From an optimization exercise on the open Yosys and OpenROAD flow, aimed at small area and a short achievable clock period; shortcuts taken in it are not production practice. Where RTL was checked, it was by simulation tests only, not by an equivalence proof against the original. Not every run is shown, and edits may drop behaviour that the tests do not exercise. Only the layout flow was run in runs 5 and 6; the RTL was not checked for function there.

**design/flow/design.v**
```verilog
module FetchStage(
  input         clock,
  input         reset,
  input         io_branch_enable,
  input  [15:0] io_branch_pc,
  output [15:0] io_f2d_pc,
  output [15:0] io_f2d_instruction,
  output [15:0] io_imem_pc,
  input  [15:0] io_imem_instruction
);
  wire [15:0] instructionMemory_io_pc;  
  wire [15:0] instructionMemory_io_instruction;  
  reg [15:0] pcReg;  
  wire [15:0] _pc_T_1 = pcReg + 16'h2;  
  reg [15:0] io_f2d_instruction_REG;  
  assign io_imem_pc = instructionMemory_io_pc;
  assign instructionMemory_io_instruction = io_imem_instruction;
  assign io_f2d_pc = pcReg;  
  assign io_f2d_instruction = io_f2d_instruction_REG;  
  assign instructionMemory_io_pc = io_branch_enable ? io_branch_pc : _pc_T_1;  
  always @(posedge clock) begin
    if (reset) begin  
      pcReg <= 16'hfffe;  
    end else if (io_branch_enable) begin  
      pcReg <= io_branch_pc;
    end else begin
      pcReg <= _pc_T_1;
    end
    io_f2d_instruction_REG <= instructionMemory_io_instruction;  
  end
endmodule
module DecodeStage(
  input         clock,
  input         reset,
  input  [15:0] io_f2d_pc,
  input  [15:0] io_f2d_instruction,
  output [15:0] io_d2e_pc,
  output [15:0] io_d2e_instruction,
  output [15:0] io_d2e_rs1,
  output [15:0] io_d2e_rs2,
  input  [15:0] io_m2w_rd,
  input  [3:0]  io_m2w_rdAdress,
  input         io_m2w_writeBack
);
  reg [15:0] registerFile_0;  
  reg [15:0] registerFile_1;  
  reg [15:0] registerFile_2;  
  reg [15:0] registerFile_3;  
  reg [15:0] registerFile_4;  
  reg [15:0] registerFile_5;  
  reg [15:0] registerFile_6;  
  reg [15:0] registerFile_7;  
  reg [15:0] registerFile_8;  
  reg [15:0] registerFile_9;  
  reg [15:0] registerFile_10;  
  reg [15:0] registerFile_11;  
  reg [15:0] registerFile_12;  
  reg [15:0] registerFile_13;  
  reg [15:0] registerFile_14;  
  reg [15:0] registerFile_15;  
  wire [3:0] opcode = io_f2d_instruction[15:12];  
  reg [15:0] d2eReg_pc;  
  reg [15:0] d2eReg_instruction;  
  reg [15:0] d2eReg_rs1;  
  reg [15:0] d2eReg_rs2;  
  wire [3:0] _d2eReg_rs1_T_3 = opcode[3] ? io_f2d_instruction[7:4] : io_f2d_instruction[11:8];  
  wire [15:0] _GEN_1 = 4'h1 == _d2eReg_rs1_T_3 ? registerFile_1 : registerFile_0;  
  wire [15:0] _GEN_2 = 4'h2 == _d2eReg_rs1_T_3 ? registerFile_2 : _GEN_1;  
  wire [15:0] _GEN_3 = 4'h3 == _d2eReg_rs1_T_3 ? registerFile_3 : _GEN_2;  
  wire [15:0] _GEN_4 = 4'h4 == _d2eReg_rs1_T_3 ? registerFile_4 : _GEN_3;  
  wire [15:0] _GEN_5 = 4'h5 == _d2eReg_rs1_T_3 ? registerFile_5 : _GEN_4;  
  wire [15:0] _GEN_6 = 4'h6 == _d2eReg_rs1_T_3 ? registerFile_6 : _GEN_5;  
  wire [15:0] _GEN_7 = 4'h7 == _d2eReg_rs1_T_3 ? registerFile_7 : _GEN_6;  
  wire [15:0] _GEN_8 = 4'h8 == _d2eReg_rs1_T_3 ? registerFile_8 : _GEN_7;  
  wire [15:0] _GEN_9 = 4'h9 == _d2eReg_rs1_T_3 ? registerFile_9 : _GEN_8;  
  wire [15:0] _GEN_10 = 4'ha == _d2eReg_rs1_T_3 ? registerFile_10 : _GEN_9;  
  wire [15:0] _GEN_11 = 4'hb == _d2eReg_rs1_T_3 ? registerFile_11 : _GEN_10;  
  wire [15:0] _GEN_17 = 4'h1 == io_f2d_instruction[3:0] ? registerFile_1 : registerFile_0;  
  wire [15:0] _GEN_18 = 4'h2 == io_f2d_instruction[3:0] ? registerFile_2 : _GEN_17;  
  wire [15:0] _GEN_19 = 4'h3 == io_f2d_instruction[3:0] ? registerFile_3 : _GEN_18;  
  wire [15:0] _GEN_20 = 4'h4 == io_f2d_instruction[3:0] ? registerFile_4 : _GEN_19;  
  wire [15:0] _GEN_21 = 4'h5 == io_f2d_instruction[3:0] ? registerFile_5 : _GEN_20;  
  wire [15:0] _GEN_22 = 4'h6 == io_f2d_instruction[3:0] ? registerFile_6 : _GEN_21;  
  wire [15:0] _GEN_23 = 4'h7 == io_f2d_instruction[3:0] ? registerFile_7 : _GEN_22;  
  wire [15:0] _GEN_24 = 4'h8 == io_f2d_instruction[3:0] ? registerFile_8 : _GEN_23;  
  wire [15:0] _GEN_25 = 4'h9 == io_f2d_instruction[3:0] ? registerFile_9 : _GEN_24;  
  wire [15:0] _GEN_26 = 4'ha == io_f2d_instruction[3:0] ? registerFile_10 : _GEN_25;  
  wire [15:0] _GEN_27 = 4'hb == io_f2d_instruction[3:0] ? registerFile_11 : _GEN_26;  
  assign io_d2e_pc = d2eReg_pc;  
  assign io_d2e_instruction = d2eReg_instruction;  
  assign io_d2e_rs1 = d2eReg_rs1;  
  assign io_d2e_rs2 = d2eReg_rs2;  
  always @(posedge clock) begin
    if (reset) begin  
      registerFile_0 <= 16'h0;  
    end else if (io_m2w_writeBack) begin  
      if (4'h0 == io_m2w_rdAdress) begin  
        registerFile_0 <= io_m2w_rd;  
      end
    end
    if (reset) begin  
      registerFile_1 <= 16'h0;  
    end else if (io_m2w_writeBack) begin  
      if (4'h1 == io_m2w_rdAdress) begin  
        registerFile_1 <= io_m2w_rd;  
      end
    end
    if (reset) begin  
      registerFile_2 <= 16'h0;  
    end else if (io_m2w_writeBack) begin  
      if (4'h2 == io_m2w_rdAdress) begin  
        registerFile_2 <= io_m2w_rd;  
      end
    end
    if (reset) begin  
      registerFile_3 <= 16'h0;  
    end else if (io_m2w_writeBack) begin  
      if (4'h3 == io_m2w_rdAdress) begin  
        registerFile_3 <= io_m2w_rd;  
      end
    end
    if (reset) begin  
      registerFile_4 <= 16'h0;  
    end else if (io_m2w_writeBack) begin  
      if (4'h4 == io_m2w_rdAdress) begin  
        registerFile_4 <= io_m2w_rd;  
      end
    end
    if (reset) begin  
      registerFile_5 <= 16'h0;  
    end else if (io_m2w_writeBack) begin  
      if (4'h5 == io_m2w_rdAdress) begin  
        registerFile_5 <= io_m2w_rd;  
      end
    end
    if (reset) begin  
      registerFile_6 <= 16'h0;  
    end else if (io_m2w_writeBack) begin  
      if (4'h6 == io_m2w_rdAdress) begin  
        registerFile_6 <= io_m2w_rd;  
      end
    end
    if (reset) begin  
      registerFile_7 <= 16'h0;  
    end else if (io_m2w_writeBack) begin  
      if (4'h7 == io_m2w_rdAdress) begin  
        registerFile_7 <= io_m2w_rd;  
      end
    end
    if (reset) begin  
      registerFile_8 <= 16'h0;  
    end else if (io_m2w_writeBack) begin  
      if (4'h8 == io_m2w_rdAdress) begin  
        registerFile_8 <= io_m2w_rd;  
      end
    end
    if (reset) begin  
      registerFile_9 <= 16'h0;  
    end else if (io_m2w_writeBack) begin  
      if (4'h9 == io_m2w_rdAdress) begin  
        registerFile_9 <= io_m2w_rd;  
      end
    end
    if (reset) begin  
      registerFile_10 <= 16'h0;  
    end else if (io_m2w_writeBack) begin  
      if (4'ha == io_m2w_rdAdress) begin  
        registerFile_10 <= io_m2w_rd;  
      end
    end
    if (reset) begin  
      registerFile_11 <= 16'h0;  
    end else if (io_m2w_writeBack) begin  
      if (4'hb == io_m2w_rdAdress) begin  
        registerFile_11 <= io_m2w_rd;  
      end
    end
    if (reset) begin  
      registerFile_12 <= 16'h0;  
    end else if (io_m2w_writeBack) begin  
      if (4'hc == io_m2w_rdAdress) begin  
        registerFile_12 <= io_m2w_rd;  
      end
    end
    if (reset) begin  
      registerFile_13 <= 16'h0;  
    end else if (io_m2w_writeBack) begin  
      if (4'hd == io_m2w_rdAdress) begin  
        registerFile_13 <= io_m2w_rd;  
      end
    end
    if (reset) begin  
      registerFile_14 <= 16'h0;  
    end else if (io_m2w_writeBack) begin  
      if (4'he == io_m2w_rdAdress) begin  
        registerFile_14 <= io_m2w_rd;  
      end
    end
    if (reset) begin  
      registerFile_15 <= 16'h0;  
    end else if (io_m2w_writeBack) begin  
      if (4'hf == io_m2w_rdAdress) begin  
        registerFile_15 <= io_m2w_rd;  
      end
    end
    d2eReg_pc <= io_f2d_pc;  
    d2eReg_instruction <= io_f2d_instruction;  
    if (4'hf == _d2eReg_rs1_T_3) begin  
      d2eReg_rs1 <= registerFile_15;  
    end else if (4'he == _d2eReg_rs1_T_3) begin  
      d2eReg_rs1 <= registerFile_14;  
    end else if (4'hd == _d2eReg_rs1_T_3) begin  
      d2eReg_rs1 <= registerFile_13;  
    end else if (4'hc == _d2eReg_rs1_T_3) begin  
      d2eReg_rs1 <= registerFile_12;  
    end else begin
      d2eReg_rs1 <= _GEN_11;
    end
    if (4'hf == io_f2d_instruction[3:0]) begin  
      d2eReg_rs2 <= registerFile_15;  
    end else if (4'he == io_f2d_instruction[3:0]) begin  
      d2eReg_rs2 <= registerFile_14;  
    end else if (4'hd == io_f2d_instruction[3:0]) begin  
      d2eReg_rs2 <= registerFile_13;  
    end else if (4'hc == io_f2d_instruction[3:0]) begin  
      d2eReg_rs2 <= registerFile_12;  
    end else begin
      d2eReg_rs2 <= _GEN_27;
    end
  end
endmodule
module ExecuteStage(
  input         clock,
  input         reset,
  output        io_branch_enable,
  output [15:0] io_branch_pc,
  input  [15:0] io_d2e_pc,
  input  [15:0] io_d2e_instruction,
  input  [15:0] io_d2e_rs1,
  input  [15:0] io_d2e_rs2,
  output [15:0] io_e2m_resultOrAdress,
  output [15:0] io_e2m_rdAdressOrStoreValue,
  output        io_e2m_writeBack,
  output        io_e2m_store,
  output        io_e2m_load
);
  reg [15:0] e2mReg_resultOrAdress;  
  reg [15:0] e2mReg_rdAdressOrStoreValue;  
  reg  e2mReg_writeBack;  
  reg  e2mReg_store;  
  reg  e2mReg_load;  
  wire [3:0] opcode = io_d2e_instruction[15:12];  
  wire [15:0] _GEN_0 = 4'hf == opcode ? io_d2e_pc : 16'h0;  
  wire [15:0] _GEN_2 = 4'hc == opcode ? io_d2e_pc : _GEN_0;  
  wire [15:0] _GEN_4 = 4'he == opcode ? io_d2e_pc : _GEN_2;  
  wire [15:0] _GEN_7 = 4'hb == opcode ? 16'h0 : _GEN_4;  
  wire [15:0] _GEN_10 = 4'ha == opcode ? 16'h0 : _GEN_7;  
  wire [15:0] _GEN_12 = 4'h8 == opcode | 4'h9 == opcode ? io_d2e_rs1 : _GEN_10;  
  wire [15:0] _GEN_16 = 4'h7 == opcode ? 16'h0 : _GEN_12;  
  wire [15:0] _GEN_19 = 4'h6 == opcode ? 16'h0 : _GEN_16;  
  wire [15:0] _GEN_22 = 4'h5 == opcode ? 16'h0 : _GEN_19;  
  wire [15:0] _GEN_25 = 4'h4 == opcode ? 16'h0 : _GEN_22;  
  wire [15:0] _GEN_27 = 4'h3 == opcode ? io_d2e_rs1 : _GEN_25;  
  wire [15:0] _GEN_30 = 4'h2 == opcode ? io_d2e_rs1 : _GEN_27;  
  wire [15:0] _GEN_34 = 4'h1 == opcode ? 16'h0 : _GEN_30;  
  wire [15:0] toAdd1 = 4'h0 == opcode ? 16'h0 : _GEN_34;  
  wire [15:0] _toAdd2_T = io_d2e_rs2;  
  wire [15:0] _toAdd2_T_4 = 16'sh0 - $signed(io_d2e_rs2);  
  wire [7:0] _toAdd2Temp_T_1 = io_d2e_instruction[7:0];  
  wire [15:0] _toAdd2_T_6 = {{8{_toAdd2Temp_T_1[7]}},_toAdd2Temp_T_1};  
  wire [11:0] _toAdd2Temp_T_3 = io_d2e_instruction[11:0];  
  wire [15:0] _toAdd2_T_7 = {{4{_toAdd2Temp_T_3[11]}},_toAdd2Temp_T_3};  
  wire [15:0] _GEN_1 = 4'hf == opcode ? _toAdd2_T_7 : 16'h0;  
  wire [15:0] _GEN_3 = 4'hc == opcode ? _toAdd2_T_6 : _GEN_1;  
  wire [15:0] _GEN_5 = 4'he == opcode ? 16'h2 : _GEN_3;  
  wire [15:0] _GEN_8 = 4'hb == opcode ? 16'h0 : _GEN_5;  
  wire [15:0] _GEN_11 = 4'ha == opcode ? 16'h0 : _GEN_8;  
  wire [15:0] _GEN_13 = 4'h8 == opcode | 4'h9 == opcode ? {{12'd0}, io_d2e_instruction[3:0]} : _GEN_11;  
  wire [15:0] _GEN_17 = 4'h7 == opcode ? 16'h0 : _GEN_13;  
  wire [15:0] _GEN_20 = 4'h6 == opcode ? 16'h0 : _GEN_17;  
  wire [15:0] _GEN_23 = 4'h5 == opcode ? 16'h0 : _GEN_20;  
  wire [15:0] _GEN_26 = 4'h4 == opcode ? 16'h0 : _GEN_23;  
  wire [15:0] _GEN_28 = 4'h3 == opcode ? _toAdd2_T_4 : _GEN_26;  
  wire [15:0] _GEN_31 = 4'h2 == opcode ? io_d2e_rs2 : _GEN_28;  
  wire [15:0] _GEN_35 = 4'h1 == opcode ? 16'h0 : _GEN_31;  
  wire [15:0] toAdd2 = 4'h0 == opcode ? 16'h0 : _GEN_35;  
  wire [15:0] added = toAdd1 + toAdd2;  
  wire  _io_branch_enable_T = opcode == 4'hd;  
  wire  _io_branch_enable_T_1 = opcode == 4'he;  
  wire  _io_branch_enable_T_2 = opcode == 4'hd | _io_branch_enable_T_1;  
  wire  _io_branch_enable_T_3 = opcode == 4'hf;  
  wire  _io_branch_enable_T_4 = _io_branch_enable_T_2 | _io_branch_enable_T_3;  
  wire  _io_branch_enable_T_5 = opcode == 4'hc;  
  wire  _io_branch_enable_T_6 = io_d2e_rs1 == 16'h0;  
  wire  _io_branch_enable_T_7 = opcode == 4'hc & _io_branch_enable_T_6;  
  wire  _e2mReg_rdAdressOrStoreValue_T = opcode == 4'h9;  
  wire [15:0] _e2mReg_resultOrAdress_T = io_d2e_rs1 & io_d2e_rs2;  
  wire [15:0] _e2mReg_resultOrAdress_T_1 = io_d2e_rs1 | io_d2e_rs2;  
  wire [15:0] _e2mReg_resultOrAdress_T_2 = ~_e2mReg_resultOrAdress_T_1;  
  wire [15:0] _e2mReg_resultOrAdress_T_5 = 16'h0 - io_d2e_rs2;  
  wire [15:0] _e2mReg_resultOrAdress_T_6 = io_d2e_rs1 >> _e2mReg_resultOrAdress_T_5;  
  wire [15:0] _GEN_37 = io_d2e_rs1;  
  wire [15:0] _e2mReg_resultOrAdress_T_7 = _GEN_37 << io_d2e_rs2;  
  wire [15:0] _e2mReg_resultOrAdress_T_8 = io_d2e_rs2[15] ? _e2mReg_resultOrAdress_T_6 :
    _e2mReg_resultOrAdress_T_7;  
  wire [15:0] _e2mReg_resultOrAdress_T_9 = io_d2e_rs1;  
  wire [16:0] _e2mReg_resultOrAdress_T_14 = $signed(io_d2e_rs1) / $signed(io_d2e_rs2);  
  wire [16:0] _e2mReg_resultOrAdress_T_15 = io_d2e_rs2 == 16'h0 ? 17'h0 : _e2mReg_resultOrAdress_T_14;
  wire [31:0] _e2mReg_resultOrAdress_T_19 = $signed(io_d2e_rs1) * $signed(io_d2e_rs2);  
  wire [15:0] _e2mReg_resultOrAdress_T_22 = {io_d2e_instruction[7:0],io_d2e_rs1[7:0]};  
  wire [15:0] _e2mReg_resultOrAdress_T_25 = {io_d2e_rs1[15:8],io_d2e_instruction[7:0]};  
  wire [15:0] _GEN_6 = 4'hb == opcode ? _e2mReg_resultOrAdress_T_25 : added;  
  wire [15:0] _GEN_9 = 4'ha == opcode ? _e2mReg_resultOrAdress_T_22 : _GEN_6;  
  wire [15:0] _GEN_14 = 4'h8 == opcode | 4'h9 == opcode ? added : _GEN_9;  
  wire [31:0] _GEN_15 = 4'h7 == opcode ? _e2mReg_resultOrAdress_T_19 : {{16'd0}, _GEN_14};  
  wire [31:0] _GEN_18 = 4'h6 == opcode ? {{15'd0}, _e2mReg_resultOrAdress_T_15} : _GEN_15;  
  wire [31:0] _GEN_21 = 4'h5 == opcode ? {{31'd0}, $signed(_e2mReg_resultOrAdress_T_9) < $signed(_toAdd2_T)} : _GEN_18;  
  wire [31:0] _GEN_24 = 4'h4 == opcode ? {{16'd0}, _e2mReg_resultOrAdress_T_8} : _GEN_21;  
  wire [31:0] _GEN_29 = 4'h3 == opcode ? {{16'd0}, added} : _GEN_24;  
  wire [31:0] _GEN_32 = 4'h2 == opcode ? {{16'd0}, added} : _GEN_29;  
  wire [31:0] _GEN_33 = 4'h1 == opcode ? {{16'd0}, _e2mReg_resultOrAdress_T_2} : _GEN_32;  
  wire [31:0] _GEN_36 = 4'h0 == opcode ? {{16'd0}, _e2mReg_resultOrAdress_T} : _GEN_33;  
  wire [31:0] _GEN_39 = reset ? 32'h0 : _GEN_36;  
  assign io_branch_enable = _io_branch_enable_T_4 | _io_branch_enable_T_7;  
  assign io_branch_pc = _io_branch_enable_T_1 | _io_branch_enable_T ? io_d2e_rs1 : added;  
  assign io_e2m_resultOrAdress = e2mReg_resultOrAdress;  
  assign io_e2m_rdAdressOrStoreValue = e2mReg_rdAdressOrStoreValue;  
  assign io_e2m_writeBack = e2mReg_writeBack;  
  assign io_e2m_store = e2mReg_store;  
  assign io_e2m_load = e2mReg_load;  
  always @(posedge clock) begin
    e2mReg_resultOrAdress <= _GEN_39[15:0];  
    if (reset) begin  
      e2mReg_rdAdressOrStoreValue <= 16'h0;  
    end else if (opcode == 4'h9) begin  
      e2mReg_rdAdressOrStoreValue <= io_d2e_rs1;
    end else begin
      e2mReg_rdAdressOrStoreValue <= {{12'd0}, io_d2e_instruction[11:8]};
    end
    if (reset) begin  
      e2mReg_writeBack <= 1'h0;  
    end else begin
      e2mReg_writeBack <= ~(_e2mReg_rdAdressOrStoreValue_T | _io_branch_enable_T_3 | _io_branch_enable_T |
        _io_branch_enable_T_5);  
    end
    if (reset) begin  
      e2mReg_store <= 1'h0;  
    end else begin
      e2mReg_store <= _e2mReg_rdAdressOrStoreValue_T;  
    end
    if (reset) begin  
      e2mReg_load <= 1'h0;  
    end else begin
      e2mReg_load <= opcode == 4'h8;  
    end
  end
endmodule
module MemoryStage(
  input         clock,
  output [15:0] io_data_adress,
  output        io_data_read,
  input  [15:0] io_data_readValue,
  output        io_data_write,
  output [15:0] io_data_writeValue,
  input  [15:0] io_e2m_resultOrAdress,
  input  [15:0] io_e2m_rdAdressOrStoreValue,
  input         io_e2m_writeBack,
  input         io_e2m_store,
  input         io_e2m_load,
  output [15:0] io_m2w_rd,
  output [3:0]  io_m2w_rdAdress,
  output        io_m2w_writeBack
);
  reg [15:0] writeValueReg;  
  assign io_data_adress = io_e2m_resultOrAdress;  
  assign io_data_read = io_e2m_load;  
  assign io_data_write = io_e2m_store;  
  assign io_data_writeValue = io_e2m_rdAdressOrStoreValue;  
  assign io_m2w_rd = io_e2m_load ? io_data_readValue : writeValueReg;  
  assign io_m2w_rdAdress = io_e2m_rdAdressOrStoreValue[3:0];  
  assign io_m2w_writeBack = io_e2m_load | io_e2m_writeBack;  
  always @(posedge clock) begin
    writeValueReg <= io_e2m_rdAdressOrStoreValue;  
  end
endmodule
module elidon_core(
  input         clock,
  input         reset,
  output [15:0] imem_addr,
  input  [15:0] imem_rdata,
  output [15:0] dmem_addr,
  output        dmem_read,
  output        dmem_write,
  output [15:0] dmem_wdata,
  input  [15:0] dmem_rdata
);
  wire        branch_enable;
  wire [15:0] branch_pc;
  wire [15:0] f2d_pc;
  wire [15:0] f2d_instruction;
  wire [15:0] d2e_pc;
  wire [15:0] d2e_instruction;
  wire [15:0] d2e_rs1;
  wire [15:0] d2e_rs2;
  wire [15:0] e2m_resultOrAdress;
  wire [15:0] e2m_rdAdressOrStoreValue;
  wire        e2m_writeBack;
  wire        e2m_store;
  wire        e2m_load;
  wire [15:0] m2w_rd;
  wire [3:0]  m2w_rdAdress;
  wire        m2w_writeBack;
  FetchStage fetchStage (
    .clock(clock),
    .reset(reset),
    .io_branch_enable(branch_enable),
    .io_branch_pc(branch_pc),
    .io_f2d_pc(f2d_pc),
    .io_f2d_instruction(f2d_instruction),
    .io_imem_pc(imem_addr),
    .io_imem_instruction(imem_rdata)
  );
  DecodeStage decodeStage (
    .clock(clock),
    .reset(reset),
    .io_f2d_pc(f2d_pc),
    .io_f2d_instruction(f2d_instruction),
    .io_d2e_pc(d2e_pc),
    .io_d2e_instruction(d2e_instruction),
    .io_d2e_rs1(d2e_rs1),
    .io_d2e_rs2(d2e_rs2),
    .io_m2w_rd(m2w_rd),
    .io_m2w_rdAdress(m2w_rdAdress),
    .io_m2w_writeBack(m2w_writeBack)
  );
  ExecuteStage executeStage (
    .clock(clock),
    .reset(reset),
    .io_branch_enable(branch_enable),
    .io_branch_pc(branch_pc),
    .io_d2e_pc(d2e_pc),
    .io_d2e_instruction(d2e_instruction),
    .io_d2e_rs1(d2e_rs1),
    .io_d2e_rs2(d2e_rs2),
    .io_e2m_resultOrAdress(e2m_resultOrAdress),
    .io_e2m_rdAdressOrStoreValue(e2m_rdAdressOrStoreValue),
    .io_e2m_writeBack(e2m_writeBack),
    .io_e2m_store(e2m_store),
    .io_e2m_load(e2m_load)
  );
  MemoryStage memoryStage (
    .clock(clock),
    .io_data_adress(dmem_addr),
    .io_data_read(dmem_read),
    .io_data_readValue(dmem_rdata),
    .io_data_write(dmem_write),
    .io_data_writeValue(dmem_wdata),
    .io_e2m_resultOrAdress(e2m_resultOrAdress),
    .io_e2m_rdAdressOrStoreValue(e2m_rdAdressOrStoreValue),
    .io_e2m_writeBack(e2m_writeBack),
    .io_e2m_store(e2m_store),
    .io_e2m_load(e2m_load),
    .io_m2w_rd(m2w_rd),
    .io_m2w_rdAdress(m2w_rdAdress),
    .io_m2w_writeBack(m2w_writeBack)
  );
endmodule
```
**design/flow/run.sh**
```bash
#!/bin/bash
# synth_recipe.tcl (not shown) runs the flow's synth.tcl, then flattens the netlist and writes it again
# the make line also repeats each setting of config.mk as NAME=value (left out here)
make -C /OpenROAD-flow-scripts/flow DESIGN_CONFIG=/design/flow/config.mk WORK_HOME=/design/flow/orfs CLKGATE_MAP_FILE= SYNTH_SCRIPT=/design/flow/synth_recipe.tcl finish
```
**design/flow/config.mk**
```make
export PLATFORM = sky130hd
export DESIGN_NAME = elidon_core
export DESIGN_NICKNAME = elidon_core
export VERILOG_FILES = /design/flow/design.v
export SDC_FILE = /design/flow/constraint.sdc
export NUM_CORES = 4
export LEC_CHECK = 0
export CAP_MARGIN = 20
export CORE_MARGIN = 2
export CORE_UTILIZATION = 40
export SLEW_MARGIN = 20
```
**design/flow/constraint.sdc**
```tcl
create_clock -name core_clock -period 32.0 [get_ports {clock}]
set_input_delay 6.4000 -clock core_clock [delete_from_list [all_inputs] [get_ports {clock}]]
set_output_delay 6.4000 -clock core_clock [all_outputs]
set_load 0.01 [all_outputs]
```
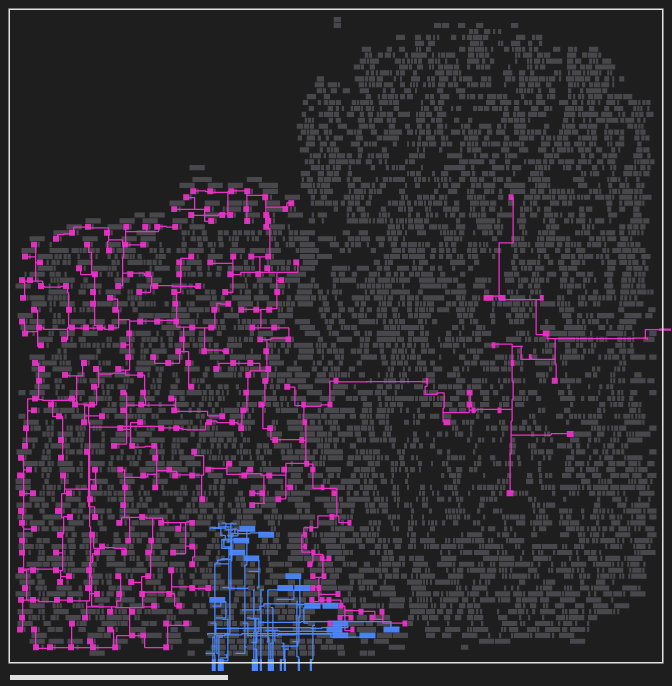
Fig. 1. Port wiring (run 1).
Scale bar: 100 µm.
| port | colour | bits | direction | edge | end cells | buffers | wire |
|---|---|---|---|---|---|---|---|
| reset | magenta | 1 | input | right | 308 | 3 | 3260 µm |
| dmem_wdata | blue | 16 | output | bottom | 16 | 16 | 1160 µm |
I/O pins: 84
number of buffers added on ports: 83

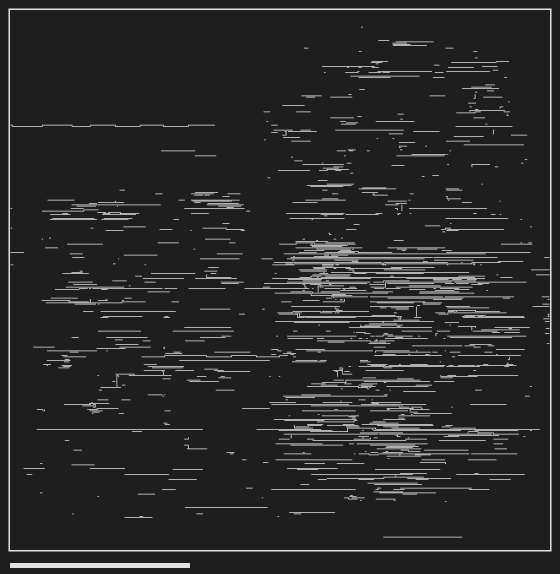
Fig. 2. Metal 3 (run 1).
Scale bar: 100 µm.
nets with wire on the layer: 458
wire length on this layer: 10900 µm
routing usage on met3: 4.70%
number of vias after detailed routing: 35371
wirelength, routed: 142 mm

==> PnR_summary.wiki, run 1 <==
{| class="wikitable"
! Metric !! Value
|-
| Async SR Flop Fraction || 0%
|-
| Sequential cell area || 8070 µm²
|-
| Layout overhead on the synthesized area || 13.9%
|-
| Total cell area at the placement stage || 37700 µm²
|-
| First-pass GRT wire length || 211 mm
|-
| Share of the yosys chip area belonging to registers || 23.1%
|-
| Sink count of the clock tree || 403
|-
| Post-detailed-route via-to-cell ratio || 6.13
|-
| Top cell types by occurrence after synthesis || sky130_fd_sc_hd__nor2_1, sky130_fd_sc_hd__dfxtp_1, sky130_fd_sc_hd__nand2_1
|-
| Flop2flop setup slack || 1440 ps
|-
| Footprint of the multi-input gates || 25500 µm²
|-
| Launch instance of the worst min-delay path || fetchStage.io_f2d_instruction_REG[12]
|-
| F_max || 0.0327 GHz
|-
| Reg-to-Reg End || executeStage.e2mReg_resultOrAdress[9]
|-
| Max Buffers Root-to-Sink || 3
|-
| Max layer used || met4
|-
| Synth Area per Inst || 7.68 µm²
|-
| Detailed-routed wire length on met3 || 10.9 mm
|-
| Hold Vio Cnt, Final || 0
|-
| Residual overflow from global routing || 0
|-
| EDFF count, synth || 0
|-
| Met2 Routed Length || 64.8 mm
|-
| Delay of the slowest cell on the worst path || 470 ps
|-
| Max_slew headroom || 28.3%
|-
| Setup violators final || 0
|-
| Maximum number of pins on one net before global-route repair || 121
|-
| Area of the core || 86600 µm²
|-
| Worst EP required || 32460 ps
|-
| Biggest area contributors in the synthesized netlist || sky130_fd_sc_hd__dfxtp_1, sky130_fd_sc_hd__ha_1, sky130_fd_sc_hd__nor2_1
|-
| Hold Path Cell Cnt || 0
|-
| Detailed placement HPWL || 103 mm
|-
| Violation count after the first detailed-routing iteration || 3418
|-
| Row count || 108
|-
| Number of antenna violations at the first check in global routing || 2
|-
| Number of nets in the synthesized netlist || 4947
|-
| Post-synthesis cell type with the largest combined area || sky130_fd_sc_hd__dfxtp_1
|-
| Number of flip-flops and latches in the synthesized netlist || 403
|-
| Period utilization || 95.5%
|-
| Worst setup path category || reg -> reg
|-
| Status || complete, no violations
|-
| Latest clock arrival within the worst-skew pair || 610 ps
|-
| Worst EP arrival || 31030 ps
|-
| Slew at the pin with the worst max-slew slack || 1070 ps
|-
| Antenna fix cells || 0
|-
| Layout cells sized above 1 || 11.6%
|-
| Gr usage total || 30.6%
|-
| Hold_buf cts || 0
|-
| First-pass iteration count of the detailed router || 8
|-
| Wire length the detailed router placed on met1 || 58.7 mm
|-
| Number of global-route vias before repair || 33398
|-
| Die footprint || 89700 µm²
|-
| Routed Antenna Nets || 0
|-
| Final number of max-transition violations || 0
|-
| Worst hold-check path type || reg -> reg
|-
| MaxCap Viol Count || 0
|-
| Post-synth cell types || 98
|-
| Initial core utilization || 40.3%
|-
| Final Wtd Congestion || 1.02
|-
| Gate count of the mapped netlist || 4551
|-
| Fin Clk Skew || 33.7 ps
|-
| Design area || 39800 µm²
|-
| Worst-case hold path end point || decodeStage.d2eReg_instruction[12]
|-
| Vertical die dimension || 300 µm
|-
| Cts bufs inserted || 45
|-
| Warnings, synthesis || 4
|-
| Type of element capturing the critical path || register
|-
| Crit start category || register
|-
| Critical Path Most Common Cell || sky130_fd_sc_hd__ha_1
|-
| Root buffer cell || sky130_fd_sc_hd__clkbuf_16
|-
| Most instantiated flip-flop cell in the synthesis netlist || sky130_fd_sc_hd__dfxtp_1
|-
| Clock-pin slew of the registers on the worst-case setup and hold paths || 80 ps
|-
| Post-route DRC || 0
|-
| Maximum fanout encountered on the critical timing path || 23
|-
| Clock H-tree levels || 2
|-
| Final min period || 30560 ps
|}
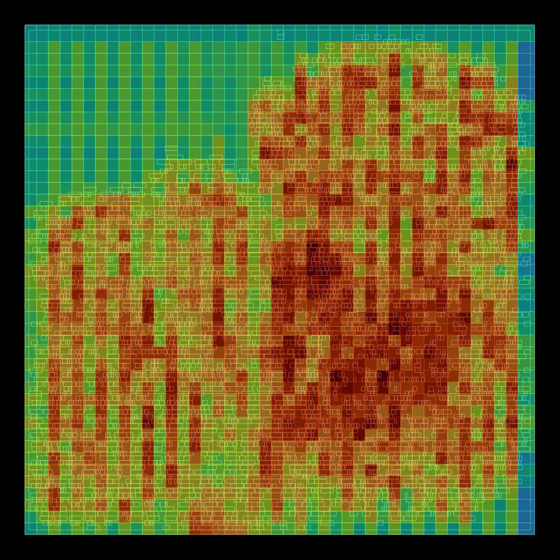
Fig. 3. Track usage over the die (run 1).
routing usage on met1: 39.7%
final cell utilization of the core: 46.0%
met2 Use GR: 49.7%
busiest grt layer: met2
average wire per standard cell: 24.7 µm

run 1: layer usage:
| metal | vias to the layer above | track usage [%] |
|---|---|---|
| met1 | 16822 | 39.7 |
| met5 | - | 0 |
| met3 | 401 | 4.70 |
| met4 | 0 | 14.7 |
| li1 | 16602 | - |
| met2 | 1546 | 49.7 |
run 1: worst max-delay path by stage:
stage | cells past startpoint | end | start
after floorplan | 148 | executeStage.e2mReg_resultOrAdress[10] | decodeStage.d2eReg_rs2[0]
after global placement | 132 | executeStage.e2mReg_resultOrAdress[11] | decodeStage.d2eReg_rs2[2]
after detailed placement | 132 | executeStage.e2mReg_resultOrAdress[11] | decodeStage.d2eReg_rs2[0]
after CTS | 133 | executeStage.e2mReg_resultOrAdress[11] | decodeStage.d2eReg_rs2[0]
after global routing | 143 | executeStage.e2mReg_resultOrAdress[6] | decodeStage.d2eReg_rs2[1]
final | 141 | executeStage.e2mReg_resultOrAdress[9] | decodeStage.d2eReg_rs2[0]
run 1: worst max-delay path: cells and delay by family, from the launching register on:
family          cells  cell delay, ps
xor+xnor            2             590
simple gates       34            5870
fa+ha+maj          16            5050
mux                 6            1790
buf+inv            14            2250
flops               1             360
compound gates     69           14520
run 1: kinds of logic after synthesis:
logic type / count (synthesis) / synth area share, %
simple gates: 1507 / 19.3
flops: 403 / 23.1
mux: 166 / 5.41
xor+xnor: 184 / 4.66
fa+ha+maj: 362 / 14.7
other cells: 2 / 0.0215
buf+inv: 535 / 5.85
compound gates: 1392 / 27.0
run 1: layout make-up:
cell class / count / share of cell area (%)
Timing Repair Buffer: 305 / 6.35
Tap cell: 1155 / 3.63
Clock buffer: 66 / 3.28
Multi-Input combinational cell: 3614 / 64.1
Inverter: 215 / 2.04
Sequential cell: 403 / 20.3
Clock inverter: 12 / 0.343
run 1: timing repair:
| item | 4_1_cts | 5_1_grt |
|---|---|---|
| gates cloned | 0 | 1 |
| endpoints found under the setup margin | 15 | 16 |
| setup buffers | 0 | 28 |
| resized for setup | 14 | 89 |
| pin swaps | 0 | 25 |
run 1: cells in the final DEF, fill, tap and decap left out, drive strengths merged, types with 40 or more instances in the layout:
| cell type | instances |
|---|---|
| a211oi | 320 |
| a21oi | 275 |
| a22oi | 40 |
| a31oi | 47 |
| buf | 223 |
| clkbuf | 66 |
| clkdlybuf4s50 | 82 |
| dfxtp | 403 |
| fa | 80 |
| ha | 282 |
| inv | 209 |
| mux2i | 120 |
| nand2 | 401 |
| nand3 | 84 |
| nor2 | 657 |
| nor3 | 91 |
| o211ai | 62 |
| o21a | 47 |
| o21ai | 210 |
| o22ai | 95 |
| or2 | 48 |
| xnor2 | 137 |
| xor2 | 47 |
run 1: stage by stage:
stage	hold WS (ps)	instances	setup WS (ps)	TNS [ps]
5_1_grt	337	5770	-353	-2800
3_3_place_gp	312	5663	-585	-1430
6_report	330	5770	1440	0
2_1_floorplan	310	4551	11.7	0
4_1_cts	331	5741	135	0
3_5_place_dp	312	5663	-984	-6910
Fig. 4: run 1, wire density map
30 x 30 tiles, from black (low) to pale yellow (high), scaled to the fullest tile. Values are wire area over tile area, all layers added.
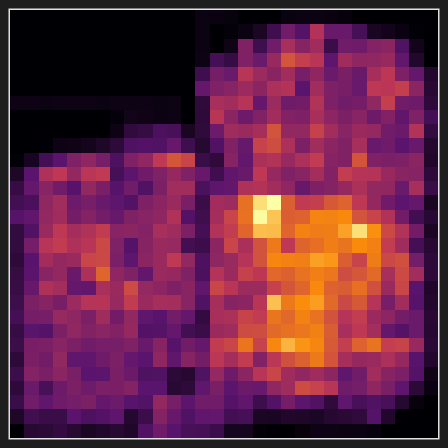

--- run 2 (changed files replaced; the others as in run 1) ---
==> design/flow/design.v <==
module elidon_core(
  input         clock,
  input         reset,
  output [15:0] imem_addr,
  input  [15:0] imem_rdata,
  output [15:0] dmem_addr,
  output        dmem_read,
  output        dmem_write,
  output [15:0] dmem_wdata,
  input  [15:0] dmem_rdata
);
  localparam integer K1 = 3;
  reg  [15:0] pcReg;
  reg  [15:0] f_ins;
  reg  [255:0] rf;
  reg  [15:0] d_ins;
  reg  [15:0] d_rs1;
  reg  [15:0] d_rs2;
  reg  [15:0] d_tgt;
  reg  [2*K1-1:0]  d_rem;
  reg  [2*K1-1:0]  d_qhi;
  reg  [15-2*K1:0] d_alo;
  reg  [15:0] d_ub;
  reg  [17:0] d_ub3;
  reg         d_neg;
  reg  [15:0] e_res;
  reg         e_neg;
  reg  [15:0] e_rdsv;
  reg         e_wb;
  reg         e_st;
  reg         e_ld;
  reg  [15:0] m_wv;
  wire [3:0]  op = d_ins[15:12];
  wire        op_c = op == 4'hc;
  wire        op_d = op == 4'hd;
  wire        op_e = op == 4'he;
  wire        op_f = op == 4'hf;
  wire        rs1_zero = d_rs1 == 16'h0;
  wire        br_en = op_d | op_e | op_f | (op_c & rs1_zero);
  wire [15:0] br_pc = (op_d | op_e) ? d_rs1 : d_tgt;
  assign imem_addr = br_en ? br_pc : pcReg + 16'h2;
  always @(posedge clock) begin
    if (reset) pcReg <= 16'hfffe;
    else pcReg <= imem_addr;
    f_ins <= imem_rdata;
  end
  wire [3:0]  f_op = f_ins[15:12];
  wire [3:0]  ra = f_op[3] ? f_ins[7:4] : f_ins[11:8];
  wire [3:0]  rb = f_ins[3:0];
  wire [15:0] rA = rf[ra*16 +: 16];
  wire [15:0] rB = rf[rb*16 +: 16];
  wire [15:0] wb_data = e_ld ? dmem_rdata : m_wv;
  wire [3:0]  wb_addr = e_rdsv[3:0];
  wire        wb_en = e_ld | e_wb;
  wire [15:0] wb_d = reset ? 16'h0 : wb_data;
  genvar gi;
  generate
    for (gi = 0; gi < 16; gi = gi + 1) begin : g_rf
      always @(posedge clock) begin
        if (reset | (wb_en & (wb_addr == gi))) rf[gi*16 +: 16] <= wb_d;
      end
    end
  endgenerate
  wire [15:0] f_off = (f_op == 4'hc) ? {{8{f_ins[7]}}, f_ins[7:0]} :
                      (f_op == 4'he) ? 16'h2 : {{4{f_ins[11]}}, f_ins[11:0]};
  wire        sa = rA[15];
  wire        sb = rB[15];
  wire [15:0] ua = sa ? 16'h0 - rA : rA;
  wire [15:0] ub = sb ? 16'h0 - rB : rB;
  wire [17:0] ub3 = {2'b0, ub} + {1'b0, ub, 1'b0};
  function automatic [19:0] div_row;   
    input [16:0] x;     
    input [15:0] b;
    input [17:0] b3;
    reg [18:0] d1, d2, d3;
    begin
      d1 = {2'b0, x} - {3'b0, b};
      d2 = {2'b0, x} - {2'b0, b, 1'b0};
      d3 = {2'b0, x} - {1'b0, b3};
      if (!d3[18])      div_row = {1'b0, 2'd3, d3[16:0]};
      else if (!d2[18]) div_row = {1'b0, 2'd2, d2[16:0]};
      else if (!d1[18]) div_row = {1'b0, 2'd1, d1[16:0]};
      else              div_row = {1'b0, 2'd0, x};
    end
  endfunction
  wire [14:0] drem [0:K1];
  wire [1:0]  dq [0:K1-1];
  assign drem[0] = 15'h0;
  generate
    for (gi = 0; gi < K1; gi = gi + 1) begin : g_drow
      localparam integer WI = (2*gi < 15) ? 2*gi : 15;        
      localparam integer WO = (2*gi+2 < 15) ? 2*gi+2 : 15;    
      wire [16:0] x;
      wire [19:0] r;
      if (WI == 0) begin : g_x0
        assign x = {15'h0, ua[15-2*gi], ua[14-2*gi]};
      end else begin : g_x
        assign x = {{(15-WI){1'b0}}, drem[gi][WI-1:0], ua[15-2*gi], ua[14-2*gi]};
      end
      assign r = div_row(x, ub, ub3);
      assign dq[gi] = r[18:17];
      assign drem[gi+1] = {{(15-WO){1'b0}}, r[WO-1:0]};
    end
  endgenerate
  wire [2*K1-1:0] dq_all;
  generate
    for (gi = 0; gi < K1; gi = gi + 1) begin : g_dq
      assign dq_all[2*K1-1-2*gi -: 2] = dq[gi];
    end
  endgenerate
  always @(posedge clock) begin
    d_ins <= f_ins;
    d_rs1 <= rA;
    d_rs2 <= rB;
    d_tgt <= pcReg + f_off;
    d_rem <= drem[K1][2*K1-1:0];
    d_qhi <= dq_all;
    d_alo <= ua[15-2*K1:0];
    d_ub  <= ub;
    d_ub3 <= ub3;
    d_neg <= sa ^ sb;
  end
  wire [14:0] erem [K1:8];
  wire [1:0]  eq [K1:7];
  assign erem[K1] = {{(15-2*K1){1'b0}}, d_rem};
  generate
    for (gi = K1; gi < 8; gi = gi + 1) begin : g_erow
      localparam integer WI = (2*gi < 15) ? 2*gi : 15;
      localparam integer WO = (2*gi+2 < 15) ? 2*gi+2 : 15;
      wire [16:0] x;
      wire [19:0] r;
      assign x = {{(15-WI){1'b0}}, erem[gi][WI-1:0], d_alo[15-2*gi], d_alo[14-2*gi]};
      assign r = div_row(x, d_ub, d_ub3);
      assign eq[gi] = r[18:17];
      assign erem[gi+1] = {{(15-WO){1'b0}}, r[WO-1:0]};
    end
  endgenerate
  wire [15:0] quo;
  assign quo[15:16-2*K1] = d_qhi;
  generate
    for (gi = K1; gi < 8; gi = gi + 1) begin : g_eq
      assign quo[15-2*gi -: 2] = eq[gi];
    end
  endgenerate
  wire        b_zero = d_rs2 == 16'h0;
  wire        use_sub = (op == 4'h3) | (op == 4'h5);
  wire [15:0] add_b = use_sub ? ~d_rs2 :
                      (op[3] ? {12'h0, d_ins[3:0]} : d_rs2);
  wire [15:0] added = d_rs1 + add_b + {15'h0, use_sub};
  wire        slt = (d_rs1[15] ^ d_rs2[15]) ? d_rs1[15] : added[15];
  wire [15:0] nrs2 = 16'h0 - d_rs2;
  wire        sh_right = d_rs2[15];
  wire [3:0]  sh_amt = sh_right ? nrs2[3:0] : d_rs2[3:0];
  wire        sh_big = sh_right ? (nrs2[15:4] != 12'h0) : (d_rs2[15:4] != 12'h0);
  wire [15:0] sh_in;
  wire [15:0] sh_l = sh_in << sh_amt;
  wire [15:0] sh_out;
  generate
    for (gi = 0; gi < 16; gi = gi + 1) begin : g_rev
      assign sh_in[gi] = sh_right ? d_rs1[15-gi] : d_rs1[gi];
      assign sh_out[gi] = sh_big ? 1'b0 : (sh_right ? sh_l[15-gi] : sh_l[gi]);
    end
  endgenerate
  wire [15:0] mul = d_rs1 * d_rs2;
  reg [15:0] alu;
  always @(*) begin
    case (op)
      4'h0: alu = d_rs1 & d_rs2;
      4'h1: alu = ~(d_rs1 | d_rs2);
      4'h2: alu = added;
      4'h3: alu = added;
      4'h4: alu = sh_out;
      4'h5: alu = {15'h0, slt};
      4'h6: alu = b_zero ? 16'h0 : quo;
      4'h7: alu = mul;
      4'h8: alu = added;
      4'h9: alu = added;
      4'ha: alu = {d_ins[7:0], d_rs1[7:0]};
      4'hb: alu = {d_rs1[15:8], d_ins[7:0]};
      4'hd: alu = 16'h0;
      default: alu = d_tgt;
    endcase
  end
  always @(posedge clock) begin
    if (reset) begin
      e_res  <= 16'h0;
      e_neg  <= 1'b0;
      e_rdsv <= 16'h0;
      e_wb   <= 1'b0;
      e_st   <= 1'b0;
      e_ld   <= 1'b0;
    end else begin
      e_res  <= alu;
      e_neg  <= (op == 4'h6) & d_neg & ~b_zero;
      e_rdsv <= (op == 4'h9) ? d_rs1 : {12'h0, d_ins[11:8]};
      e_wb   <= ~((op == 4'h9) | op_f | op_d | op_c);
      e_st   <= op == 4'h9;
      e_ld   <= op == 4'h8;
    end
  end
  assign dmem_addr  = e_neg ? 16'h0 - e_res : e_res;
  assign dmem_read  = e_ld;
  assign dmem_write = e_st;
  assign dmem_wdata = e_rdsv;
  always @(posedge clock) begin
    m_wv <= e_rdsv;
  end
endmodule
==> design/flow/config.mk <==
export PLATFORM = sky130hd
export DESIGN_NAME = elidon_core
export DESIGN_NICKNAME = elidon_core
export VERILOG_FILES = /design/flow/design.v
export SDC_FILE = /design/flow/constraint.sdc
export NUM_CORES = 4
export LEC_CHECK = 0
export CAP_MARGIN = 20
export CORE_MARGIN = 2
export CORE_UTILIZATION = 70
export SLEW_MARGIN = 20
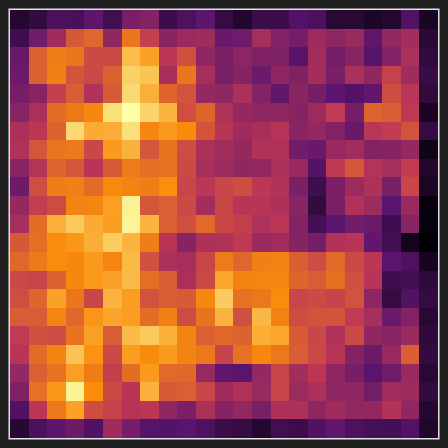
Fig. 5. Wire density map (run 2).
23 x 23 tiles, from black (low) to pale yellow (high), scaled to the fullest tile. Values are wire area over tile area, all layers added.
densest ninth of the die: middle left
nearly empty tiles: 0.20%
mean over tiles: 0.45
tiles over half the peak: 47%
average wire per standard cell: 30.0 µm
number of vias after detailed routing: 31115
gr usage total: 48.5%

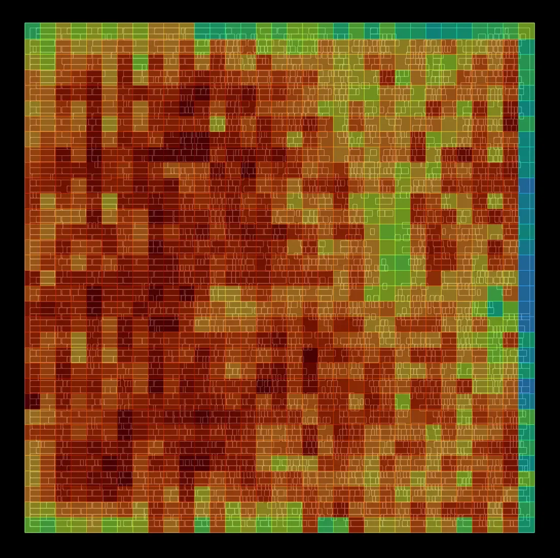
Fig. 6. Track usage over the die (run 2).
routing usage on met3: 15.7%
met2 Use GR: 73.4%
final cell utilization of the core: 76.9%
routing usage on met1: 58.2%

==> run 2 against run 1 <==
Global-route usage up 18 points. Via count down 12%. Sequential share of layout area up 10 points. Die area down 42%. First-iteration DRC count up 43%. Critical endpoint is now e_res[0]. Largest cell class unchanged.
==> PnR_summary.wiki, run 2 <==
{| class="wikitable"
! Metric !! Value
|-
| Latest clock arrival within the worst-skew pair || 650 ps (was 610 ps)
|-
| Worst setup path category || reg -> reg (unchanged)
|-
| MaxCap Viol Count || 0 (unchanged)
|-
| Layout overhead on the synthesized area || 9.15% (was 13.9%)
|-
| Final min period || 14910 ps (was 30560 ps)
|-
| Sink count of the clock tree || 458 (was 403)
|-
| Top cell types by occurrence after synthesis || sky130_fd_sc_hd__ha_1, sky130_fd_sc_hd__nand2_1, sky130_fd_sc_hd__edfxtp_1 (was sky130_fd_sc_hd__nor2_1, sky130_fd_sc_hd__dfxtp_1, sky130_fd_sc_hd__nand2_1)
|-
| Status || complete, no violations (unchanged)
|-
| Hold_buf cts || 0 (unchanged)
|-
| First-pass iteration count of the detailed router || 9 (was 8)
|-
| Max_slew headroom || 15.3% (was 28.3%)
|-
| Sum Neg Setup Slack || 0 ps (unchanged)
|-
| Top Registers || rf x256, d_ub3 x18
|-
| Number of nets in the synthesized netlist || 3912 (was 4947)
|-
| Fin Clk Skew || 69.6 ps (was 33.7 ps)
|-
| Maximum number of pins on one net before global-route repair || 75 (was 121)
|-
| Critical Path Most Common Cell || sky130_fd_sc_hd__a21o_1 (was sky130_fd_sc_hd__ha_1)
|-
| Vertical die dimension || 228 µm (was 300 µm)
|-
| Final number of max-transition violations || 0 (unchanged)
|-
| Biggest area contributors in the synthesized netlist || sky130_fd_sc_hd__edfxtp_1, sky130_fd_sc_hd__dfxtp_1, sky130_fd_sc_hd__ha_1 (was sky130_fd_sc_hd__dfxtp_1, sky130_fd_sc_hd__ha_1, sky130_fd_sc_hd__nor2_1)
|-
| Initial core utilization || 70.4% (was 40.3%)
|-
| Sequential cell area || 11700 µm² (was 8070 µm²)
|-
| Most frequent cells in the layout || sky130_fd_sc_hd__ha_1, sky130_fd_sc_hd__nand2_1, sky130_fd_sc_hd__edfxtp_1, sky130_fd_sc_hd__inv_1, sky130_fd_sc_hd__nor2_1 (was sky130_fd_sc_hd__nor2_1, sky130_fd_sc_hd__dfxtp_1, sky130_fd_sc_hd__nand2_1, sky130_fd_sc_hd__a211oi_1, sky130_fd_sc_hd__ha_1)
|-
| Area of the core || 49900 µm² (was 86600 µm²)
|-
| Routed Antenna Nets || 0 (unchanged)
|-
| Period utilization || 46.6% (was 95.5%)
|-
| Gate count of the mapped netlist || 3470 (was 4551)
|-
| Number of flip-flops under the largest register name || 256
|-
| Residual overflow from global routing || 0 (unchanged)
|-
| Number of resized instances in the post-cts repair step || 0 (was 14)
|-
| Row count || 82 (was 108)
|-
| Number of flip-flops and latches in the synthesized netlist || 458 (was 403)
|-
| Footprint of the multi-input gates || 21900 µm² (was 25500 µm²)
|-
| Setup repair after global routing missed its margin || false
|-
| Synth Area per Inst || 10.1 µm² (was 7.68 µm²)
|-
| Hold Vio Cnt, Final || 0 (unchanged)
|-
| Cell Area, Synth || 35100 µm² (was 34900 µm²)
|-
| Delay of the slowest cell on the worst path || 600 ps (was 470 ps)
|-
| Worst EP required || 32550 ps (was 32460 ps)
|-
| Clock H-tree levels || 2 (unchanged)
|-
| Number of buffers added on ports || 83 (unchanged)
|-
| Crit-path slowest cell || sky130_fd_sc_hd__o31ai_1 (was sky130_fd_sc_hd__a311o_2)
|-
| Cts bufs inserted || 45 (unchanged)
|-
| Wirelength, routed || 127 mm (was 142 mm)
|-
| Cell family contributing the most delay on the critical path || compound AO/OA/AOI/OAI gates (unchanged)
|-
| Detailed placement HPWL || 82.3 mm (was 103 mm)
|-
| Most instantiated flip-flop cell in the synthesis netlist || sky130_fd_sc_hd__edfxtp_1 (was sky130_fd_sc_hd__dfxtp_1)
|-
| Post-synth cell types || 85 (was 98)
|-
| Reg with most FFs || rf
|-
| Number of buffers inserted by post-CTS setup repair || 0 (unchanged)
|-
| Most common library cell in the layout ignoring fill and taps || sky130_fd_sc_hd__ha_1 (was sky130_fd_sc_hd__nor2_1)
|-
| Post-route DRC || 0 (unchanged)
|-
| Total cell area at the placement stage || 36700 µm² (was 37700 µm²)
|-
| Most common cell in the synthesized netlist || sky130_fd_sc_hd__ha_1 (was sky130_fd_sc_hd__nor2_1)
|-
| Final Wtd Congestion || 1.01 (was 1.02)
|-
| Number of antenna violations at the first check in global routing || 7 (was 2)
|-
| I/O pins || 84 (unchanged)
|-
| Number of global-route vias before repair || 31091 (was 33398)
|-
| Worst hold-check path type || reg -> reg (unchanged)
|-
| Post-detailed-route via-to-cell ratio || 7.37 (was 6.13)
|-
| F_max || 0.0671 GHz (was 0.0327 GHz)
|-
| Maximum fanout encountered on the critical timing path || 44 (was 23)
|-
| Violation count after the first detailed-routing iteration || 4902 (was 3418)
|-
| Share of the yosys chip area belonging to registers || 33.4% (was 23.1%)
|-
| EDFF count, synth || 256 (was 0)
|-
| Max Buffers Root-to-Sink || 3 (unchanged)
|-
| Clock-pin slew of the registers on the worst-case setup and hold paths || 70 ps (was 80 ps)
|-
| Filler cell count || 2956 (was 8692)
|-
| Root buffer cell || sky130_fd_sc_hd__clkbuf_16 (unchanged)
|-
| Worst EP arrival || 15460 ps (was 31030 ps)
|-
| First-pass GRT wire length || 190 mm (was 211 mm)
|-
| Layout cells sized above 1 || 10.2% (was 11.6%)
|-
| Count of nets after finishing || 3956 (was 4980)
|-
| Die footprint || 52000 µm² (was 89700 µm²)
|-
| Setup violators final || 0 (unchanged)
|-
| Slew at the pin with the worst max-slew slack || 1230 ps (was 1070 ps)
|-
| Type of element capturing the critical path || register (unchanged)
|-
| Design area || 38300 µm² (was 39800 µm²)
|-
| Async SR Flop Fraction || 0% (unchanged)
|-
| TritonCTS clock tree || built (unchanged)
|-
| Horizontal die dimension || 228 µm (was 300 µm)
|-
| Busiest grt layer || met2 (unchanged)
|-
| Post-synthesis cell type with the largest combined area || sky130_fd_sc_hd__edfxtp_1 (was sky130_fd_sc_hd__dfxtp_1)
|-
| Buf/Inv on CP || 2 (was 14)
|-
| Warnings, synthesis || 1 (was 4)
|-
| Crit start category || register (unchanged)
|-
| Synth top area share || 21.9% (was 23.1%)
|}
[run 2: cell types whose count changed in the layout (fill, tap and decap cells not counted), sizes merged, moves of 47 or more]
cell / delta
a211oi: -291
a21o: +51
a21oi: -82
and2: +80
buf: -159
dfxtp: -201
edfxtp: +256
inv: +54
mux4: +128
nand2: -131
nor2: -424
o21ai: -47
o22ai: -92
[run 2: routing by layer]
metal | vias to the layer above | share of wire, % | wire length (µm)
li1 | 12730 | - | -
met1 | 14615 | 34 | 42400
met2 | 2855 | 43 | 54400
met3 | 911 | 14 | 17700
met4 | 4 | 9.5 | 12000
met5 | - | 0.016 | 20
[run 2: cell families after synthesis]
kind of cell | after synthesis | share of synthesized area [%]
xor+xnor | 238 | 5.99
fa+ha+maj | 408 | 16.8
mux | 236 | 11.9
compound gates | 770 | 14.4
flops | 458 | 33.4
buf+inv | 407 | 4.51
simple gates | 953 | 13.1
[run 2: worst paths after layout]
kind,start,endpoint,slack (ps),cells past startpoint
worst min-delay path,e_rdsv[4],m_wv[4],360,0
worst min register to register,e_rdsv[4],m_wv[4],360,0
worst max-delay path,d_ub3[0],e_res[0],17090,55
worst max register to register,d_ub3[0],e_res[0],17090,55
[run 2: layout make-up]
cell class                 instances  area share [%]
antenna                            1         0.00653
clock buffer                      56            3.16
clock inverter                    27           0.904
inverter                         258            2.53
multi-input combinational       2605            57.2
sequential                       458            30.6
tap                              672            2.19
timing repair buffer             146            3.39
[run 2: stage by stage]
stage	worst slack, ps	instances	hold WS (ps)
4_1_cts	17510	4220	356
6_report	17090	4223	361
3_5_place_dp	17560	4137	340
5_1_grt	16000	4222	372
3_3_place_gp	18060	4137	336
2_1_floorplan	20080	3470	322
Fig. 7: run 2, port wiring
Scale bar: 50 µm.
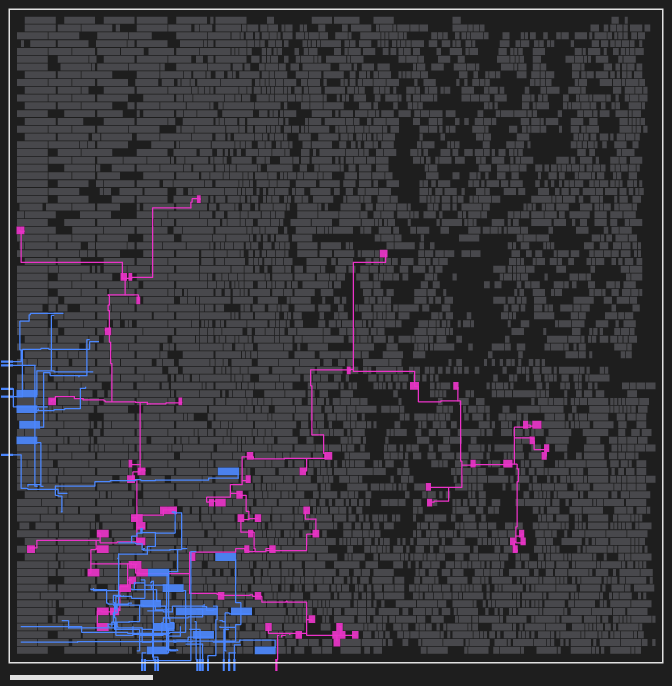

==> run 2 -> run 3 <==
--- a/design/flow/config.mk
+++ b/design/flow/config.mk
@@ -7,5 +7,5 @@
 export LEC_CHECK = 0
 export CAP_MARGIN = 20
 export CORE_MARGIN = 2
-export CORE_UTILIZATION = 70
+export CORE_UTILIZATION = 40
 export SLEW_MARGIN = 20
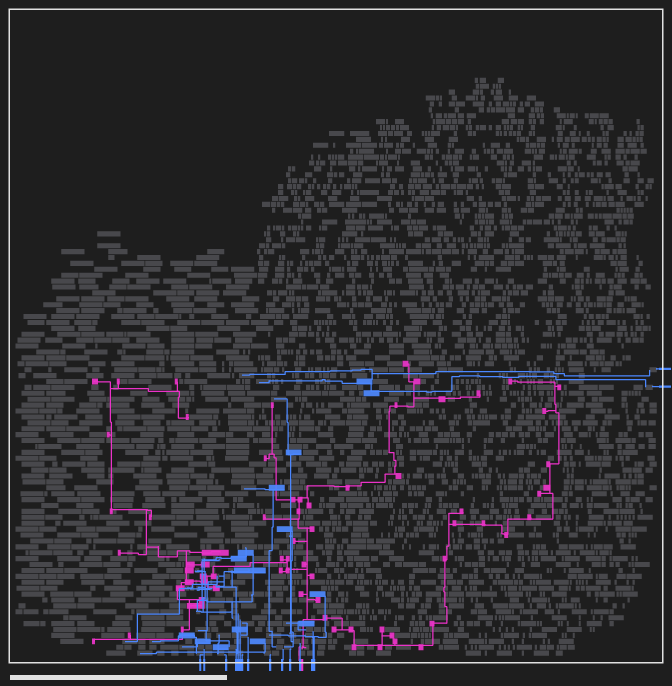
Fig. 8. Port wiring (run 3).
Scale bar: 100 µm.
| port | colour | bits | direction | edge | end cells | buffers | wire |
|---|---|---|---|---|---|---|---|
| dmem_wdata | blue | 16 | output | 14 bottom, 2 right | 16 | 16 | 1420 µm |
| reset | magenta | 1 | input | bottom | 74 | 2 | 1110 µm |

==> run 3 against run 2 <==
Still clean on timing, DRC and antenna. Critical path depth fell by 1. Die area is 74% higher. Worst hold slack got worse by 7.5 ps. Clock skew decreased by 28 ps. Worst setup slack improved by 370 ps. Count of clock-buffer cells in the layout rose by 7. Sequential cell count unchanged. Maximum frequency is 2.5% higher. First-iteration DRC count is 42% lower. Sequential share of layout area down 0.60 points.
==> PnR_summary.wiki, run 3 <==
{| class="wikitable"
! Metric !! Value
|-
| Synth top area share || 21.9% (unchanged)
|-
| Adder and majority gate portion of the synthesized area || 16.8% (unchanged)
|-
| Worst hold-check path type || reg -> reg (unchanged)
|-
| Cts bufs inserted || 49 (was 45)
|-
| Most instantiated flip-flop cell in the synthesis netlist || sky130_fd_sc_hd__edfxtp_1 (unchanged)
|-
| Share of the yosys chip area belonging to registers || 33.4% (unchanged)
|-
| Origin of the critical flop-to-flop path || d_ub3[0] (unchanged)
|-
| Layout cells sized above 1 || 10.5% (was 10.2%)
|-
| First-pass iteration count of the detailed router || 8 (was 9)
|-
| Launch instance of the worst min-delay path || f_ins[14] (was e_rdsv[4])
|-
| Vertical die dimension || 300 µm (was 228 µm)
|-
| Post-synth cell types || 85 (unchanged)
|-
| Parity-gate share of the synthesized area counting xor and xnor cells || 5.99% (unchanged)
|-
| Number of buffers inserted by post-CTS setup repair || 0 (unchanged)
|-
| Slew at the pin with the worst max-slew slack || 1160 ps (was 1230 ps)
|-
| Number of global-route vias before repair || 26538 (was 31091)
|-
| Latest clock arrival within the worst-skew pair || 620 ps (was 650 ps)
|-
| Reg with most FFs || rf (unchanged)
|-
| Worst EP required || 32510 ps (was 32550 ps)
|-
| Setup violators final || 0 (unchanged)
|-
| Footprint of the multi-input gates || 21900 µm² (about the same)
|-
| Average wire per standard cell || 23.0 µm (was 30.0 µm)
|-
| Critical Path Most Common Cell || sky130_fd_sc_hd__a21o_1 (unchanged)
|-
| Number of flip-flops and latches in the synthesized netlist || 458 (unchanged)
|-
| Max Buffers Root-to-Sink || 3 (unchanged)
|-
| Post-synthesis cell type with the largest combined area || sky130_fd_sc_hd__edfxtp_1 (unchanged)
|-
| Hold Vio Cnt, Final || 0 (unchanged)
|-
| Die footprint || 90200 µm² (was 52000 µm²)
|-
| Initial core utilization || 40.4% (was 70.4%)
|-
| Number of antenna violations at the first check in global routing || 3 (was 7)
|-
| Largest family of logic cells by synthesized area || adder cells (unchanged)
|-
| Reg-to-Reg End || e_res[0] (unchanged)
|-
| Detailed placement HPWL || 78.3 mm (was 82.3 mm)
|-
| Number of vias after detailed routing || 27721 (was 31115)
|-
| Top Registers || rf x256, d_ub3 x18 (unchanged)
|-
| Type of element capturing the critical path || register (unchanged)
|-
| Final number of max-transition violations || 0 (unchanged)
|-
| MaxCap Viol Count || 0 (unchanged)
|-
| Crit start category || register (unchanged)
|-
| Violation count after the first detailed-routing iteration || 2851 (was 4902)
|-
| Total cell area at the placement stage || 37400 µm² (was 36700 µm²)
|-
| Delay of the slowest cell on the worst path || 700 ps (was 600 ps)
|-
| Worst EP arrival || 15050 ps (was 15460 ps)
|-
| Gate count of the mapped netlist || 3470 (unchanged)
|-
| Sum Neg Setup Slack || 0 ps (unchanged)
|-
| Worst setup path category || reg -> reg (unchanged)
|-
| Synth Area per Inst || 10.1 µm² (unchanged)
|-
| Layout overhead on the synthesized area || 11.3% (was 9.15%)
|-
| Hold_buf cts || 0 (unchanged)
|-
| Most common library cell in the layout ignoring fill and taps || sky130_fd_sc_hd__ha_1 (unchanged)
|-
| I/O pins || 84 (unchanged)
|-
| Final min period || 14540 ps (was 14910 ps)
|-
| Setup repair after global routing missed its margin || false (unchanged)
|-
| Count of nets after finishing || 3972 (was 3956)
|-
| Row count || 108 (was 82)
|-
| Maximum number of pins on one net before global-route repair || 75 (unchanged)
|-
| Warnings, synthesis || 1 (unchanged)
|-
| Horizontal die dimension || 300 µm (was 228 µm)
|-
| Routed Antenna Nets || 0 (unchanged)
|-
| F_max || 0.0688 GHz (was 0.0671 GHz)
|-
| Max_slew headroom || 22.6% (was 15.3%)
|-
| Residual overflow from global routing || 0 (unchanged)
|-
| Simple logic cell fraction of the synthesized area || 13.1% (unchanged)
|-
| Biggest area contributors in the synthesized netlist || sky130_fd_sc_hd__edfxtp_1, sky130_fd_sc_hd__dfxtp_1, sky130_fd_sc_hd__ha_1 (unchanged)
|-
| TritonCTS clock tree || built (unchanged)
|-
| EDFF count, synth || 256 (unchanged)
|-
| Hold Path Cell Cnt || 0 (unchanged)
|-
| Cell Area, Synth || 35100 µm² (unchanged)
|-
| Worst-case hold path end point || d_ins[14] (was m_wv[4])
|-
| Top cell types by occurrence after synthesis || sky130_fd_sc_hd__ha_1, sky130_fd_sc_hd__nand2_1, sky130_fd_sc_hd__edfxtp_1 (unchanged)
|-
| Number of resized instances in the post-cts repair step || 0 (unchanged)
|-
| Async SR Flop Fraction || 0% (unchanged)
|-
| Most common cell in the synthesized netlist || sky130_fd_sc_hd__ha_1 (unchanged)
|-
| Maximum fanout encountered on the critical timing path || 44 (unchanged)
|-
| Root buffer cell || sky130_fd_sc_hd__clkbuf_16 (unchanged)
|-
| Sink count of the clock tree || 458 (unchanged)
|-
| Clock-pin slew of the registers on the worst-case setup and hold paths || 70 ps (about the same)
|-
| Area of the core || 86900 µm² (was 49900 µm²)
|-
| Depth of the worst register-to-register path || 54 (was 55)
|-
| Mux share of post-synthesis cell area || 11.9% (unchanged)
|-
| Complex-gate fraction of the synthesized area || 14.4% (unchanged)
|-
| Design area || 39100 µm² (was 38300 µm²)
|-
| Number of flip-flops under the largest register name || 256 (unchanged)
|-
| Most frequent cells in the layout || sky130_fd_sc_hd__ha_1, sky130_fd_sc_hd__nand2_1, sky130_fd_sc_hd__edfxtp_1, sky130_fd_sc_hd__inv_1, sky130_fd_sc_hd__nor2_1 (unchanged)
|-
| Sequential cell area || 11700 µm² (unchanged)
|-
| Clock H-tree levels || 2 (unchanged)
|-
| Post-route DRC || 0 (unchanged)
|-
| Status || complete, no violations (unchanged)
|-
| Gr usage total || 23.7% (was 48.5%)
|-
| Period utilization || 45.4% (was 46.6%)
|-
| Number of nets in the synthesized netlist || 3912 (unchanged)
|-
| First-pass GRT wire length || 163 mm (was 190 mm)
|-
| Final Wtd Congestion || 0.929 (was 1.01)
|-
| Post-detailed-route via-to-cell ratio || 5.87 (was 7.37)
|-
| Crit-path slowest cell || sky130_fd_sc_hd__o31ai_1 (unchanged)
|-
| Number of buffers added on ports || 83 (unchanged)
|-
| Flop2flop setup slack || 17460 ps (was 17090 ps)
|}
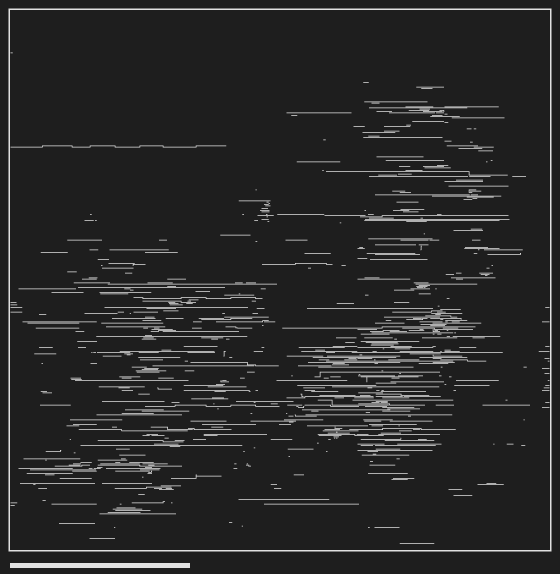
Fig. 9. Metal 3 (run 3).
Scale bar: 100 µm.
wire length on this layer: 9190 µm
share of all routed wire: 8.5%
nets with wire on the layer: 393
wirelength, routed: 109 mm
routing usage on met3: 4.58%

-- run 3: metal layers --
layer	global-route usage (%)	share of wire, %	vias to the layer above
met5	0	0.011	-
met4	6.87	2.9	2
met3	4.58	8.5	195
met2	37.2	45	1174
met1	33.4	44	13559
li1	-	-	12791
-- run 3: cells by family (layout without fill, tap and decap cells) --
logic type | after synthesis | after routing
AND/OR/NAND/NOR | 953 | 953
multiplexers | 236 | 236
AO/OA/AOI/OAI | 770 | 770
adder cells (fa/ha/maj) | 408 | 408
other | 0 | 1
XOR/XNOR | 238 | 238
flip-flops | 458 | 458
buffers and inverters | 407 | 506
-- run 3: how the worst max path moves through the flow --
stage,start,endpoint,slack (ps),depth (start not counted)
global placement,d_ub3[0],e_res[0],18170,54
global route,d_ub3[0],e_res[0],16240,54
finish,d_ub3[0],e_res[0],17460,54
detailed placement,d_ub3[0],e_res[0],17700,54
floorplan,d_ub3[0],e_res[0],20080,55
CTS,d_ub3[0],e_res[0],17610,54
-- run 3: final cells by class --
type	count	share of cell area (%)
tap	1155	3.70
clock buffer	63	3.39
inverter	258	2.48
multi-input combinational	2605	56.0
timing repair buffer	158	3.55
clock inverter	27	0.822
antenna	1	0.00640
sequential	458	30.0
-- run 3: worst max-delay path, delay by kind of cell (launching register included) --
family | cells | cell delay [ps]
fa+ha+maj | 6 | 2150
flops | 1 | 320
simple gates | 8 | 1360
buf+inv | 2 | 540
compound gates | 36 | 9200
mux | 2 | 840
-- run 3: stage by stage --
stage                     utilization, %  hold slack [ps]  worst slack, ps  std cells
after floorplan                        -              322            20080       3470
after global placement              43.1              340            18170       4634
after detailed placement            43.1              337            17700       4634
after CTS                           45.0              354            17610       4724
after global routing                45.0              360            16240       4724
final                               45.0              354            17460       4725
Fig. 10: run 3, wire density map
30 x 30 tiles, from black (low) to pale yellow (high), scaled to the fullest tile. Values are wire area over tile area, all layers added.
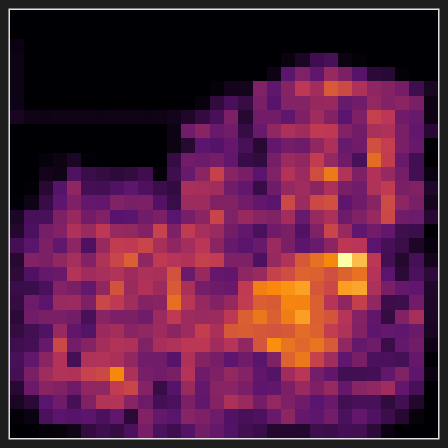

==> run 3 -> run 4 <==
==> design/flow/flow/run.sh (new file) <==
#!/bin/bash
set -euo pipefail
cd "$(dirname "$0")/.."
bash standard.sh SETUP_SLACK_MARGIN=20 finish > standard_flow.log 2>&1
==> design/flow/standard.sh (new file) <==
#!/bin/bash
# synth_recipe.tcl (not shown) runs the flow's synth.tcl, then flattens the netlist and writes it again
# the make line also repeats each setting of config.mk as NAME=value (left out here)
make -C /OpenROAD-flow-scripts/flow DESIGN_CONFIG=/design/flow/config.mk WORK_HOME=/design/flow/orfs CLKGATE_MAP_FILE= SYNTH_SCRIPT=/design/flow/synth_recipe.tcl "${@:-finish}"
removed: design/flow/run.sh
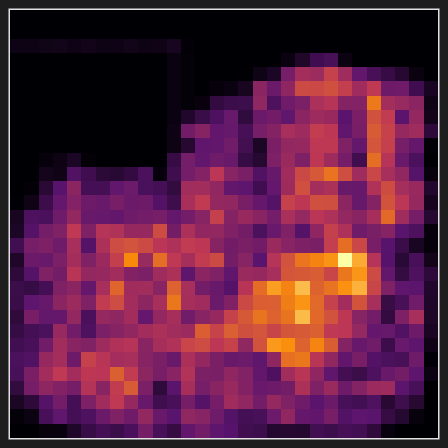
Fig. 11. Wire density map (run 4).
30 x 30 tiles, from black (low) to pale yellow (high), scaled to the fullest tile. Values are wire area over tile area, all layers added.
emptiest ninth of the die: upper left
tiles over half the peak: 13%
mean over tiles: 0.20
nearly empty tiles: 23%
fullest tile: 0.77
wirelength, routed: 111 mm
average wire per standard cell: 23.2 µm
gr usage total: 23.9%
number of vias after detailed routing: 28070

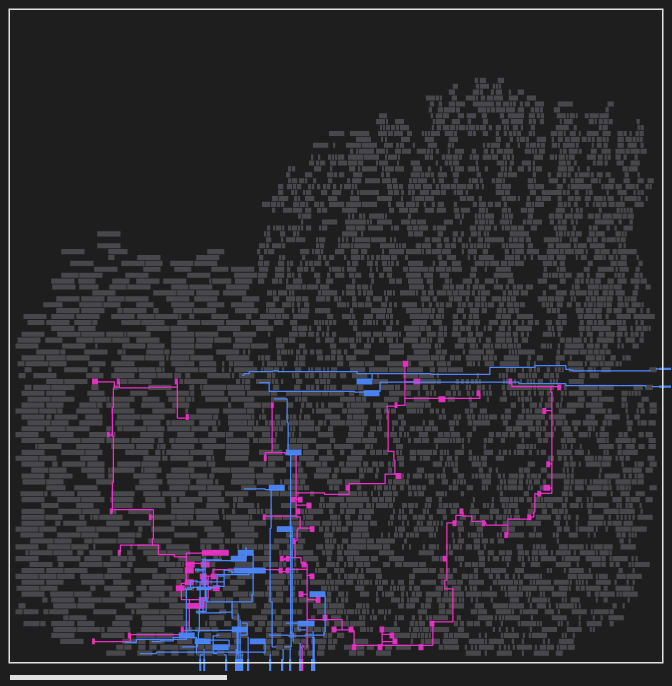
Fig. 12. Port wiring (run 4).
Scale bar: 100 µm.
| port | colour | bits | direction | edge | end cells | buffers | wire |
|---|---|---|---|---|---|---|---|
| reset | magenta | 1 | input | bottom | 74 | 2 | 1080 µm |
| dmem_wdata | blue | 16 | output | 14 bottom, 2 right | 16 | 16 | 1410 µm |

==> run 4 against run 3 <==
Design area up 3.0%. Highest routed layer unchanged. Non-clock buffer count up 64. Die area unchanged. Utilization up 1.3 points. Critical endpoint is now e_res[1]. Via count up 1.3%.
==> PnR_summary.wiki, run 4 <==
{| class="wikitable"
! Metric !! Value
|-
| Status || complete, no violations (unchanged)
|-
| EDFF count, synth || 256 (unchanged)
|-
| First-pass GRT wire length || 165 mm (was 163 mm)
|-
| Maximum number of pins on one net before global-route repair || 75 (unchanged)
|-
| Synth top area share || 21.9% (unchanged)
|-
| Most common library cell in the layout ignoring fill and taps || sky130_fd_sc_hd__ha_1 (unchanged)
|-
| Cts bufs inserted || 49 (unchanged)
|-
| Critical Path Most Common Cell || sky130_fd_sc_hd__a21o_1 (unchanged)
|-
| Most common cell in the synthesized netlist || sky130_fd_sc_hd__ha_1 (unchanged)
|-
| Max_slew headroom || 24.4% (was 22.6%)
|-
| Post-route DRC || 0 (unchanged)
|-
| Biggest area contributors in the synthesized netlist || sky130_fd_sc_hd__edfxtp_1, sky130_fd_sc_hd__dfxtp_1, sky130_fd_sc_hd__ha_1 (unchanged)
|-
| Horizontal die dimension || 300 µm (unchanged)
|-
| Routed Antenna Nets || 0 (unchanged)
|-
| Number of flip-flops under the largest register name || 256 (unchanged)
|-
| TritonCTS clock tree || built (unchanged)
|-
| Layout overhead on the synthesized area || 14.7% (was 11.3%)
|-
| Filler cell count || 8098 (was 8209)
|-
| Share of the yosys chip area belonging to registers || 33.4% (unchanged)
|-
| Clock H-tree levels || 2 (unchanged)
|-
| Latest clock arrival within the worst-skew pair || 620 ps (about the same)
|-
| Buf/Inv on CP || 4 (was 2)
|-
| Most instantiated flip-flop cell in the synthesis netlist || sky130_fd_sc_hd__edfxtp_1 (unchanged)
|-
| Worst setup path category || reg -> reg (unchanged)
|-
| Top cell types by occurrence after synthesis || sky130_fd_sc_hd__ha_1, sky130_fd_sc_hd__nand2_1, sky130_fd_sc_hd__edfxtp_1 (unchanged)
|-
| Number of nets in the synthesized netlist || 3912 (unchanged)
|-
| Fin Clk Skew || 41.7 ps (was 41.6 ps)
|-
| Type of element capturing the critical path || register (unchanged)
|-
| Detailed placement HPWL || 78.3 mm (unchanged)
|-
| Row count || 108 (unchanged)
|-
| Layout cells sized above 1 || 14.6% (was 10.5%)
|-
| Slew at the pin with the worst max-slew slack || 1130 ps (was 1160 ps)
|-
| Depth of the worst register-to-register path || 55 (was 54)
|-
| Most frequent cells in the layout || sky130_fd_sc_hd__ha_1, sky130_fd_sc_hd__nand2_1, sky130_fd_sc_hd__edfxtp_1, sky130_fd_sc_hd__inv_1, sky130_fd_sc_hd__nor2_1 (unchanged)
|-
| Violation count after the first detailed-routing iteration || 2750 (was 2851)
|-
| Reg with most FFs || rf (unchanged)
|-
| Gate count of the mapped netlist || 3470 (unchanged)
|-
| MaxCap Viol Count || 0 (unchanged)
|-
| Area of the core || 86900 µm² (unchanged)
|-
| Dpl cells || 4634 (unchanged)
|-
| Setup repair after global routing missed its margin || true (was false)
|-
| Post-synthesis cell type with the largest combined area || sky130_fd_sc_hd__edfxtp_1 (unchanged)
|-
| Worst hold-check path type || reg -> reg (unchanged)
|-
| Post-Layout Cell Count || 4790 (was 4725)
|-
| Number of global-route vias before repair || 26701 (was 26538)
|-
| Hold Vio Cnt, Final || 0 (unchanged)
|-
| Max Buffers Root-to-Sink || 3 (unchanged)
|-
| Worst EP required || 32420 ps (was 32510 ps)
|-
| Count of nets after finishing || 4037 (was 3972)
|-
| Final Wtd Congestion || 0.929 (unchanged)
|-
| Number of antenna violations at the first check in global routing || 5 (was 3)
|-
| Warnings, synthesis || 1 (unchanged)
|-
| Cell Area, Synth || 35100 µm² (unchanged)
|-
| Number of flip-flops and latches in the synthesized netlist || 458 (unchanged)
|-
| Number of buffers added on ports || 83 (unchanged)
|-
| Synth Area per Inst || 10.1 µm² (unchanged)
|-
| Top Registers || rf x256, d_ub3 x18 (unchanged)
|-
| Die footprint || 90200 µm² (unchanged)
|-
| Period utilization || 36.6% (was 45.4%)
|-
| Worst EP arrival || 12150 ps (was 15050 ps)
|-
| Number of stages on the worst setup path || 55 (was 54)
|-
| Vertical die dimension || 300 µm (unchanged)
|-
| Residual overflow from global routing || 0 (unchanged)
|-
| Post-synth cell types || 85 (unchanged)
|-
| Final min period || 11730 ps (was 14540 ps)
|-
| Sum Neg Setup Slack || 0 ps (unchanged)
|-
| Sink count of the clock tree || 458 (unchanged)
|}
run 4: cell counts after synthesis:
Identical to the previous run, type by type.
run 4: final timing paths:
kind              slack (ps)   endpoint  startpoint
setup / recovery       20270   e_res[1]    d_ub[15]
setup reg to reg       20270   e_res[1]    d_ub[15]
hold / removal           350  d_ins[14]   f_ins[14]
hold reg to reg          350  d_ins[14]   f_ins[14]
run 4: logic make-up after synthesis:
family	synth area share, %
simple gates	13.1
compound gates	14.4
flops	33.4
fa+ha+maj	16.8
buf+inv	4.51
xor+xnor	5.99
mux	11.9
run 4: metrics by stage:
step / util, % / setup WS, ps / instance area (µm²)
6_report: 46.3 / 20270 / 40300
5_1_grt: 46.3 / 19720 / 40300
4_1_cts: 45.4 / 20010 / 39400
3_5_place_dp: 43.1 / 17700 / 37400
3_3_place_gp: 43.1 / 18170 / 37400
2_1_floorplan: - / 20080 / 35100
run 4: cell type report:
| class | instances | area [µm²] | area share (%) |
|---|---|---|---|
| Antenna cell | 1 | 2.50 | 0.00621 |
| Clock buffer | 63 | 1330 | 3.29 |
| Clock inverter | 27 | 322 | 0.798 |
| Inverter | 258 | 980 | 2.43 |
| Multi-Input combinational cell | 2606 | 22500 | 55.9 |
| Sequential cell | 458 | 11700 | 29.2 |
| Tap cell | 1155 | 1450 | 3.59 |
| Timing Repair Buffer | 222 | 1950 | 4.85 |
run 4: metal layers:
metal | track usage, % | share of wire [%] | vias to the layer above
met2 | 37.9 | 45 | 1188
met1 | 33.7 | 43 | 13783
li1 | - | - | 12923
met5 | 0 | 0.011 | -
met4 | 6.33 | 2.7 | 2
met3 | 4.24 | 8.5 | 174
run 4: what timing repair did:
item                                    CTS  global route
pin swaps                                 7            41
gates cloned                              2             4
gates resized for setup                  55            75
setup buffers                             7            52
endpoints found under the setup margin    4            10
Fig. 13: run 4, metal 3
Scale bar: 100 µm.
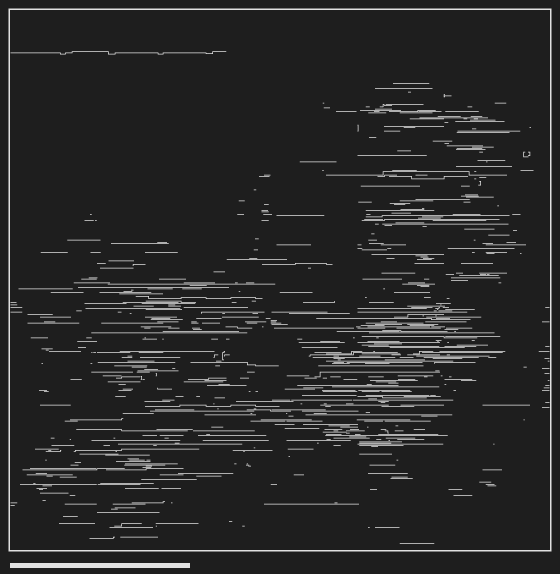

==> run 5: a larger rewrite; changed files in full <==
==> design/flow/design.v <==
module elidon_core(
  input         clock,
  input         reset,
  output [15:0] imem_addr,
  input  [15:0] imem_rdata,
  output [15:0] dmem_addr,
  output        dmem_read,
  output        dmem_write,
  output [15:0] dmem_wdata,
  input  [15:0] dmem_rdata
);
  reg  [15:0] pcReg;
  reg  [15:0] f_ins;
  reg  [255:0] rf;
  reg  [15:0] d_ins;
  reg  [15:0] d_rs1;
  reg  [15:0] d_rs2;
  reg  [15:0] d_tgt;
  reg  [7:0] d_rem;
  reg  [7:0] d_qhi;
  reg  [7:0] d_alo;
  reg  [15:0] d_ub;
  reg         d_sa;
  reg         d_sb;
  reg  [17:0] d_t3;
  reg  [15:0] e_res;
  reg         e_neg;
  reg         e_inc;
  reg  [15:0] e_rdsv;
  reg         e_wb;
  reg         e_st;
  reg         e_ld;
  reg  [15:0] m_wv;
  wire [3:0]  op = d_ins[15:12];
  wire        op_c = op == 4'hc;
  wire        op_d = op == 4'hd;
  wire        op_e = op == 4'he;
  wire        op_f = op == 4'hf;
  wire        rs1_zero = d_rs1 == 16'h0;
  wire        br_en = op_d | op_e | op_f | (op_c & rs1_zero);
  wire [15:0] br_pc = (op_d | op_e) ? d_rs1 : d_tgt;
  assign imem_addr = br_en ? br_pc : pcReg + 16'h2;
  always @(posedge clock) begin
    if (reset) pcReg <= 16'hfffe;
    else pcReg <= imem_addr;
    f_ins <= imem_rdata;
  end
  wire [3:0]  f_op = f_ins[15:12];
  wire [3:0]  ra = f_op[3] ? f_ins[7:4] : f_ins[11:8];
  wire [3:0]  rb = f_ins[3:0];
  wire [15:0] rA = rf[ra*16 +: 16];
  wire [15:0] rB = rf[rb*16 +: 16];
  wire [15:0] wb_data = e_ld ? dmem_rdata : m_wv;
  wire [3:0]  wb_addr = e_rdsv[3:0];
  wire        wb_en = e_ld | e_wb;
  wire [15:0] wb_d = reset ? 16'h0 : wb_data;
  genvar gi;
  generate
    for (gi = 0; gi < 16; gi = gi + 1) begin : g_rf
      always @(posedge clock) begin
        if (reset | (wb_en & (wb_addr == gi))) rf[gi*16 +: 16] <= wb_d;
      end
    end
  endgenerate
  wire [15:0] f_off = (f_op == 4'hc) ? {{8{f_ins[7]}}, f_ins[7:0]} :
                      (f_op == 4'he) ? 16'h2 : {{4{f_ins[11]}}, f_ins[11:0]};
  wire        sa = rA[15];
  wire        sb = rB[15];
  wire [15:0] ua1 = rA ^ {16{sa}};
  wire [15:0] nb = rB ^ {16{sb}};
  wire [15:0] ub = nb + {15'h0, sb};
  wire [17:0] t3 = {2'b0, ub} + {1'b0, ub, 1'b0};
  wire [1:0] r0_x = ua1[15:14];
  wire [3:0] r0_a1 = {1'b0, r0_x, 1'b1} + {1'b0, ~nb[1:0], ~sb};
  wire [2:0] r0_s1 = {~r0_a1[3], r0_a1[2:1]};
  wire r0_g1 = (nb[15:2] == 14'h0) & ~r0_s1[2];
  wire [2:0] r0_a2 = {1'b0, r0_x[1:1], 1'b1} + {1'b0, ~nb[0:0], ~sb};
  wire [1:0] r0_s2 = {~r0_a2[2], r0_a2[1:1]};
  wire r0_g2 = (nb[15:1] == 15'h0) & ~r0_s2[1];
  wire [2:0] r0_s3 = {1'b0, r0_x} - {1'b0, t3[1:0]};
  wire r0_g3 = (sb ? (nb < 16'd1) : (nb <= 16'd1)) & ~r0_s3[2];
  wire [1:0] r0_q = {r0_g2, r0_g3 | (r0_g1 & ~r0_g2)};
  wire [1:0] r0_r = r0_g3 ? r0_s3[1:0] : r0_g2 ? {r0_s2[0:0], r0_x[0]} :
                       r0_g1 ? r0_s1[1:0] : r0_x;
  wire [1:0] r0_ro = r0_r[1:0];
  wire [3:0] r1_x = {r0_ro[1:0], ua1[13:12]};
  wire [5:0] r1_a1 = {1'b0, r1_x, 1'b1} + {1'b0, ~nb[3:0], ~sb};
  wire [4:0] r1_s1 = {~r1_a1[5], r1_a1[4:1]};
  wire r1_g1 = (nb[15:4] == 12'h0) & ~r1_s1[4];
  wire [4:0] r1_a2 = {1'b0, r1_x[3:1], 1'b1} + {1'b0, ~nb[2:0], ~sb};
  wire [3:0] r1_s2 = {~r1_a2[4], r1_a2[3:1]};
  wire r1_g2 = (nb[15:3] == 13'h0) & ~r1_s2[3];
  wire [4:0] r1_s3 = {1'b0, r1_x} - {1'b0, t3[3:0]};
  wire r1_g3 = (sb ? (nb < 16'd5) : (nb <= 16'd5)) & ~r1_s3[4];
  wire [1:0] r1_q = {r1_g2, r1_g3 | (r1_g1 & ~r1_g2)};
  wire [3:0] r1_r = r1_g3 ? r1_s3[3:0] : r1_g2 ? {r1_s2[2:0], r1_x[0]} :
                       r1_g1 ? r1_s1[3:0] : r1_x;
  wire [3:0] r1_ro = r1_r[3:0];
  wire [5:0] r2_x = {r1_ro[3:0], ua1[11:10]};
  wire [7:0] r2_a1 = {1'b0, r2_x, 1'b1} + {1'b0, ~nb[5:0], ~sb};
  wire [6:0] r2_s1 = {~r2_a1[7], r2_a1[6:1]};
  wire r2_g1 = (nb[15:6] == 10'h0) & ~r2_s1[6];
  wire [6:0] r2_a2 = {1'b0, r2_x[5:1], 1'b1} + {1'b0, ~nb[4:0], ~sb};
  wire [5:0] r2_s2 = {~r2_a2[6], r2_a2[5:1]};
  wire r2_g2 = (nb[15:5] == 11'h0) & ~r2_s2[5];
  wire [6:0] r2_s3 = {1'b0, r2_x} - {1'b0, t3[5:0]};
  wire r2_g3 = (sb ? (nb < 16'd21) : (nb <= 16'd21)) & ~r2_s3[6];
  wire [1:0] r2_q = {r2_g2, r2_g3 | (r2_g1 & ~r2_g2)};
  wire [5:0] r2_r = r2_g3 ? r2_s3[5:0] : r2_g2 ? {r2_s2[4:0], r2_x[0]} :
                       r2_g1 ? r2_s1[5:0] : r2_x;
  wire [5:0] r2_ro = r2_r[5:0];
  wire [7:0] r3_x = {r2_ro[5:0], ua1[9:8]};
  wire [9:0] r3_a1 = {1'b0, r3_x, 1'b1} + {1'b0, ~nb[7:0], ~sb};
  wire [8:0] r3_s1 = {~r3_a1[9], r3_a1[8:1]};
  wire r3_g1 = (nb[15:8] == 8'h0) & ~r3_s1[8];
  wire [8:0] r3_a2 = {1'b0, r3_x[7:1], 1'b1} + {1'b0, ~nb[6:0], ~sb};
  wire [7:0] r3_s2 = {~r3_a2[8], r3_a2[7:1]};
  wire r3_g2 = (nb[15:7] == 9'h0) & ~r3_s2[7];
  wire [8:0] r3_s3 = {1'b0, r3_x} - {1'b0, t3[7:0]};
  wire r3_g3 = (sb ? (nb < 16'd85) : (nb <= 16'd85)) & ~r3_s3[8];
  wire [1:0] r3_q = {r3_g2, r3_g3 | (r3_g1 & ~r3_g2)};
  wire [7:0] r3_r = r3_g3 ? r3_s3[7:0] : r3_g2 ? {r3_s2[6:0], r3_x[0]} :
                       r3_g1 ? r3_s1[7:0] : r3_x;
  wire [7:0] r3_ro = r3_r[7:0];
  always @(posedge clock) begin
    d_ins <= f_ins;
    d_rs1 <= rA;
    d_rs2 <= rB;
    d_tgt <= pcReg + f_off;
    d_rem <= r3_ro;
    d_qhi <= {r0_q, r1_q, r2_q, r3_q};
    d_alo <= ua1[7:0];
    d_ub  <= ub;
    d_sa  <= sa;
    d_sb  <= sb;
    d_t3  <= t3;
  end
  wire [9:0] r4_x = {d_rem[7:0], d_alo[7:6]};
  wire [10:0] r4_s1 = {1'b0, r4_x[9:0]} - {1'b0, d_ub[9:0]};
  wire r4_g1 = (d_ub[15:10] == 6'h0) & ~r4_s1[10];
  wire [9:0] r4_s2 = {1'b0, r4_x[9:1]} - {1'b0, d_ub[8:0]};
  wire r4_g2 = (d_ub[15:9] == 7'h0) & ~r4_s2[9];
  wire [10:0] r4_s3 = {1'b0, r4_x} - {1'b0, d_t3[9:0]};
  wire r4_g3 = (d_t3[17:10] == 8'h0) & ~r4_s3[10];
  wire [1:0] r4_q = {r4_g2, r4_g3 | (r4_g1 & ~r4_g2)};
  wire [9:0] r4_r = r4_g3 ? r4_s3[9:0] : r4_g2 ? {r4_s2[8:0], r4_x[0]} :
                       r4_g1 ? r4_s1[9:0] : r4_x;
  wire [9:0] r4_ro = r4_r[9:0];
  wire [11:0] r5_x = {r4_ro[9:0], d_alo[5:4]};
  wire [12:0] r5_s1 = {1'b0, r5_x[11:0]} - {1'b0, d_ub[11:0]};
  wire r5_g1 = (d_ub[15:12] == 4'h0) & ~r5_s1[12];
  wire [11:0] r5_s2 = {1'b0, r5_x[11:1]} - {1'b0, d_ub[10:0]};
  wire r5_g2 = (d_ub[15:11] == 5'h0) & ~r5_s2[11];
  wire [12:0] r5_s3 = {1'b0, r5_x} - {1'b0, d_t3[11:0]};
  wire r5_g3 = (d_t3[17:12] == 6'h0) & ~r5_s3[12];
  wire [1:0] r5_q = {r5_g2, r5_g3 | (r5_g1 & ~r5_g2)};
  wire [11:0] r5_r = r5_g3 ? r5_s3[11:0] : r5_g2 ? {r5_s2[10:0], r5_x[0]} :
                       r5_g1 ? r5_s1[11:0] : r5_x;
  wire [11:0] r5_ro = r5_r[11:0];
  wire [13:0] r6_x = {r5_ro[11:0], d_alo[3:2]};
  wire [14:0] r6_s1 = {1'b0, r6_x[13:0]} - {1'b0, d_ub[13:0]};
  wire r6_g1 = (d_ub[15:14] == 2'h0) & ~r6_s1[14];
  wire [13:0] r6_s2 = {1'b0, r6_x[13:1]} - {1'b0, d_ub[12:0]};
  wire r6_g2 = (d_ub[15:13] == 3'h0) & ~r6_s2[13];
  wire [14:0] r6_s3 = {1'b0, r6_x} - {1'b0, d_t3[13:0]};
  wire r6_g3 = (d_t3[17:14] == 4'h0) & ~r6_s3[14];
  wire [1:0] r6_q = {r6_g2, r6_g3 | (r6_g1 & ~r6_g2)};
  wire [13:0] r6_r = r6_g3 ? r6_s3[13:0] : r6_g2 ? {r6_s2[12:0], r6_x[0]} :
                       r6_g1 ? r6_s1[13:0] : r6_x;
  wire [13:0] r6_ro = r6_r[13:0];
  wire [15:0] r7_x = {r6_ro[13:0], d_alo[1:0]};
  wire [16:0] r7_s1 = {1'b0, r7_x[15:0]} - {1'b0, d_ub[15:0]};
  wire r7_g1 = 1'b1 & ~r7_s1[16];
  wire [15:0] r7_s2 = {1'b0, r7_x[15:1]} - {1'b0, d_ub[14:0]};
  wire r7_g2 = (d_ub[15:15] == 1'h0) & ~r7_s2[15];
  wire [16:0] r7_s3 = {1'b0, r7_x} - {1'b0, d_t3[15:0]};
  wire r7_g3 = (d_t3[17:16] == 2'h0) & ~r7_s3[16];
  wire [1:0] r7_q = {r7_g2, r7_g3 | (r7_g1 & ~r7_g2)};
  wire [15:0] r7_r = r7_g3 ? r7_s3[15:0] : r7_g2 ? {r7_s2[14:0], r7_x[0]} :
                       r7_g1 ? r7_s1[15:0] : r7_x;
  wire [14:0] r7_ro = r7_r[14:0];
  wire [15:0] quo = {d_qhi, r4_q, r5_q, r6_q, r7_q};
  wire [15:0] bm1 = d_ub - 16'h1;
  wire        q_fix = d_sa & (r7_ro == bm1[14:0]);
  wire        b_zero = d_rs2 == 16'h0;
  wire        is_div = op == 4'h6;
  wire        use_sub = (op == 4'h3) | (op == 4'h5);
  wire [15:0] add_b = use_sub ? ~d_rs2 :
                      (op[3] ? {12'h0, d_ins[3:0]} : d_rs2);
  wire [15:0] added = d_rs1 + add_b + {15'h0, use_sub};
  wire        slt = (d_rs1[15] ^ d_rs2[15]) ? d_rs1[15] : added[15];
  wire [15:0] nrs2 = 16'h0 - d_rs2;
  wire        sh_right = d_rs2[15];
  wire [3:0]  sh_amt = sh_right ? nrs2[3:0] : d_rs2[3:0];
  wire        sh_big = sh_right ? (nrs2[15:4] != 12'h0) : (d_rs2[15:4] != 12'h0);
  wire [15:0] sh_in;
  wire [15:0] sh_l = sh_in << sh_amt;
  wire [15:0] sh_out;
  generate
    for (gi = 0; gi < 16; gi = gi + 1) begin : g_rev
      assign sh_in[gi] = sh_right ? d_rs1[15-gi] : d_rs1[gi];
      assign sh_out[gi] = sh_big ? 1'b0 : (sh_right ? sh_l[15-gi] : sh_l[gi]);
    end
  endgenerate
  wire [16:0] mb = {d_rs2, 1'b0};
  reg  [15:0] pp [0:7];
  reg  [7:0]  pneg;
  integer i;
  always @(*) begin
    for (i = 0; i < 8; i = i + 1) begin : g_booth
      reg b0, b1, b2;
      reg [15:0] s;
      b0 = mb[2*i]; b1 = mb[2*i+1]; b2 = mb[2*i+2];
      s = (b1 ^ b0) ? d_rs1 :
          ((b2 & ~b1 & ~b0) | (~b2 & b1 & b0)) ? {d_rs1[14:0], 1'b0} : 16'h0;
      pneg[i] = b2 & ~(b1 & b0);
      pp[i] = (pneg[i] ? ~s : s) << (2*i);
    end
  end
  wire [15:0] mul = pp[0] + pp[1] + pp[2] + pp[3] + pp[4] + pp[5] + pp[6] + pp[7] +
    {1'b0, pneg[7], 1'b0, pneg[6], 1'b0, pneg[5], 1'b0, pneg[4],
     1'b0, pneg[3], 1'b0, pneg[2], 1'b0, pneg[1], 1'b0, pneg[0]};
  reg [15:0] alu;
  always @(*) begin
    case (op)
      4'h0: alu = d_rs1 & d_rs2;
      4'h1: alu = ~(d_rs1 | d_rs2);
      4'h2: alu = added;
      4'h3: alu = added;
      4'h4: alu = sh_out;
      4'h5: alu = {15'h0, slt};
      4'h6: alu = b_zero ? 16'h0 : quo;
      4'h7: alu = mul;
      4'h8: alu = added;
      4'h9: alu = added;
      4'ha: alu = {d_ins[7:0], d_rs1[7:0]};
      4'hb: alu = {d_rs1[15:8], d_ins[7:0]};
      4'hd: alu = 16'h0;
      default: alu = d_tgt;
    endcase
  end
  always @(posedge clock) begin
    if (reset) begin
      e_res  <= 16'h0;
      e_neg  <= 1'b0;
      e_inc  <= 1'b0;
      e_rdsv <= 16'h0;
      e_wb   <= 1'b0;
      e_st   <= 1'b0;
      e_ld   <= 1'b0;
    end else begin
      e_res  <= alu;
      e_neg  <= is_div & ~b_zero & (d_sa ^ d_sb);
      e_inc  <= is_div & ~b_zero & (d_sa ^ d_sb ^ q_fix);
      e_rdsv <= (op == 4'h9) ? d_rs1 : {12'h0, d_ins[11:8]};
      e_wb   <= ~((op == 4'h9) | op_f | op_d | op_c);
      e_st   <= op == 4'h9;
      e_ld   <= op == 4'h8;
    end
  end
  assign dmem_addr  = (e_res ^ {16{e_neg}}) + {15'h0, e_inc};
  assign dmem_read  = e_ld;
  assign dmem_write = e_st;
  assign dmem_wdata = e_rdsv;
  always @(posedge clock) begin
    m_wv <= e_rdsv;
  end
endmodule
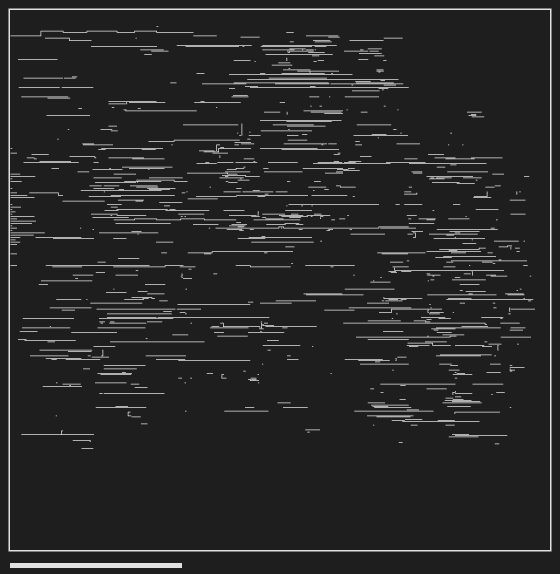
Fig. 14. Metal 3 (run 5).
Scale bar: 100 µm.
main direction: horizontal
longest straight run: 91.8 µm
wire length on this layer: 8900 µm
wirelength, routed: 132 mm
number of vias after detailed routing: 33008
routing usage on met3: 3.16%

==> run 5 against run 4 <==
Wire length rose by 19%. Still clean. Design area rose by 6.5%. Count of clock-buffer cells in the layout grew 10. Via count grew 18%. Clock skew increased by 8.7 ps. Area after synthesis rose by 8.9%. Final cell count grew 14%. Critical endpoint is now e_inc.
==> PnR_summary.wiki, run 5 <==
{| class="wikitable"
! Metric !! Value
|-
| Area of the core || 94900 µm² (was 86900 µm²)
|-
| Worst hold-check path type || reg -> reg (unchanged)
|-
| Worst EP required || 32500 ps (was 32420 ps)
|-
| Critical Path Most Common Cell || sky130_fd_sc_hd__ha_1 (was sky130_fd_sc_hd__a21o_1)
|-
| Synth top area share || 20.1% (was 21.9%)
|-
| Number of flip-flops under the largest register name || 256 (unchanged)
|-
| Flop2flop setup slack || 20610 ps (was 20270 ps)
|-
| Parity-gate share of the synthesized area counting xor and xnor cells || 8.73% (was 5.99%)
|-
| Final number of max-transition violations || 0 (unchanged)
|-
| Number of flip-flops and latches in the synthesized netlist || 462 (was 458)
|-
| Cell Area, Synth || 38200 µm² (was 35100 µm²)
|-
| Clock-pin slew of the registers on the worst-case setup and hold paths || 80 ps (was 60 ps)
|-
| Post-route DRC || 0 (unchanged)
|-
| Adder and majority gate portion of the synthesized area || 13.1% (was 16.8%)
|-
| Origin of the critical flop-to-flop path || d_t3[0] (was d_ub[15])
|-
| Status || complete, no violations (unchanged)
|-
| Number of antenna violations at the first check in global routing || 1 (was 5)
|-
| I/O pins || 84 (unchanged)
|-
| Cell family contributing the most delay on the critical path || compound AO/OA/AOI/OAI gates (unchanged)
|-
| Layout overhead on the synthesized area || 12.1% (was 14.7%)
|-
| Horizontal die dimension || 313 µm (was 300 µm)
|-
| Final cell utilization of the core || 45.2% (was 46.3%)
|-
| Top Registers || rf x256, d_t3 x18 (was rf x256, d_ub3 x18)
|-
| Die footprint || 98100 µm² (was 90200 µm²)
|-
| Hold Vio Cnt, Final || 0 (unchanged)
|-
| Post-synthesis cell type with the largest combined area || sky130_fd_sc_hd__edfxtp_1 (unchanged)
|-
| Gate count of the mapped netlist || 4133 (was 3470)
|-
| First-pass GRT wire length || 198 mm (was 165 mm)
|-
| Launching instance or port of the critical path || d_t3[0] (was d_ub[15])
|-
| First-pass iteration count of the detailed router || 7 (was 5)
|-
| Vertical die dimension || 313 µm (was 300 µm)
|-
| Layout cells sized above 1 || 10.3% (was 14.6%)
|-
| Most frequent cells in the layout || sky130_fd_sc_hd__nand2_1, sky130_fd_sc_hd__ha_1, sky130_fd_sc_hd__xnor2_1, sky130_fd_sc_hd__nor2_1, sky130_fd_sc_hd__a21oi_1 (was sky130_fd_sc_hd__ha_1, sky130_fd_sc_hd__nand2_1, sky130_fd_sc_hd__edfxtp_1, sky130_fd_sc_hd__inv_1, sky130_fd_sc_hd__nor2_1)
|-
| Cts bufs inserted || 51 (was 49)
|-
| Hold_buf cts || 0 (unchanged)
|-
| EDFF count, synth || 256 (unchanged)
|-
| TritonCTS clock tree || built (unchanged)
|-
| Maximum number of pins on one net before global-route repair || 69 (was 75)
|-
| Mux share of post-synthesis cell area || 8.72% (was 11.9%)
|-
| Sink count of the clock tree || 462 (was 458)
|-
| Period utilization || 35.6% (was 36.6%)
|-
| Synth Area per Inst || 9.25 µm² (was 10.1 µm²)
|-
| F_max || 0.0878 GHz (was 0.0853 GHz)
|-
| Buf/Inv on CP || 3 (was 4)
|-
| Delay of the slowest cell on the worst path || 510 ps (was 500 ps)
|-
| Sum Neg Setup Slack || 0 ps (unchanged)
|-
| Sequential cell area || 11800 µm² (was 11700 µm²)
|-
| MaxCap Viol Count || 0 (unchanged)
|-
| Setup violators final || 0 (unchanged)
|-
| Type of element capturing the critical path || register (unchanged)
|-
| Worst EP arrival || 11880 ps (was 12150 ps)
|-
| Clock H-tree levels || 2 (unchanged)
|-
| Final min period || 11390 ps (was 11730 ps)
|-
| Capture point of the worst path || e_inc (was e_res[1])
|-
| Footprint of the multi-input gates || 25400 µm² (was 22500 µm²)
|-
| Initial core utilization || 40.3% (was 40.4%)
|-
| Violation count after the first detailed-routing iteration || 3443 (was 2750)
|-
| Number of buffers added on ports || 83 (unchanged)
|-
| Async SR Flop Fraction || 0% (unchanged)
|-
| Maximum fanout encountered on the critical timing path || 17 (was 7)
|-
| Post-synth cell types || 88 (was 85)
|-
| Final Wtd Congestion || 0.996 (was 0.929)
|-
| Crit start category || register (unchanged)
|-
| Detailed placement HPWL || 97.4 mm (was 78.3 mm)
|-
| Most common cell in the synthesized netlist || sky130_fd_sc_hd__nand2_1 (was sky130_fd_sc_hd__ha_1)
|-
| Worst setup path category || reg -> reg (unchanged)
|-
| Complex-gate fraction of the synthesized area || 19.5% (was 14.4%)
|-
| Total cell area at the placement stage || 40600 µm² (was 37400 µm²)
|-
| Simple logic cell fraction of the synthesized area || 14.9% (was 13.1%)
|-
| Most instantiated flip-flop cell in the synthesis netlist || sky130_fd_sc_hd__edfxtp_1 (unchanged)
|-
| Residual overflow from global routing || 0 (unchanged)
|-
| Hold_ws || 350 ps (was 355 ps)
|-
| Routed Antenna Nets || 0 (unchanged)
|-
| Warnings, synthesis || 2 (was 1)
|-
| Slew at the pin with the worst max-slew slack || 1080 ps (was 1130 ps)
|-
| Max_slew headroom || 27.7% (was 24.4%)
|-
| Hold Path Cell Cnt || 0 (unchanged)
|-
| Number of global-route vias before repair || 31347 (was 26701)
|}
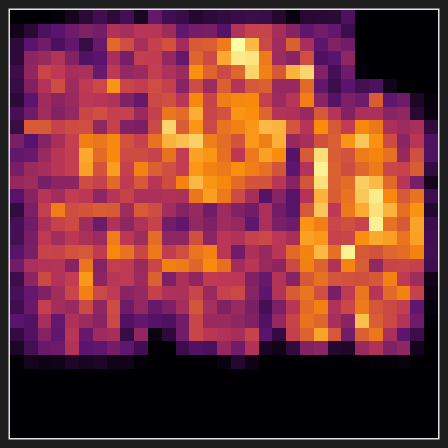
Fig. 15. Wire density map (run 5).
31 x 31 tiles, from black (low) to pale yellow (high), scaled to the fullest tile. Values are wire area over tile area, all layers added.
fullest tile: 0.61
tiles over half the peak: 35%
nearly empty tiles: 23%
average wire per standard cell: 24.2 µm
gr usage total: 26.2%

[run 5: cell types whose count changed after synthesis, moves of 32 or more]
cell,change
sky130_fd_sc_hd__xnor2_1,+122
sky130_fd_sc_hd__nand2_1,+109
sky130_fd_sc_hd__and2_1,-71
sky130_fd_sc_hd__a21oi_1,+68
sky130_fd_sc_hd__inv_1,-63
sky130_fd_sc_hd__nand3_1,+63
sky130_fd_sc_hd__clkbuf_1,+61
sky130_fd_sc_hd__mux4_2,-61
sky130_fd_sc_hd__o21a_1,+49
sky130_fd_sc_hd__fa_1,-46
sky130_fd_sc_hd__nor2_1,+39
sky130_fd_sc_hd__mux2i_1,+35
sky130_fd_sc_hd__and3_1,+32
[run 5: stage by stage]
stage	std cells	setup WS (ps)
floorplan	4133	20590
global placement	5355	18470
detailed placement	5355	18070
CTS	5453	20020
global route	5469	19960
finish	5470	20610
[run 5: kinds of logic after synthesis]
| group | count (synthesis) |
|---|---|
| simple gates | 1199 |
| compound gates | 1102 |
| flops | 462 |
| buf+inv | 402 |
| xor+xnor | 381 |
| fa+ha+maj | 367 |
| mux | 220 |
[run 5: layer usage]
| metal | GRT usage, % | vias up | wire length (µm) |
|---|---|---|---|
| met4 | 9.98 | 2 | 5320 |
| met3 | 3.16 | 260 | 8900 |
| met2 | 43.4 | 1358 | 61500 |
| li1 | - | 15387 | - |
| met5 | 0 | - | 14 |
| met1 | 35.0 | 16001 | 56500 |
[run 5: timing repair]
action                                  4_1_cts  5_1_grt
pin swaps                                     0        4
resized for setup                            40       55
setup buffers                                 3       14
endpoints found under the setup margin        4       12
[run 5: area by class of cell]
type,count,share of cell area (%)
diodes,1,0.00584
flip-flops and latches,462,27.6
well taps,1265,3.69
clock buffers,73,3.40
multi-input cells,3269,59.1
inverters,193,1.74
clock inverters,22,0.686
repair buffers,185,3.77
[run 5: how the worst min path moves through the flow]
stage	start	endpoint	slack, ps
2_1_floorplan	f_ins[12]	d_ins[12]	320
3_3_place_gp	f_ins[12]	d_ins[12]	330
3_5_place_dp	e_rdsv[7]	m_wv[7]	340
4_1_cts	f_ins[14]	d_ins[14]	350
5_1_grt	f_ins[12]	d_ins[12]	360
6_report	f_ins[14]	d_ins[14]	350
Fig. 16: run 5, track usage over the die
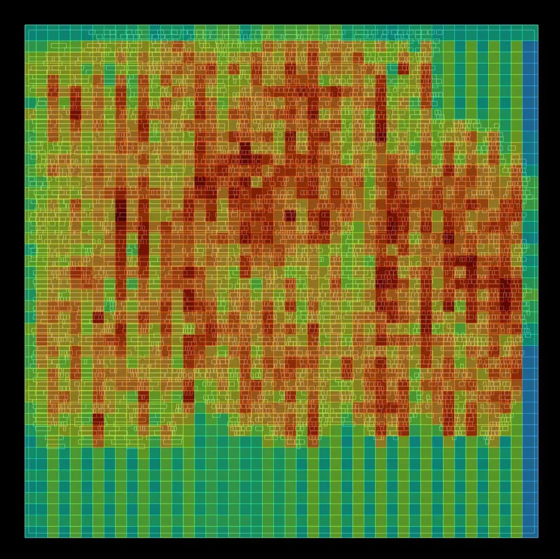

==> run 5 -> run 6 <==
--- a/design/flow/design.v
+++ b/design/flow/design.v
@@ -16,9 +16,9 @@
   reg  [15:0] d_rs1;
   reg  [15:0] d_rs2;
   reg  [15:0] d_tgt;
-  reg  [7:0] d_rem;
-  reg  [7:0] d_qhi;
-  reg  [7:0] d_alo;
+  reg  [5:0] d_rem;
+  reg  [5:0] d_qhi;
+  reg  [9:0] d_alo;
   reg  [15:0] d_ub;
   reg         d_sa;
   reg         d_sb;
@@ -66,76 +66,68 @@
                       (f_op == 4'he) ? 16'h2 : {{4{f_ins[11]}}, f_ins[11:0]};
   wire        sa = rA[15];
   wire        sb = rB[15];
-  wire [15:0] ua1 = rA ^ {16{sa}};
+  wire [15:0] ua1 = sa ? 16'h0 - rA : rA;
   wire [15:0] nb = rB ^ {16{sb}};
   wire [15:0] ub = nb + {15'h0, sb};
   wire [17:0] t3 = {2'b0, ub} + {1'b0, ub, 1'b0};
   wire [1:0] r0_x = ua1[15:14];
-  wire [3:0] r0_a1 = {1'b0, r0_x, 1'b1} + {1'b0, ~nb[1:0], ~sb};
-  wire [2:0] r0_s1 = {~r0_a1[3], r0_a1[2:1]};
-  wire r0_g1 = (nb[15:2] == 14'h0) & ~r0_s1[2];
-  wire [2:0] r0_a2 = {1'b0, r0_x[1:1], 1'b1} + {1'b0, ~nb[0:0], ~sb};
-  wire [1:0] r0_s2 = {~r0_a2[2], r0_a2[1:1]};
-  wire r0_g2 = (nb[15:1] == 15'h0) & ~r0_s2[1];
+  wire [2:0] r0_s1 = {1'b0, r0_x[1:0]} - {1'b0, ub[1:0]};
+  wire r0_g1 = (ub[15:2] == 14'h0) & ~r0_s1[2];
+  wire [1:0] r0_s2 = {1'b0, r0_x[1:1]} - {1'b0, ub[0:0]};
+  wire r0_g2 = (ub[15:1] == 15'h0) & ~r0_s2[1];
   wire [2:0] r0_s3 = {1'b0, r0_x} - {1'b0, t3[1:0]};
-  wire r0_g3 = (sb ? (nb < 16'd1) : (nb <= 16'd1)) & ~r0_s3[2];
+  wire r0_g3 = (t3[17:2] == 16'h0) & ~r0_s3[2];
   wire [1:0] r0_q = {r0_g2, r0_g3 | (r0_g1 & ~r0_g2)};
   wire [1:0] r0_r = r0_g3 ? r0_s3[1:0] : r0_g2 ? {r0_s2[0:0], r0_x[0]} :
                        r0_g1 ? r0_s1[1:0] : r0_x;
   wire [1:0] r0_ro = r0_r[1:0];
   wire [3:0] r1_x = {r0_ro[1:0], ua1[13:12]};
-  wire [5:0] r1_a1 = {1'b0, r1_x, 1'b1} + {1'b0, ~nb[3:0], ~sb};
-  wire [4:0] r1_s1 = {~r1_a1[5], r1_a1[4:1]};
-  wire r1_g1 = (nb[15:4] == 12'h0) & ~r1_s1[4];
-  wire [4:0] r1_a2 = {1'b0, r1_x[3:1], 1'b1} + {1'b0, ~nb[2:0], ~sb};
-  wire [3:0] r1_s2 = {~r1_a2[4], r1_a2[3:1]};
-  wire r1_g2 = (nb[15:3] == 13'h0) & ~r1_s2[3];
+  wire [4:0] r1_s1 = {1'b0, r1_x[3:0]} - {1'b0, ub[3:0]};
+  wire r1_g1 = (ub[15:4] == 12'h0) & ~r1_s1[4];
+  wire [3:0] r1_s2 = {1'b0, r1_x[3:1]} - {1'b0, ub[2:0]};
+  wire r1_g2 = (ub[15:3] == 13'h0) & ~r1_s2[3];
   wire [4:0] r1_s3 = {1'b0, r1_x} - {1'b0, t3[3:0]};
-  wire r1_g3 = (sb ? (nb < 16'd5) : (nb <= 16'd5)) & ~r1_s3[4];
+  wire r1_g3 = (t3[17:4] == 14'h0) & ~r1_s3[4];
   wire [1:0] r1_q = {r1_g2, r1_g3 | (r1_g1 & ~r1_g2)};
   wire [3:0] r1_r = r1_g3 ? r1_s3[3:0] : r1_g2 ? {r1_s2[2:0], r1_x[0]} :
                        r1_g1 ? r1_s1[3:0] : r1_x;
   wire [3:0] r1_ro = r1_r[3:0];
   wire [5:0] r2_x = {r1_ro[3:0], ua1[11:10]};
-  wire [7:0] r2_a1 = {1'b0, r2_x, 1'b1} + {1'b0, ~nb[5:0], ~sb};
-  wire [6:0] r2_s1 = {~r2_a1[7], r2_a1[6:1]};
-  wire r2_g1 = (nb[15:6] == 10'h0) & ~r2_s1[6];
-  wire [6:0] r2_a2 = {1'b0, r2_x[5:1], 1'b1} + {1'b0, ~nb[4:0], ~sb};
-  wire [5:0] r2_s2 = {~r2_a2[6], r2_a2[5:1]};
-  wire r2_g2 = (nb[15:5] == 11'h0) & ~r2_s2[5];
+  wire [6:0] r2_s1 = {1'b0, r2_x[5:0]} - {1'b0, ub[5:0]};
+  wire r2_g1 = (ub[15:6] == 10'h0) & ~r2_s1[6];
+  wire [5:0] r2_s2 = {1'b0, r2_x[5:1]} - {1'b0, ub[4:0]};
+  wire r2_g2 = (ub[15:5] == 11'h0) & ~r2_s2[5];
   wire [6:0] r2_s3 = {1'b0, r2_x} - {1'b0, t3[5:0]};
-  wire r2_g3 = (sb ? (nb < 16'd21) : (nb <= 16'd21)) & ~r2_s3[6];
+  wire r2_g3 = (t3[17:6] == 12'h0) & ~r2_s3[6];
   wire [1:0] r2_q = {r2_g2, r2_g3 | (r2_g1 & ~r2_g2)};
   wire [5:0] r2_r = r2_g3 ? r2_s3[5:0] : r2_g2 ? {r2_s2[4:0], r2_x[0]} :
                        r2_g1 ? r2_s1[5:0] : r2_x;
   wire [5:0] r2_ro = r2_r[5:0];
-  wire [7:0] r3_x = {r2_ro[5:0], ua1[9:8]};
-  wire [9:0] r3_a1 = {1'b0, r3_x, 1'b1} + {1'b0, ~nb[7:0], ~sb};
-  wire [8:0] r3_s1 = {~r3_a1[9], r3_a1[8:1]};
-  wire r3_g1 = (nb[15:8] == 8'h0) & ~r3_s1[8];
-  wire [8:0] r3_a2 = {1'b0, r3_x[7:1], 1'b1} + {1'b0, ~nb[6:0], ~sb};
-  wire [7:0] r3_s2 = {~r3_a2[8], r3_a2[7:1]};
-  wire r3_g2 = (nb[15:7] == 9'h0) & ~r3_s2[7];
-  wire [8:0] r3_s3 = {1'b0, r3_x} - {1'b0, t3[7:0]};
-  wire r3_g3 = (sb ? (nb < 16'd85) : (nb <= 16'd85)) & ~r3_s3[8];
+  always @(posedge clock) begin
+    d_ins <= f_ins;
+    d_rs1 <= rA;
+    d_rs2 <= rB;
+    d_tgt <= pcReg + f_off;
+    d_rem <= r2_ro;
+    d_qhi <= {r0_q, r1_q, r2_q};
+    d_alo <= ua1[9:0];
+    d_ub  <= ub;
+    d_sa  <= sa;
+    d_sb  <= sb;
+    d_t3  <= t3;
+  end
+  wire [7:0] r3_x = {d_rem[5:0], d_alo[9:8]};
+  wire [8:0] r3_s1 = {1'b0, r3_x[7:0]} - {1'b0, d_ub[7:0]};
+  wire r3_g1 = (d_ub[15:8] == 8'h0) & ~r3_s1[8];
+  wire [7:0] r3_s2 = {1'b0, r3_x[7:1]} - {1'b0, d_ub[6:0]};
+  wire r3_g2 = (d_ub[15:7] == 9'h0) & ~r3_s2[7];
+  wire [8:0] r3_s3 = {1'b0, r3_x} - {1'b0, d_t3[7:0]};
+  wire r3_g3 = (d_t3[17:8] == 10'h0) & ~r3_s3[8];
   wire [1:0] r3_q = {r3_g2, r3_g3 | (r3_g1 & ~r3_g2)};
   wire [7:0] r3_r = r3_g3 ? r3_s3[7:0] : r3_g2 ? {r3_s2[6:0], r3_x[0]} :
                        r3_g1 ? r3_s1[7:0] : r3_x;
   wire [7:0] r3_ro = r3_r[7:0];
-  always @(posedge clock) begin
-    d_ins <= f_ins;
-    d_rs1 <= rA;
-    d_rs2 <= rB;
-    d_tgt <= pcReg + f_off;
-    d_rem <= r3_ro;
-    d_qhi <= {r0_q, r1_q, r2_q, r3_q};
-    d_alo <= ua1[7:0];
-    d_ub  <= ub;
-    d_sa  <= sa;
-    d_sb  <= sb;
-    d_t3  <= t3;
-  end
-  wire [9:0] r4_x = {d_rem[7:0], d_alo[7:6]};
+  wire [9:0] r4_x = {r3_ro[7:0], d_alo[7:6]};
   wire [10:0] r4_s1 = {1'b0, r4_x[9:0]} - {1'b0, d_ub[9:0]};
   wire r4_g1 = (d_ub[15:10] == 6'h0) & ~r4_s1[10];
   wire [9:0] r4_s2 = {1'b0, r4_x[9:1]} - {1'b0, d_ub[8:0]};
@@ -179,9 +171,9 @@
   wire [15:0] r7_r = r7_g3 ? r7_s3[15:0] : r7_g2 ? {r7_s2[14:0], r7_x[0]} :
                        r7_g1 ? r7_s1[15:0] : r7_x;
   wire [14:0] r7_ro = r7_r[14:0];
-  wire [15:0] quo = {d_qhi, r4_q, r5_q, r6_q, r7_q};
+  wire [15:0] quo = {d_qhi, r3_q, r4_q, r5_q, r6_q, r7_q};
   wire [15:0] bm1 = d_ub - 16'h1;
-  wire        q_fix = d_sa & (r7_ro == bm1[14:0]);
+  wire        q_fix = 1'b0;
   wire        b_zero = d_rs2 == 16'h0;
   wire        is_div = op == 4'h6;
   wire        use_sub = (op == 4'h3) | (op == 4'h5);
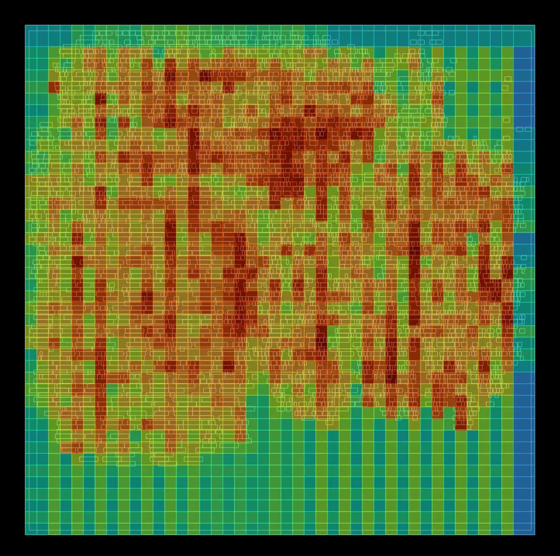
Fig. 17. Track usage over the die (run 6).
average wire per standard cell: 24.2 µm
gr usage total: 25.2%
routing usage on met1: 34.2%
final cell utilization of the core: 45.8%

==> run 6 against run 5 <==
Still clean on timing, DRC and antenna. Register-to-register slack got worse by 140 ps. Sequential share of layout area is 1.5 points higher. Worst hold slack gained 4.6 ps. Utilization is 0.59 points higher. Global-route usage shrank 1.0 points. Critical path type unchanged.
==> PnR_summary.wiki, run 6 <==
{| class="wikitable"
! Metric !! Value
|-
| Detailed placement HPWL || 84.7 mm (was 97.4 mm)
|-
| First-pass GRT wire length || 175 mm (was 198 mm)
|-
| Count of nets after finishing || 4066 (was 4562)
|-
| Dpl cells || 4717 (was 5355)
|-
| TritonCTS clock tree || built (unchanged)
|-
| Routed Antenna Nets || 0 (unchanged)
|-
| Flop2flop setup slack || 20470 ps (was 20610 ps)
|-
| Area of the core || 88400 µm² (was 94900 µm²)
|-
| Residual overflow from global routing || 0 (unchanged)
|-
| Type of element capturing the critical path || register (unchanged)
|-
| Number of nets in the synthesized netlist || 3977 (was 4533)
|-
| Max_slew headroom || 22.2% (was 27.7%)
|-
| Async SR Flop Fraction || 0% (unchanged)
|-
| Final min period || 11530 ps (was 11390 ps)
|-
| Crit-path slowest cell || sky130_fd_sc_hd__a2111o_1 (was sky130_fd_sc_hd__or3b_2)
|-
| Latest clock arrival within the worst-skew pair || 640 ps (was 630 ps)
|-
| Die footprint || 91500 µm² (was 98100 µm²)
|-
| Crit start category || register (unchanged)
|-
| Cell Area, Synth || 35700 µm² (was 38200 µm²)
|-
| Clock H-tree levels || 2 (unchanged)
|-
| Number of flip-flops and latches in the synthesized netlist || 458 (was 462)
|-
| Top cell types by occurrence after synthesis || sky130_fd_sc_hd__ha_1, sky130_fd_sc_hd__edfxtp_1, sky130_fd_sc_hd__nand2_1 (was sky130_fd_sc_hd__nand2_1, sky130_fd_sc_hd__ha_1, sky130_fd_sc_hd__xnor2_1)
|-
| Post-detailed-route via-to-cell ratio || 5.97 (was 6.03)
|-
| Share of the yosys chip area belonging to registers || 32.9% (was 30.9%)
|-
| Reg-to-Reg End || e_res[0] (was e_inc)
|-
| Maximum fanout encountered on the critical timing path || 14 (was 17)
|-
| Violation count after the first detailed-routing iteration || 3002 (was 3443)
|-
| Launch instance of the worst min-delay path || e_rdsv[7] (was f_ins[14])
|-
| Final number of max-transition violations || 0 (unchanged)
|-
| Number of antenna violations at the first check in global routing || 3 (was 1)
|-
| Hold Path Cell Cnt || 0 (unchanged)
|-
| Number of flip-flops under the largest register name || 256 (unchanged)
|-
| Horizontal die dimension || 303 µm (was 313 µm)
|-
| Critical Path Most Common Cell || sky130_fd_sc_hd__a21o_1 (was sky130_fd_sc_hd__ha_1)
|-
| Root buffer cell || sky130_fd_sc_hd__clkbuf_16 (unchanged)
|-
| Fin Clk Skew || 55.0 ps (was 50.4 ps)
|-
| Clock-pin slew of the registers on the worst-case setup and hold paths || 60 ps (was 80 ps)
|-
| I/O pins || 84 (unchanged)
|-
| Status || complete, no violations (unchanged)
|-
| Most frequent cells in the layout || sky130_fd_sc_hd__ha_1, sky130_fd_sc_hd__edfxtp_1, sky130_fd_sc_hd__nand2_1, sky130_fd_sc_hd__nor2_1, sky130_fd_sc_hd__xnor2_1 (was sky130_fd_sc_hd__nand2_1, sky130_fd_sc_hd__ha_1, sky130_fd_sc_hd__xnor2_1, sky130_fd_sc_hd__nor2_1, sky130_fd_sc_hd__a21oi_1)
|-
| Origin of the critical flop-to-flop path || d_t3[0] (unchanged)
|-
| Vertical die dimension || 303 µm (was 313 µm)
|-
| Cts bufs inserted || 50 (was 51)
|-
| Worst EP required || 32480 ps (was 32500 ps)
|-
| Row count || 109 (was 113)
|-
| Most common library cell in the layout ignoring fill and taps || sky130_fd_sc_hd__ha_1 (was sky130_fd_sc_hd__nand2_1)
|-
| Layout cells sized above 1 || 13.1% (was 10.3%)
|-
| Initial core utilization || 40.3% (about the same)
|-
| First-pass iteration count of the detailed router || 6 (was 7)
|-
| Warnings, synthesis || 2 (unchanged)
|-
| Gate count of the mapped netlist || 3565 (was 4133)
|-
| EDFF count, synth || 256 (unchanged)
|-
| Most common cell in the synthesized netlist || sky130_fd_sc_hd__ha_1 (was sky130_fd_sc_hd__nand2_1)
|-
| Worst-case hold path end point || m_wv[7] (was d_ins[14])
|-
| Maximum number of pins on one net before global-route repair || 67 (was 69)
|-
| Max Buffers Root-to-Sink || 3 (unchanged)
|-
| Setup violators final || 0 (unchanged)
|-
| Biggest area contributors in the synthesized netlist || sky130_fd_sc_hd__edfxtp_1, sky130_fd_sc_hd__dfxtp_1, sky130_fd_sc_hd__ha_1 (unchanged)
|-
| Slew at the pin with the worst max-slew slack || 1160 ps (was 1080 ps)
|-
| Sum Neg Setup Slack || 0 ps (unchanged)
|-
| Delay of the slowest cell on the worst path || 420 ps (was 510 ps)
|-
| Final Wtd Congestion || 0.941 (was 0.996)
|-
| Post-route DRC || 0 (unchanged)
|-
| Hold_buf cts || 0 (unchanged)
|-
| Post-Layout Cell Count || 4863 (was 5470)
|-
| Worst EP arrival || 12000 ps (was 11880 ps)
|-
| Met2 Use GR || 40.2% (was 43.4%)
|-
| Period utilization || 36.0% (was 35.6%)
|-
| Worst setup path category || reg -> reg (unchanged)
|-
| Layout overhead on the synthesized area || 13.5% (was 12.1%)
|-
| Buf/Inv on CP || 5 (was 3)
|-
| Reg with most FFs || rf (unchanged)
|-
| Number of buffers added on ports || 83 (unchanged)
|-
| Synth Area per Inst || 10.0 µm² (was 9.25 µm²)
|-
| F_max || 0.0867 GHz (was 0.0878 GHz)
|-
| Post-synthesis cell type with the largest combined area || sky130_fd_sc_hd__edfxtp_1 (unchanged)
|-
| Depth of the worst register-to-register path || 55 (was 40)
|-
| Hold Vio Cnt, Final || 0 (unchanged)
|-
| Top Registers || rf x256, d_t3 x18 (unchanged)
|-
| Number of global-route vias before repair || 28030 (was 31347)
|-
| Synth top area share || 21.6% (was 20.1%)
|-
| Routing usage on met3 || 4.98% (was 3.16%)
|-
| Busiest grt layer || met2 (unchanged)
|-
| Worst hold-check path type || reg -> reg (unchanged)
|-
| Most instantiated flip-flop cell in the synthesis netlist || sky130_fd_sc_hd__edfxtp_1 (unchanged)
|-
| MaxCap Viol Count || 0 (unchanged)
|-
| Sink count of the clock tree || 458 (was 462)
|-
| Post-synth cell types || 97 (was 88)
|-
| Cell family contributing the most delay on the critical path || compound AO/OA/AOI/OAI gates (unchanged)
|-
| Setup repair after global routing missed its margin || true (unchanged)
|}
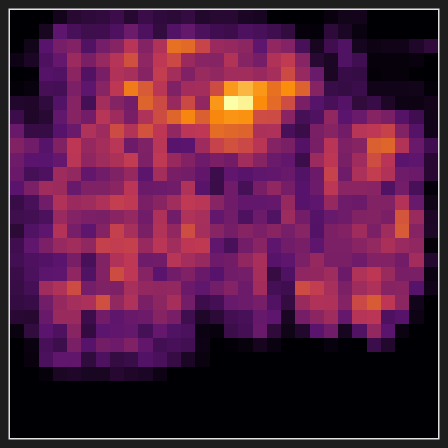
Fig. 18. Wire density map (run 6).
30 x 30 tiles, from black (low) to pale yellow (high), scaled to the fullest tile. Values are wire area over tile area, all layers added.
densest ninth of the die: top centre
mean over tiles: 0.21
nearly empty tiles: 24%
tiles over half the peak: 8.0%
number of vias after detailed routing: 29053
wirelength, routed: 118 mm

==> run 6: cell types whose count changed in the layout (fill, tap and decap cells not counted), sizes merged, moves of 28 or more <==
cell | before | now
mux4 | 87 | 116
and3 | 48 | 19
o21a | 68 | 20
inv | 189 | 217
nand2 | 379 | 239
mux2i | 115 | 147
nor2 | 272 | 228
nand3 | 131 | 71
nor3 | 97 | 59
xnor2 | 279 | 214
a21oi | 260 | 217
==> run 6: area by class of cell <==
| class | instances | area, µm² |
|---|---|---|
| Timing Repair Buffer | 196 | 1720 |
| Multi-Input combinational cell | 2728 | 23000 |
| Tap cell | 1165 | 1460 |
| Fill cell | 8331 | 47900 |
| Clock inverter | 28 | 342 |
| Clock buffer | 66 | 1380 |
| Antenna cell | 2 | 5.00 |
| Sequential cell | 458 | 11700 |
| Inverter | 220 | 841 |
==> run 6: logic make-up after synthesis <==
| family | after synthesis | synth area share [%] |
|---|---|---|
| xor+xnor | 317 | 7.79 |
| mux | 279 | 12.0 |
| fa+ha+maj | 379 | 14.6 |
| buf+inv | 381 | 4.34 |
| flops | 458 | 32.9 |
| simple gates | 843 | 11.3 |
| compound gates | 908 | 17.0 |
==> run 6: how the worst max path moves through the flow <==
stage	startpoint	to	slack, ps	depth (start not counted)
after global routing	d_alo[8]	e_res[0]	19870	57
after floorplan	d_ub[1]	e_res[0]	20040	58
after global placement	d_ub[1]	e_res[0]	18370	56
after detailed placement	d_ub[1]	e_res[0]	18050	56
final	d_t3[0]	e_res[0]	20470	55
after CTS	d_t3[0]	e_res[0]	19890	58
==> run 6: timing repair <==
action	in CTS	in global routing
buffers inserted	16	31
cloned	2	1
endpoints found under the setup margin	7	9
endpoints found under the hold margin	0	0
gates resized for setup	55	82
pin swaps	11	33
==> run 6: routing by layer <==
| layer | vias up | share of wire (%) |
|---|---|---|
| met5 | - | 0 |
| met4 | 0 | 3.6 |
| met3 | 240 | 9.0 |
| met2 | 1359 | 45 |
| met1 | 14056 | 42 |
| li1 | 13398 | - |
==> run 6: metrics by stage <==
stage | setup slack, ps | area, µm² | hold slack, ps
after floorplan | 20040 | 35700 | 322
after global placement | 18370 | 37800 | 339
after detailed placement | 18050 | 37800 | 338
after global routing | 19870 | 40500 | 371
final | 20470 | 40500 | 355
after CTS | 19890 | 39900 | 356

## afterwards: timing with drivers on the ports
The results above use ideal ports. As a check the final layouts listed here were re-extracted and re-timed, cells and wires unchanged.
Step 1 sets driving cells, clkbuf_16 on the clock port and buf_2 on the other inputs (assumed; they add their load-dependent delay and slew).
Step 2 moves the port delays by t, midway between the first and last clock arrival at a register: inputs arrive t later, outputs are due t later. That takes back most of the time a late clock gives input paths.
Slacks: ideal ports / drivers / drivers and shift; pairs: ideal ports / drivers.
| run | shift t [ns] | setup WS [ns] | latest minus earliest clock arrival (ns) | worst data-port slew with drivers (ns) |
|---|---|---|---|---|
| run 1 | 0.659 | 1.437 / 1.437 / 1.437 | 0.036 / 0.035 | 0.06 |
| run 2 | 0.678 | 17.091 / 17.091 / 17.091 | 0.070 / 0.070 | 0.07 |
| run 3 | 0.661 | 17.457 / 17.457 / 17.457 | 0.042 / 0.041 | 0.08 |
| run 4 | 0.660 | 20.273 / 20.273 / 20.273 | 0.041 / 0.042 | 0.08 |
| run 5 | 0.665 | 20.614 / 20.614 / 20.614 | 0.051 / 0.051 | 0.05 |
| run 6 | 0.677 | 20.472 / 20.472 / 20.472 | 0.056 / 0.056 | 0.06 |
After both steps every run listed still meets setup and hold.
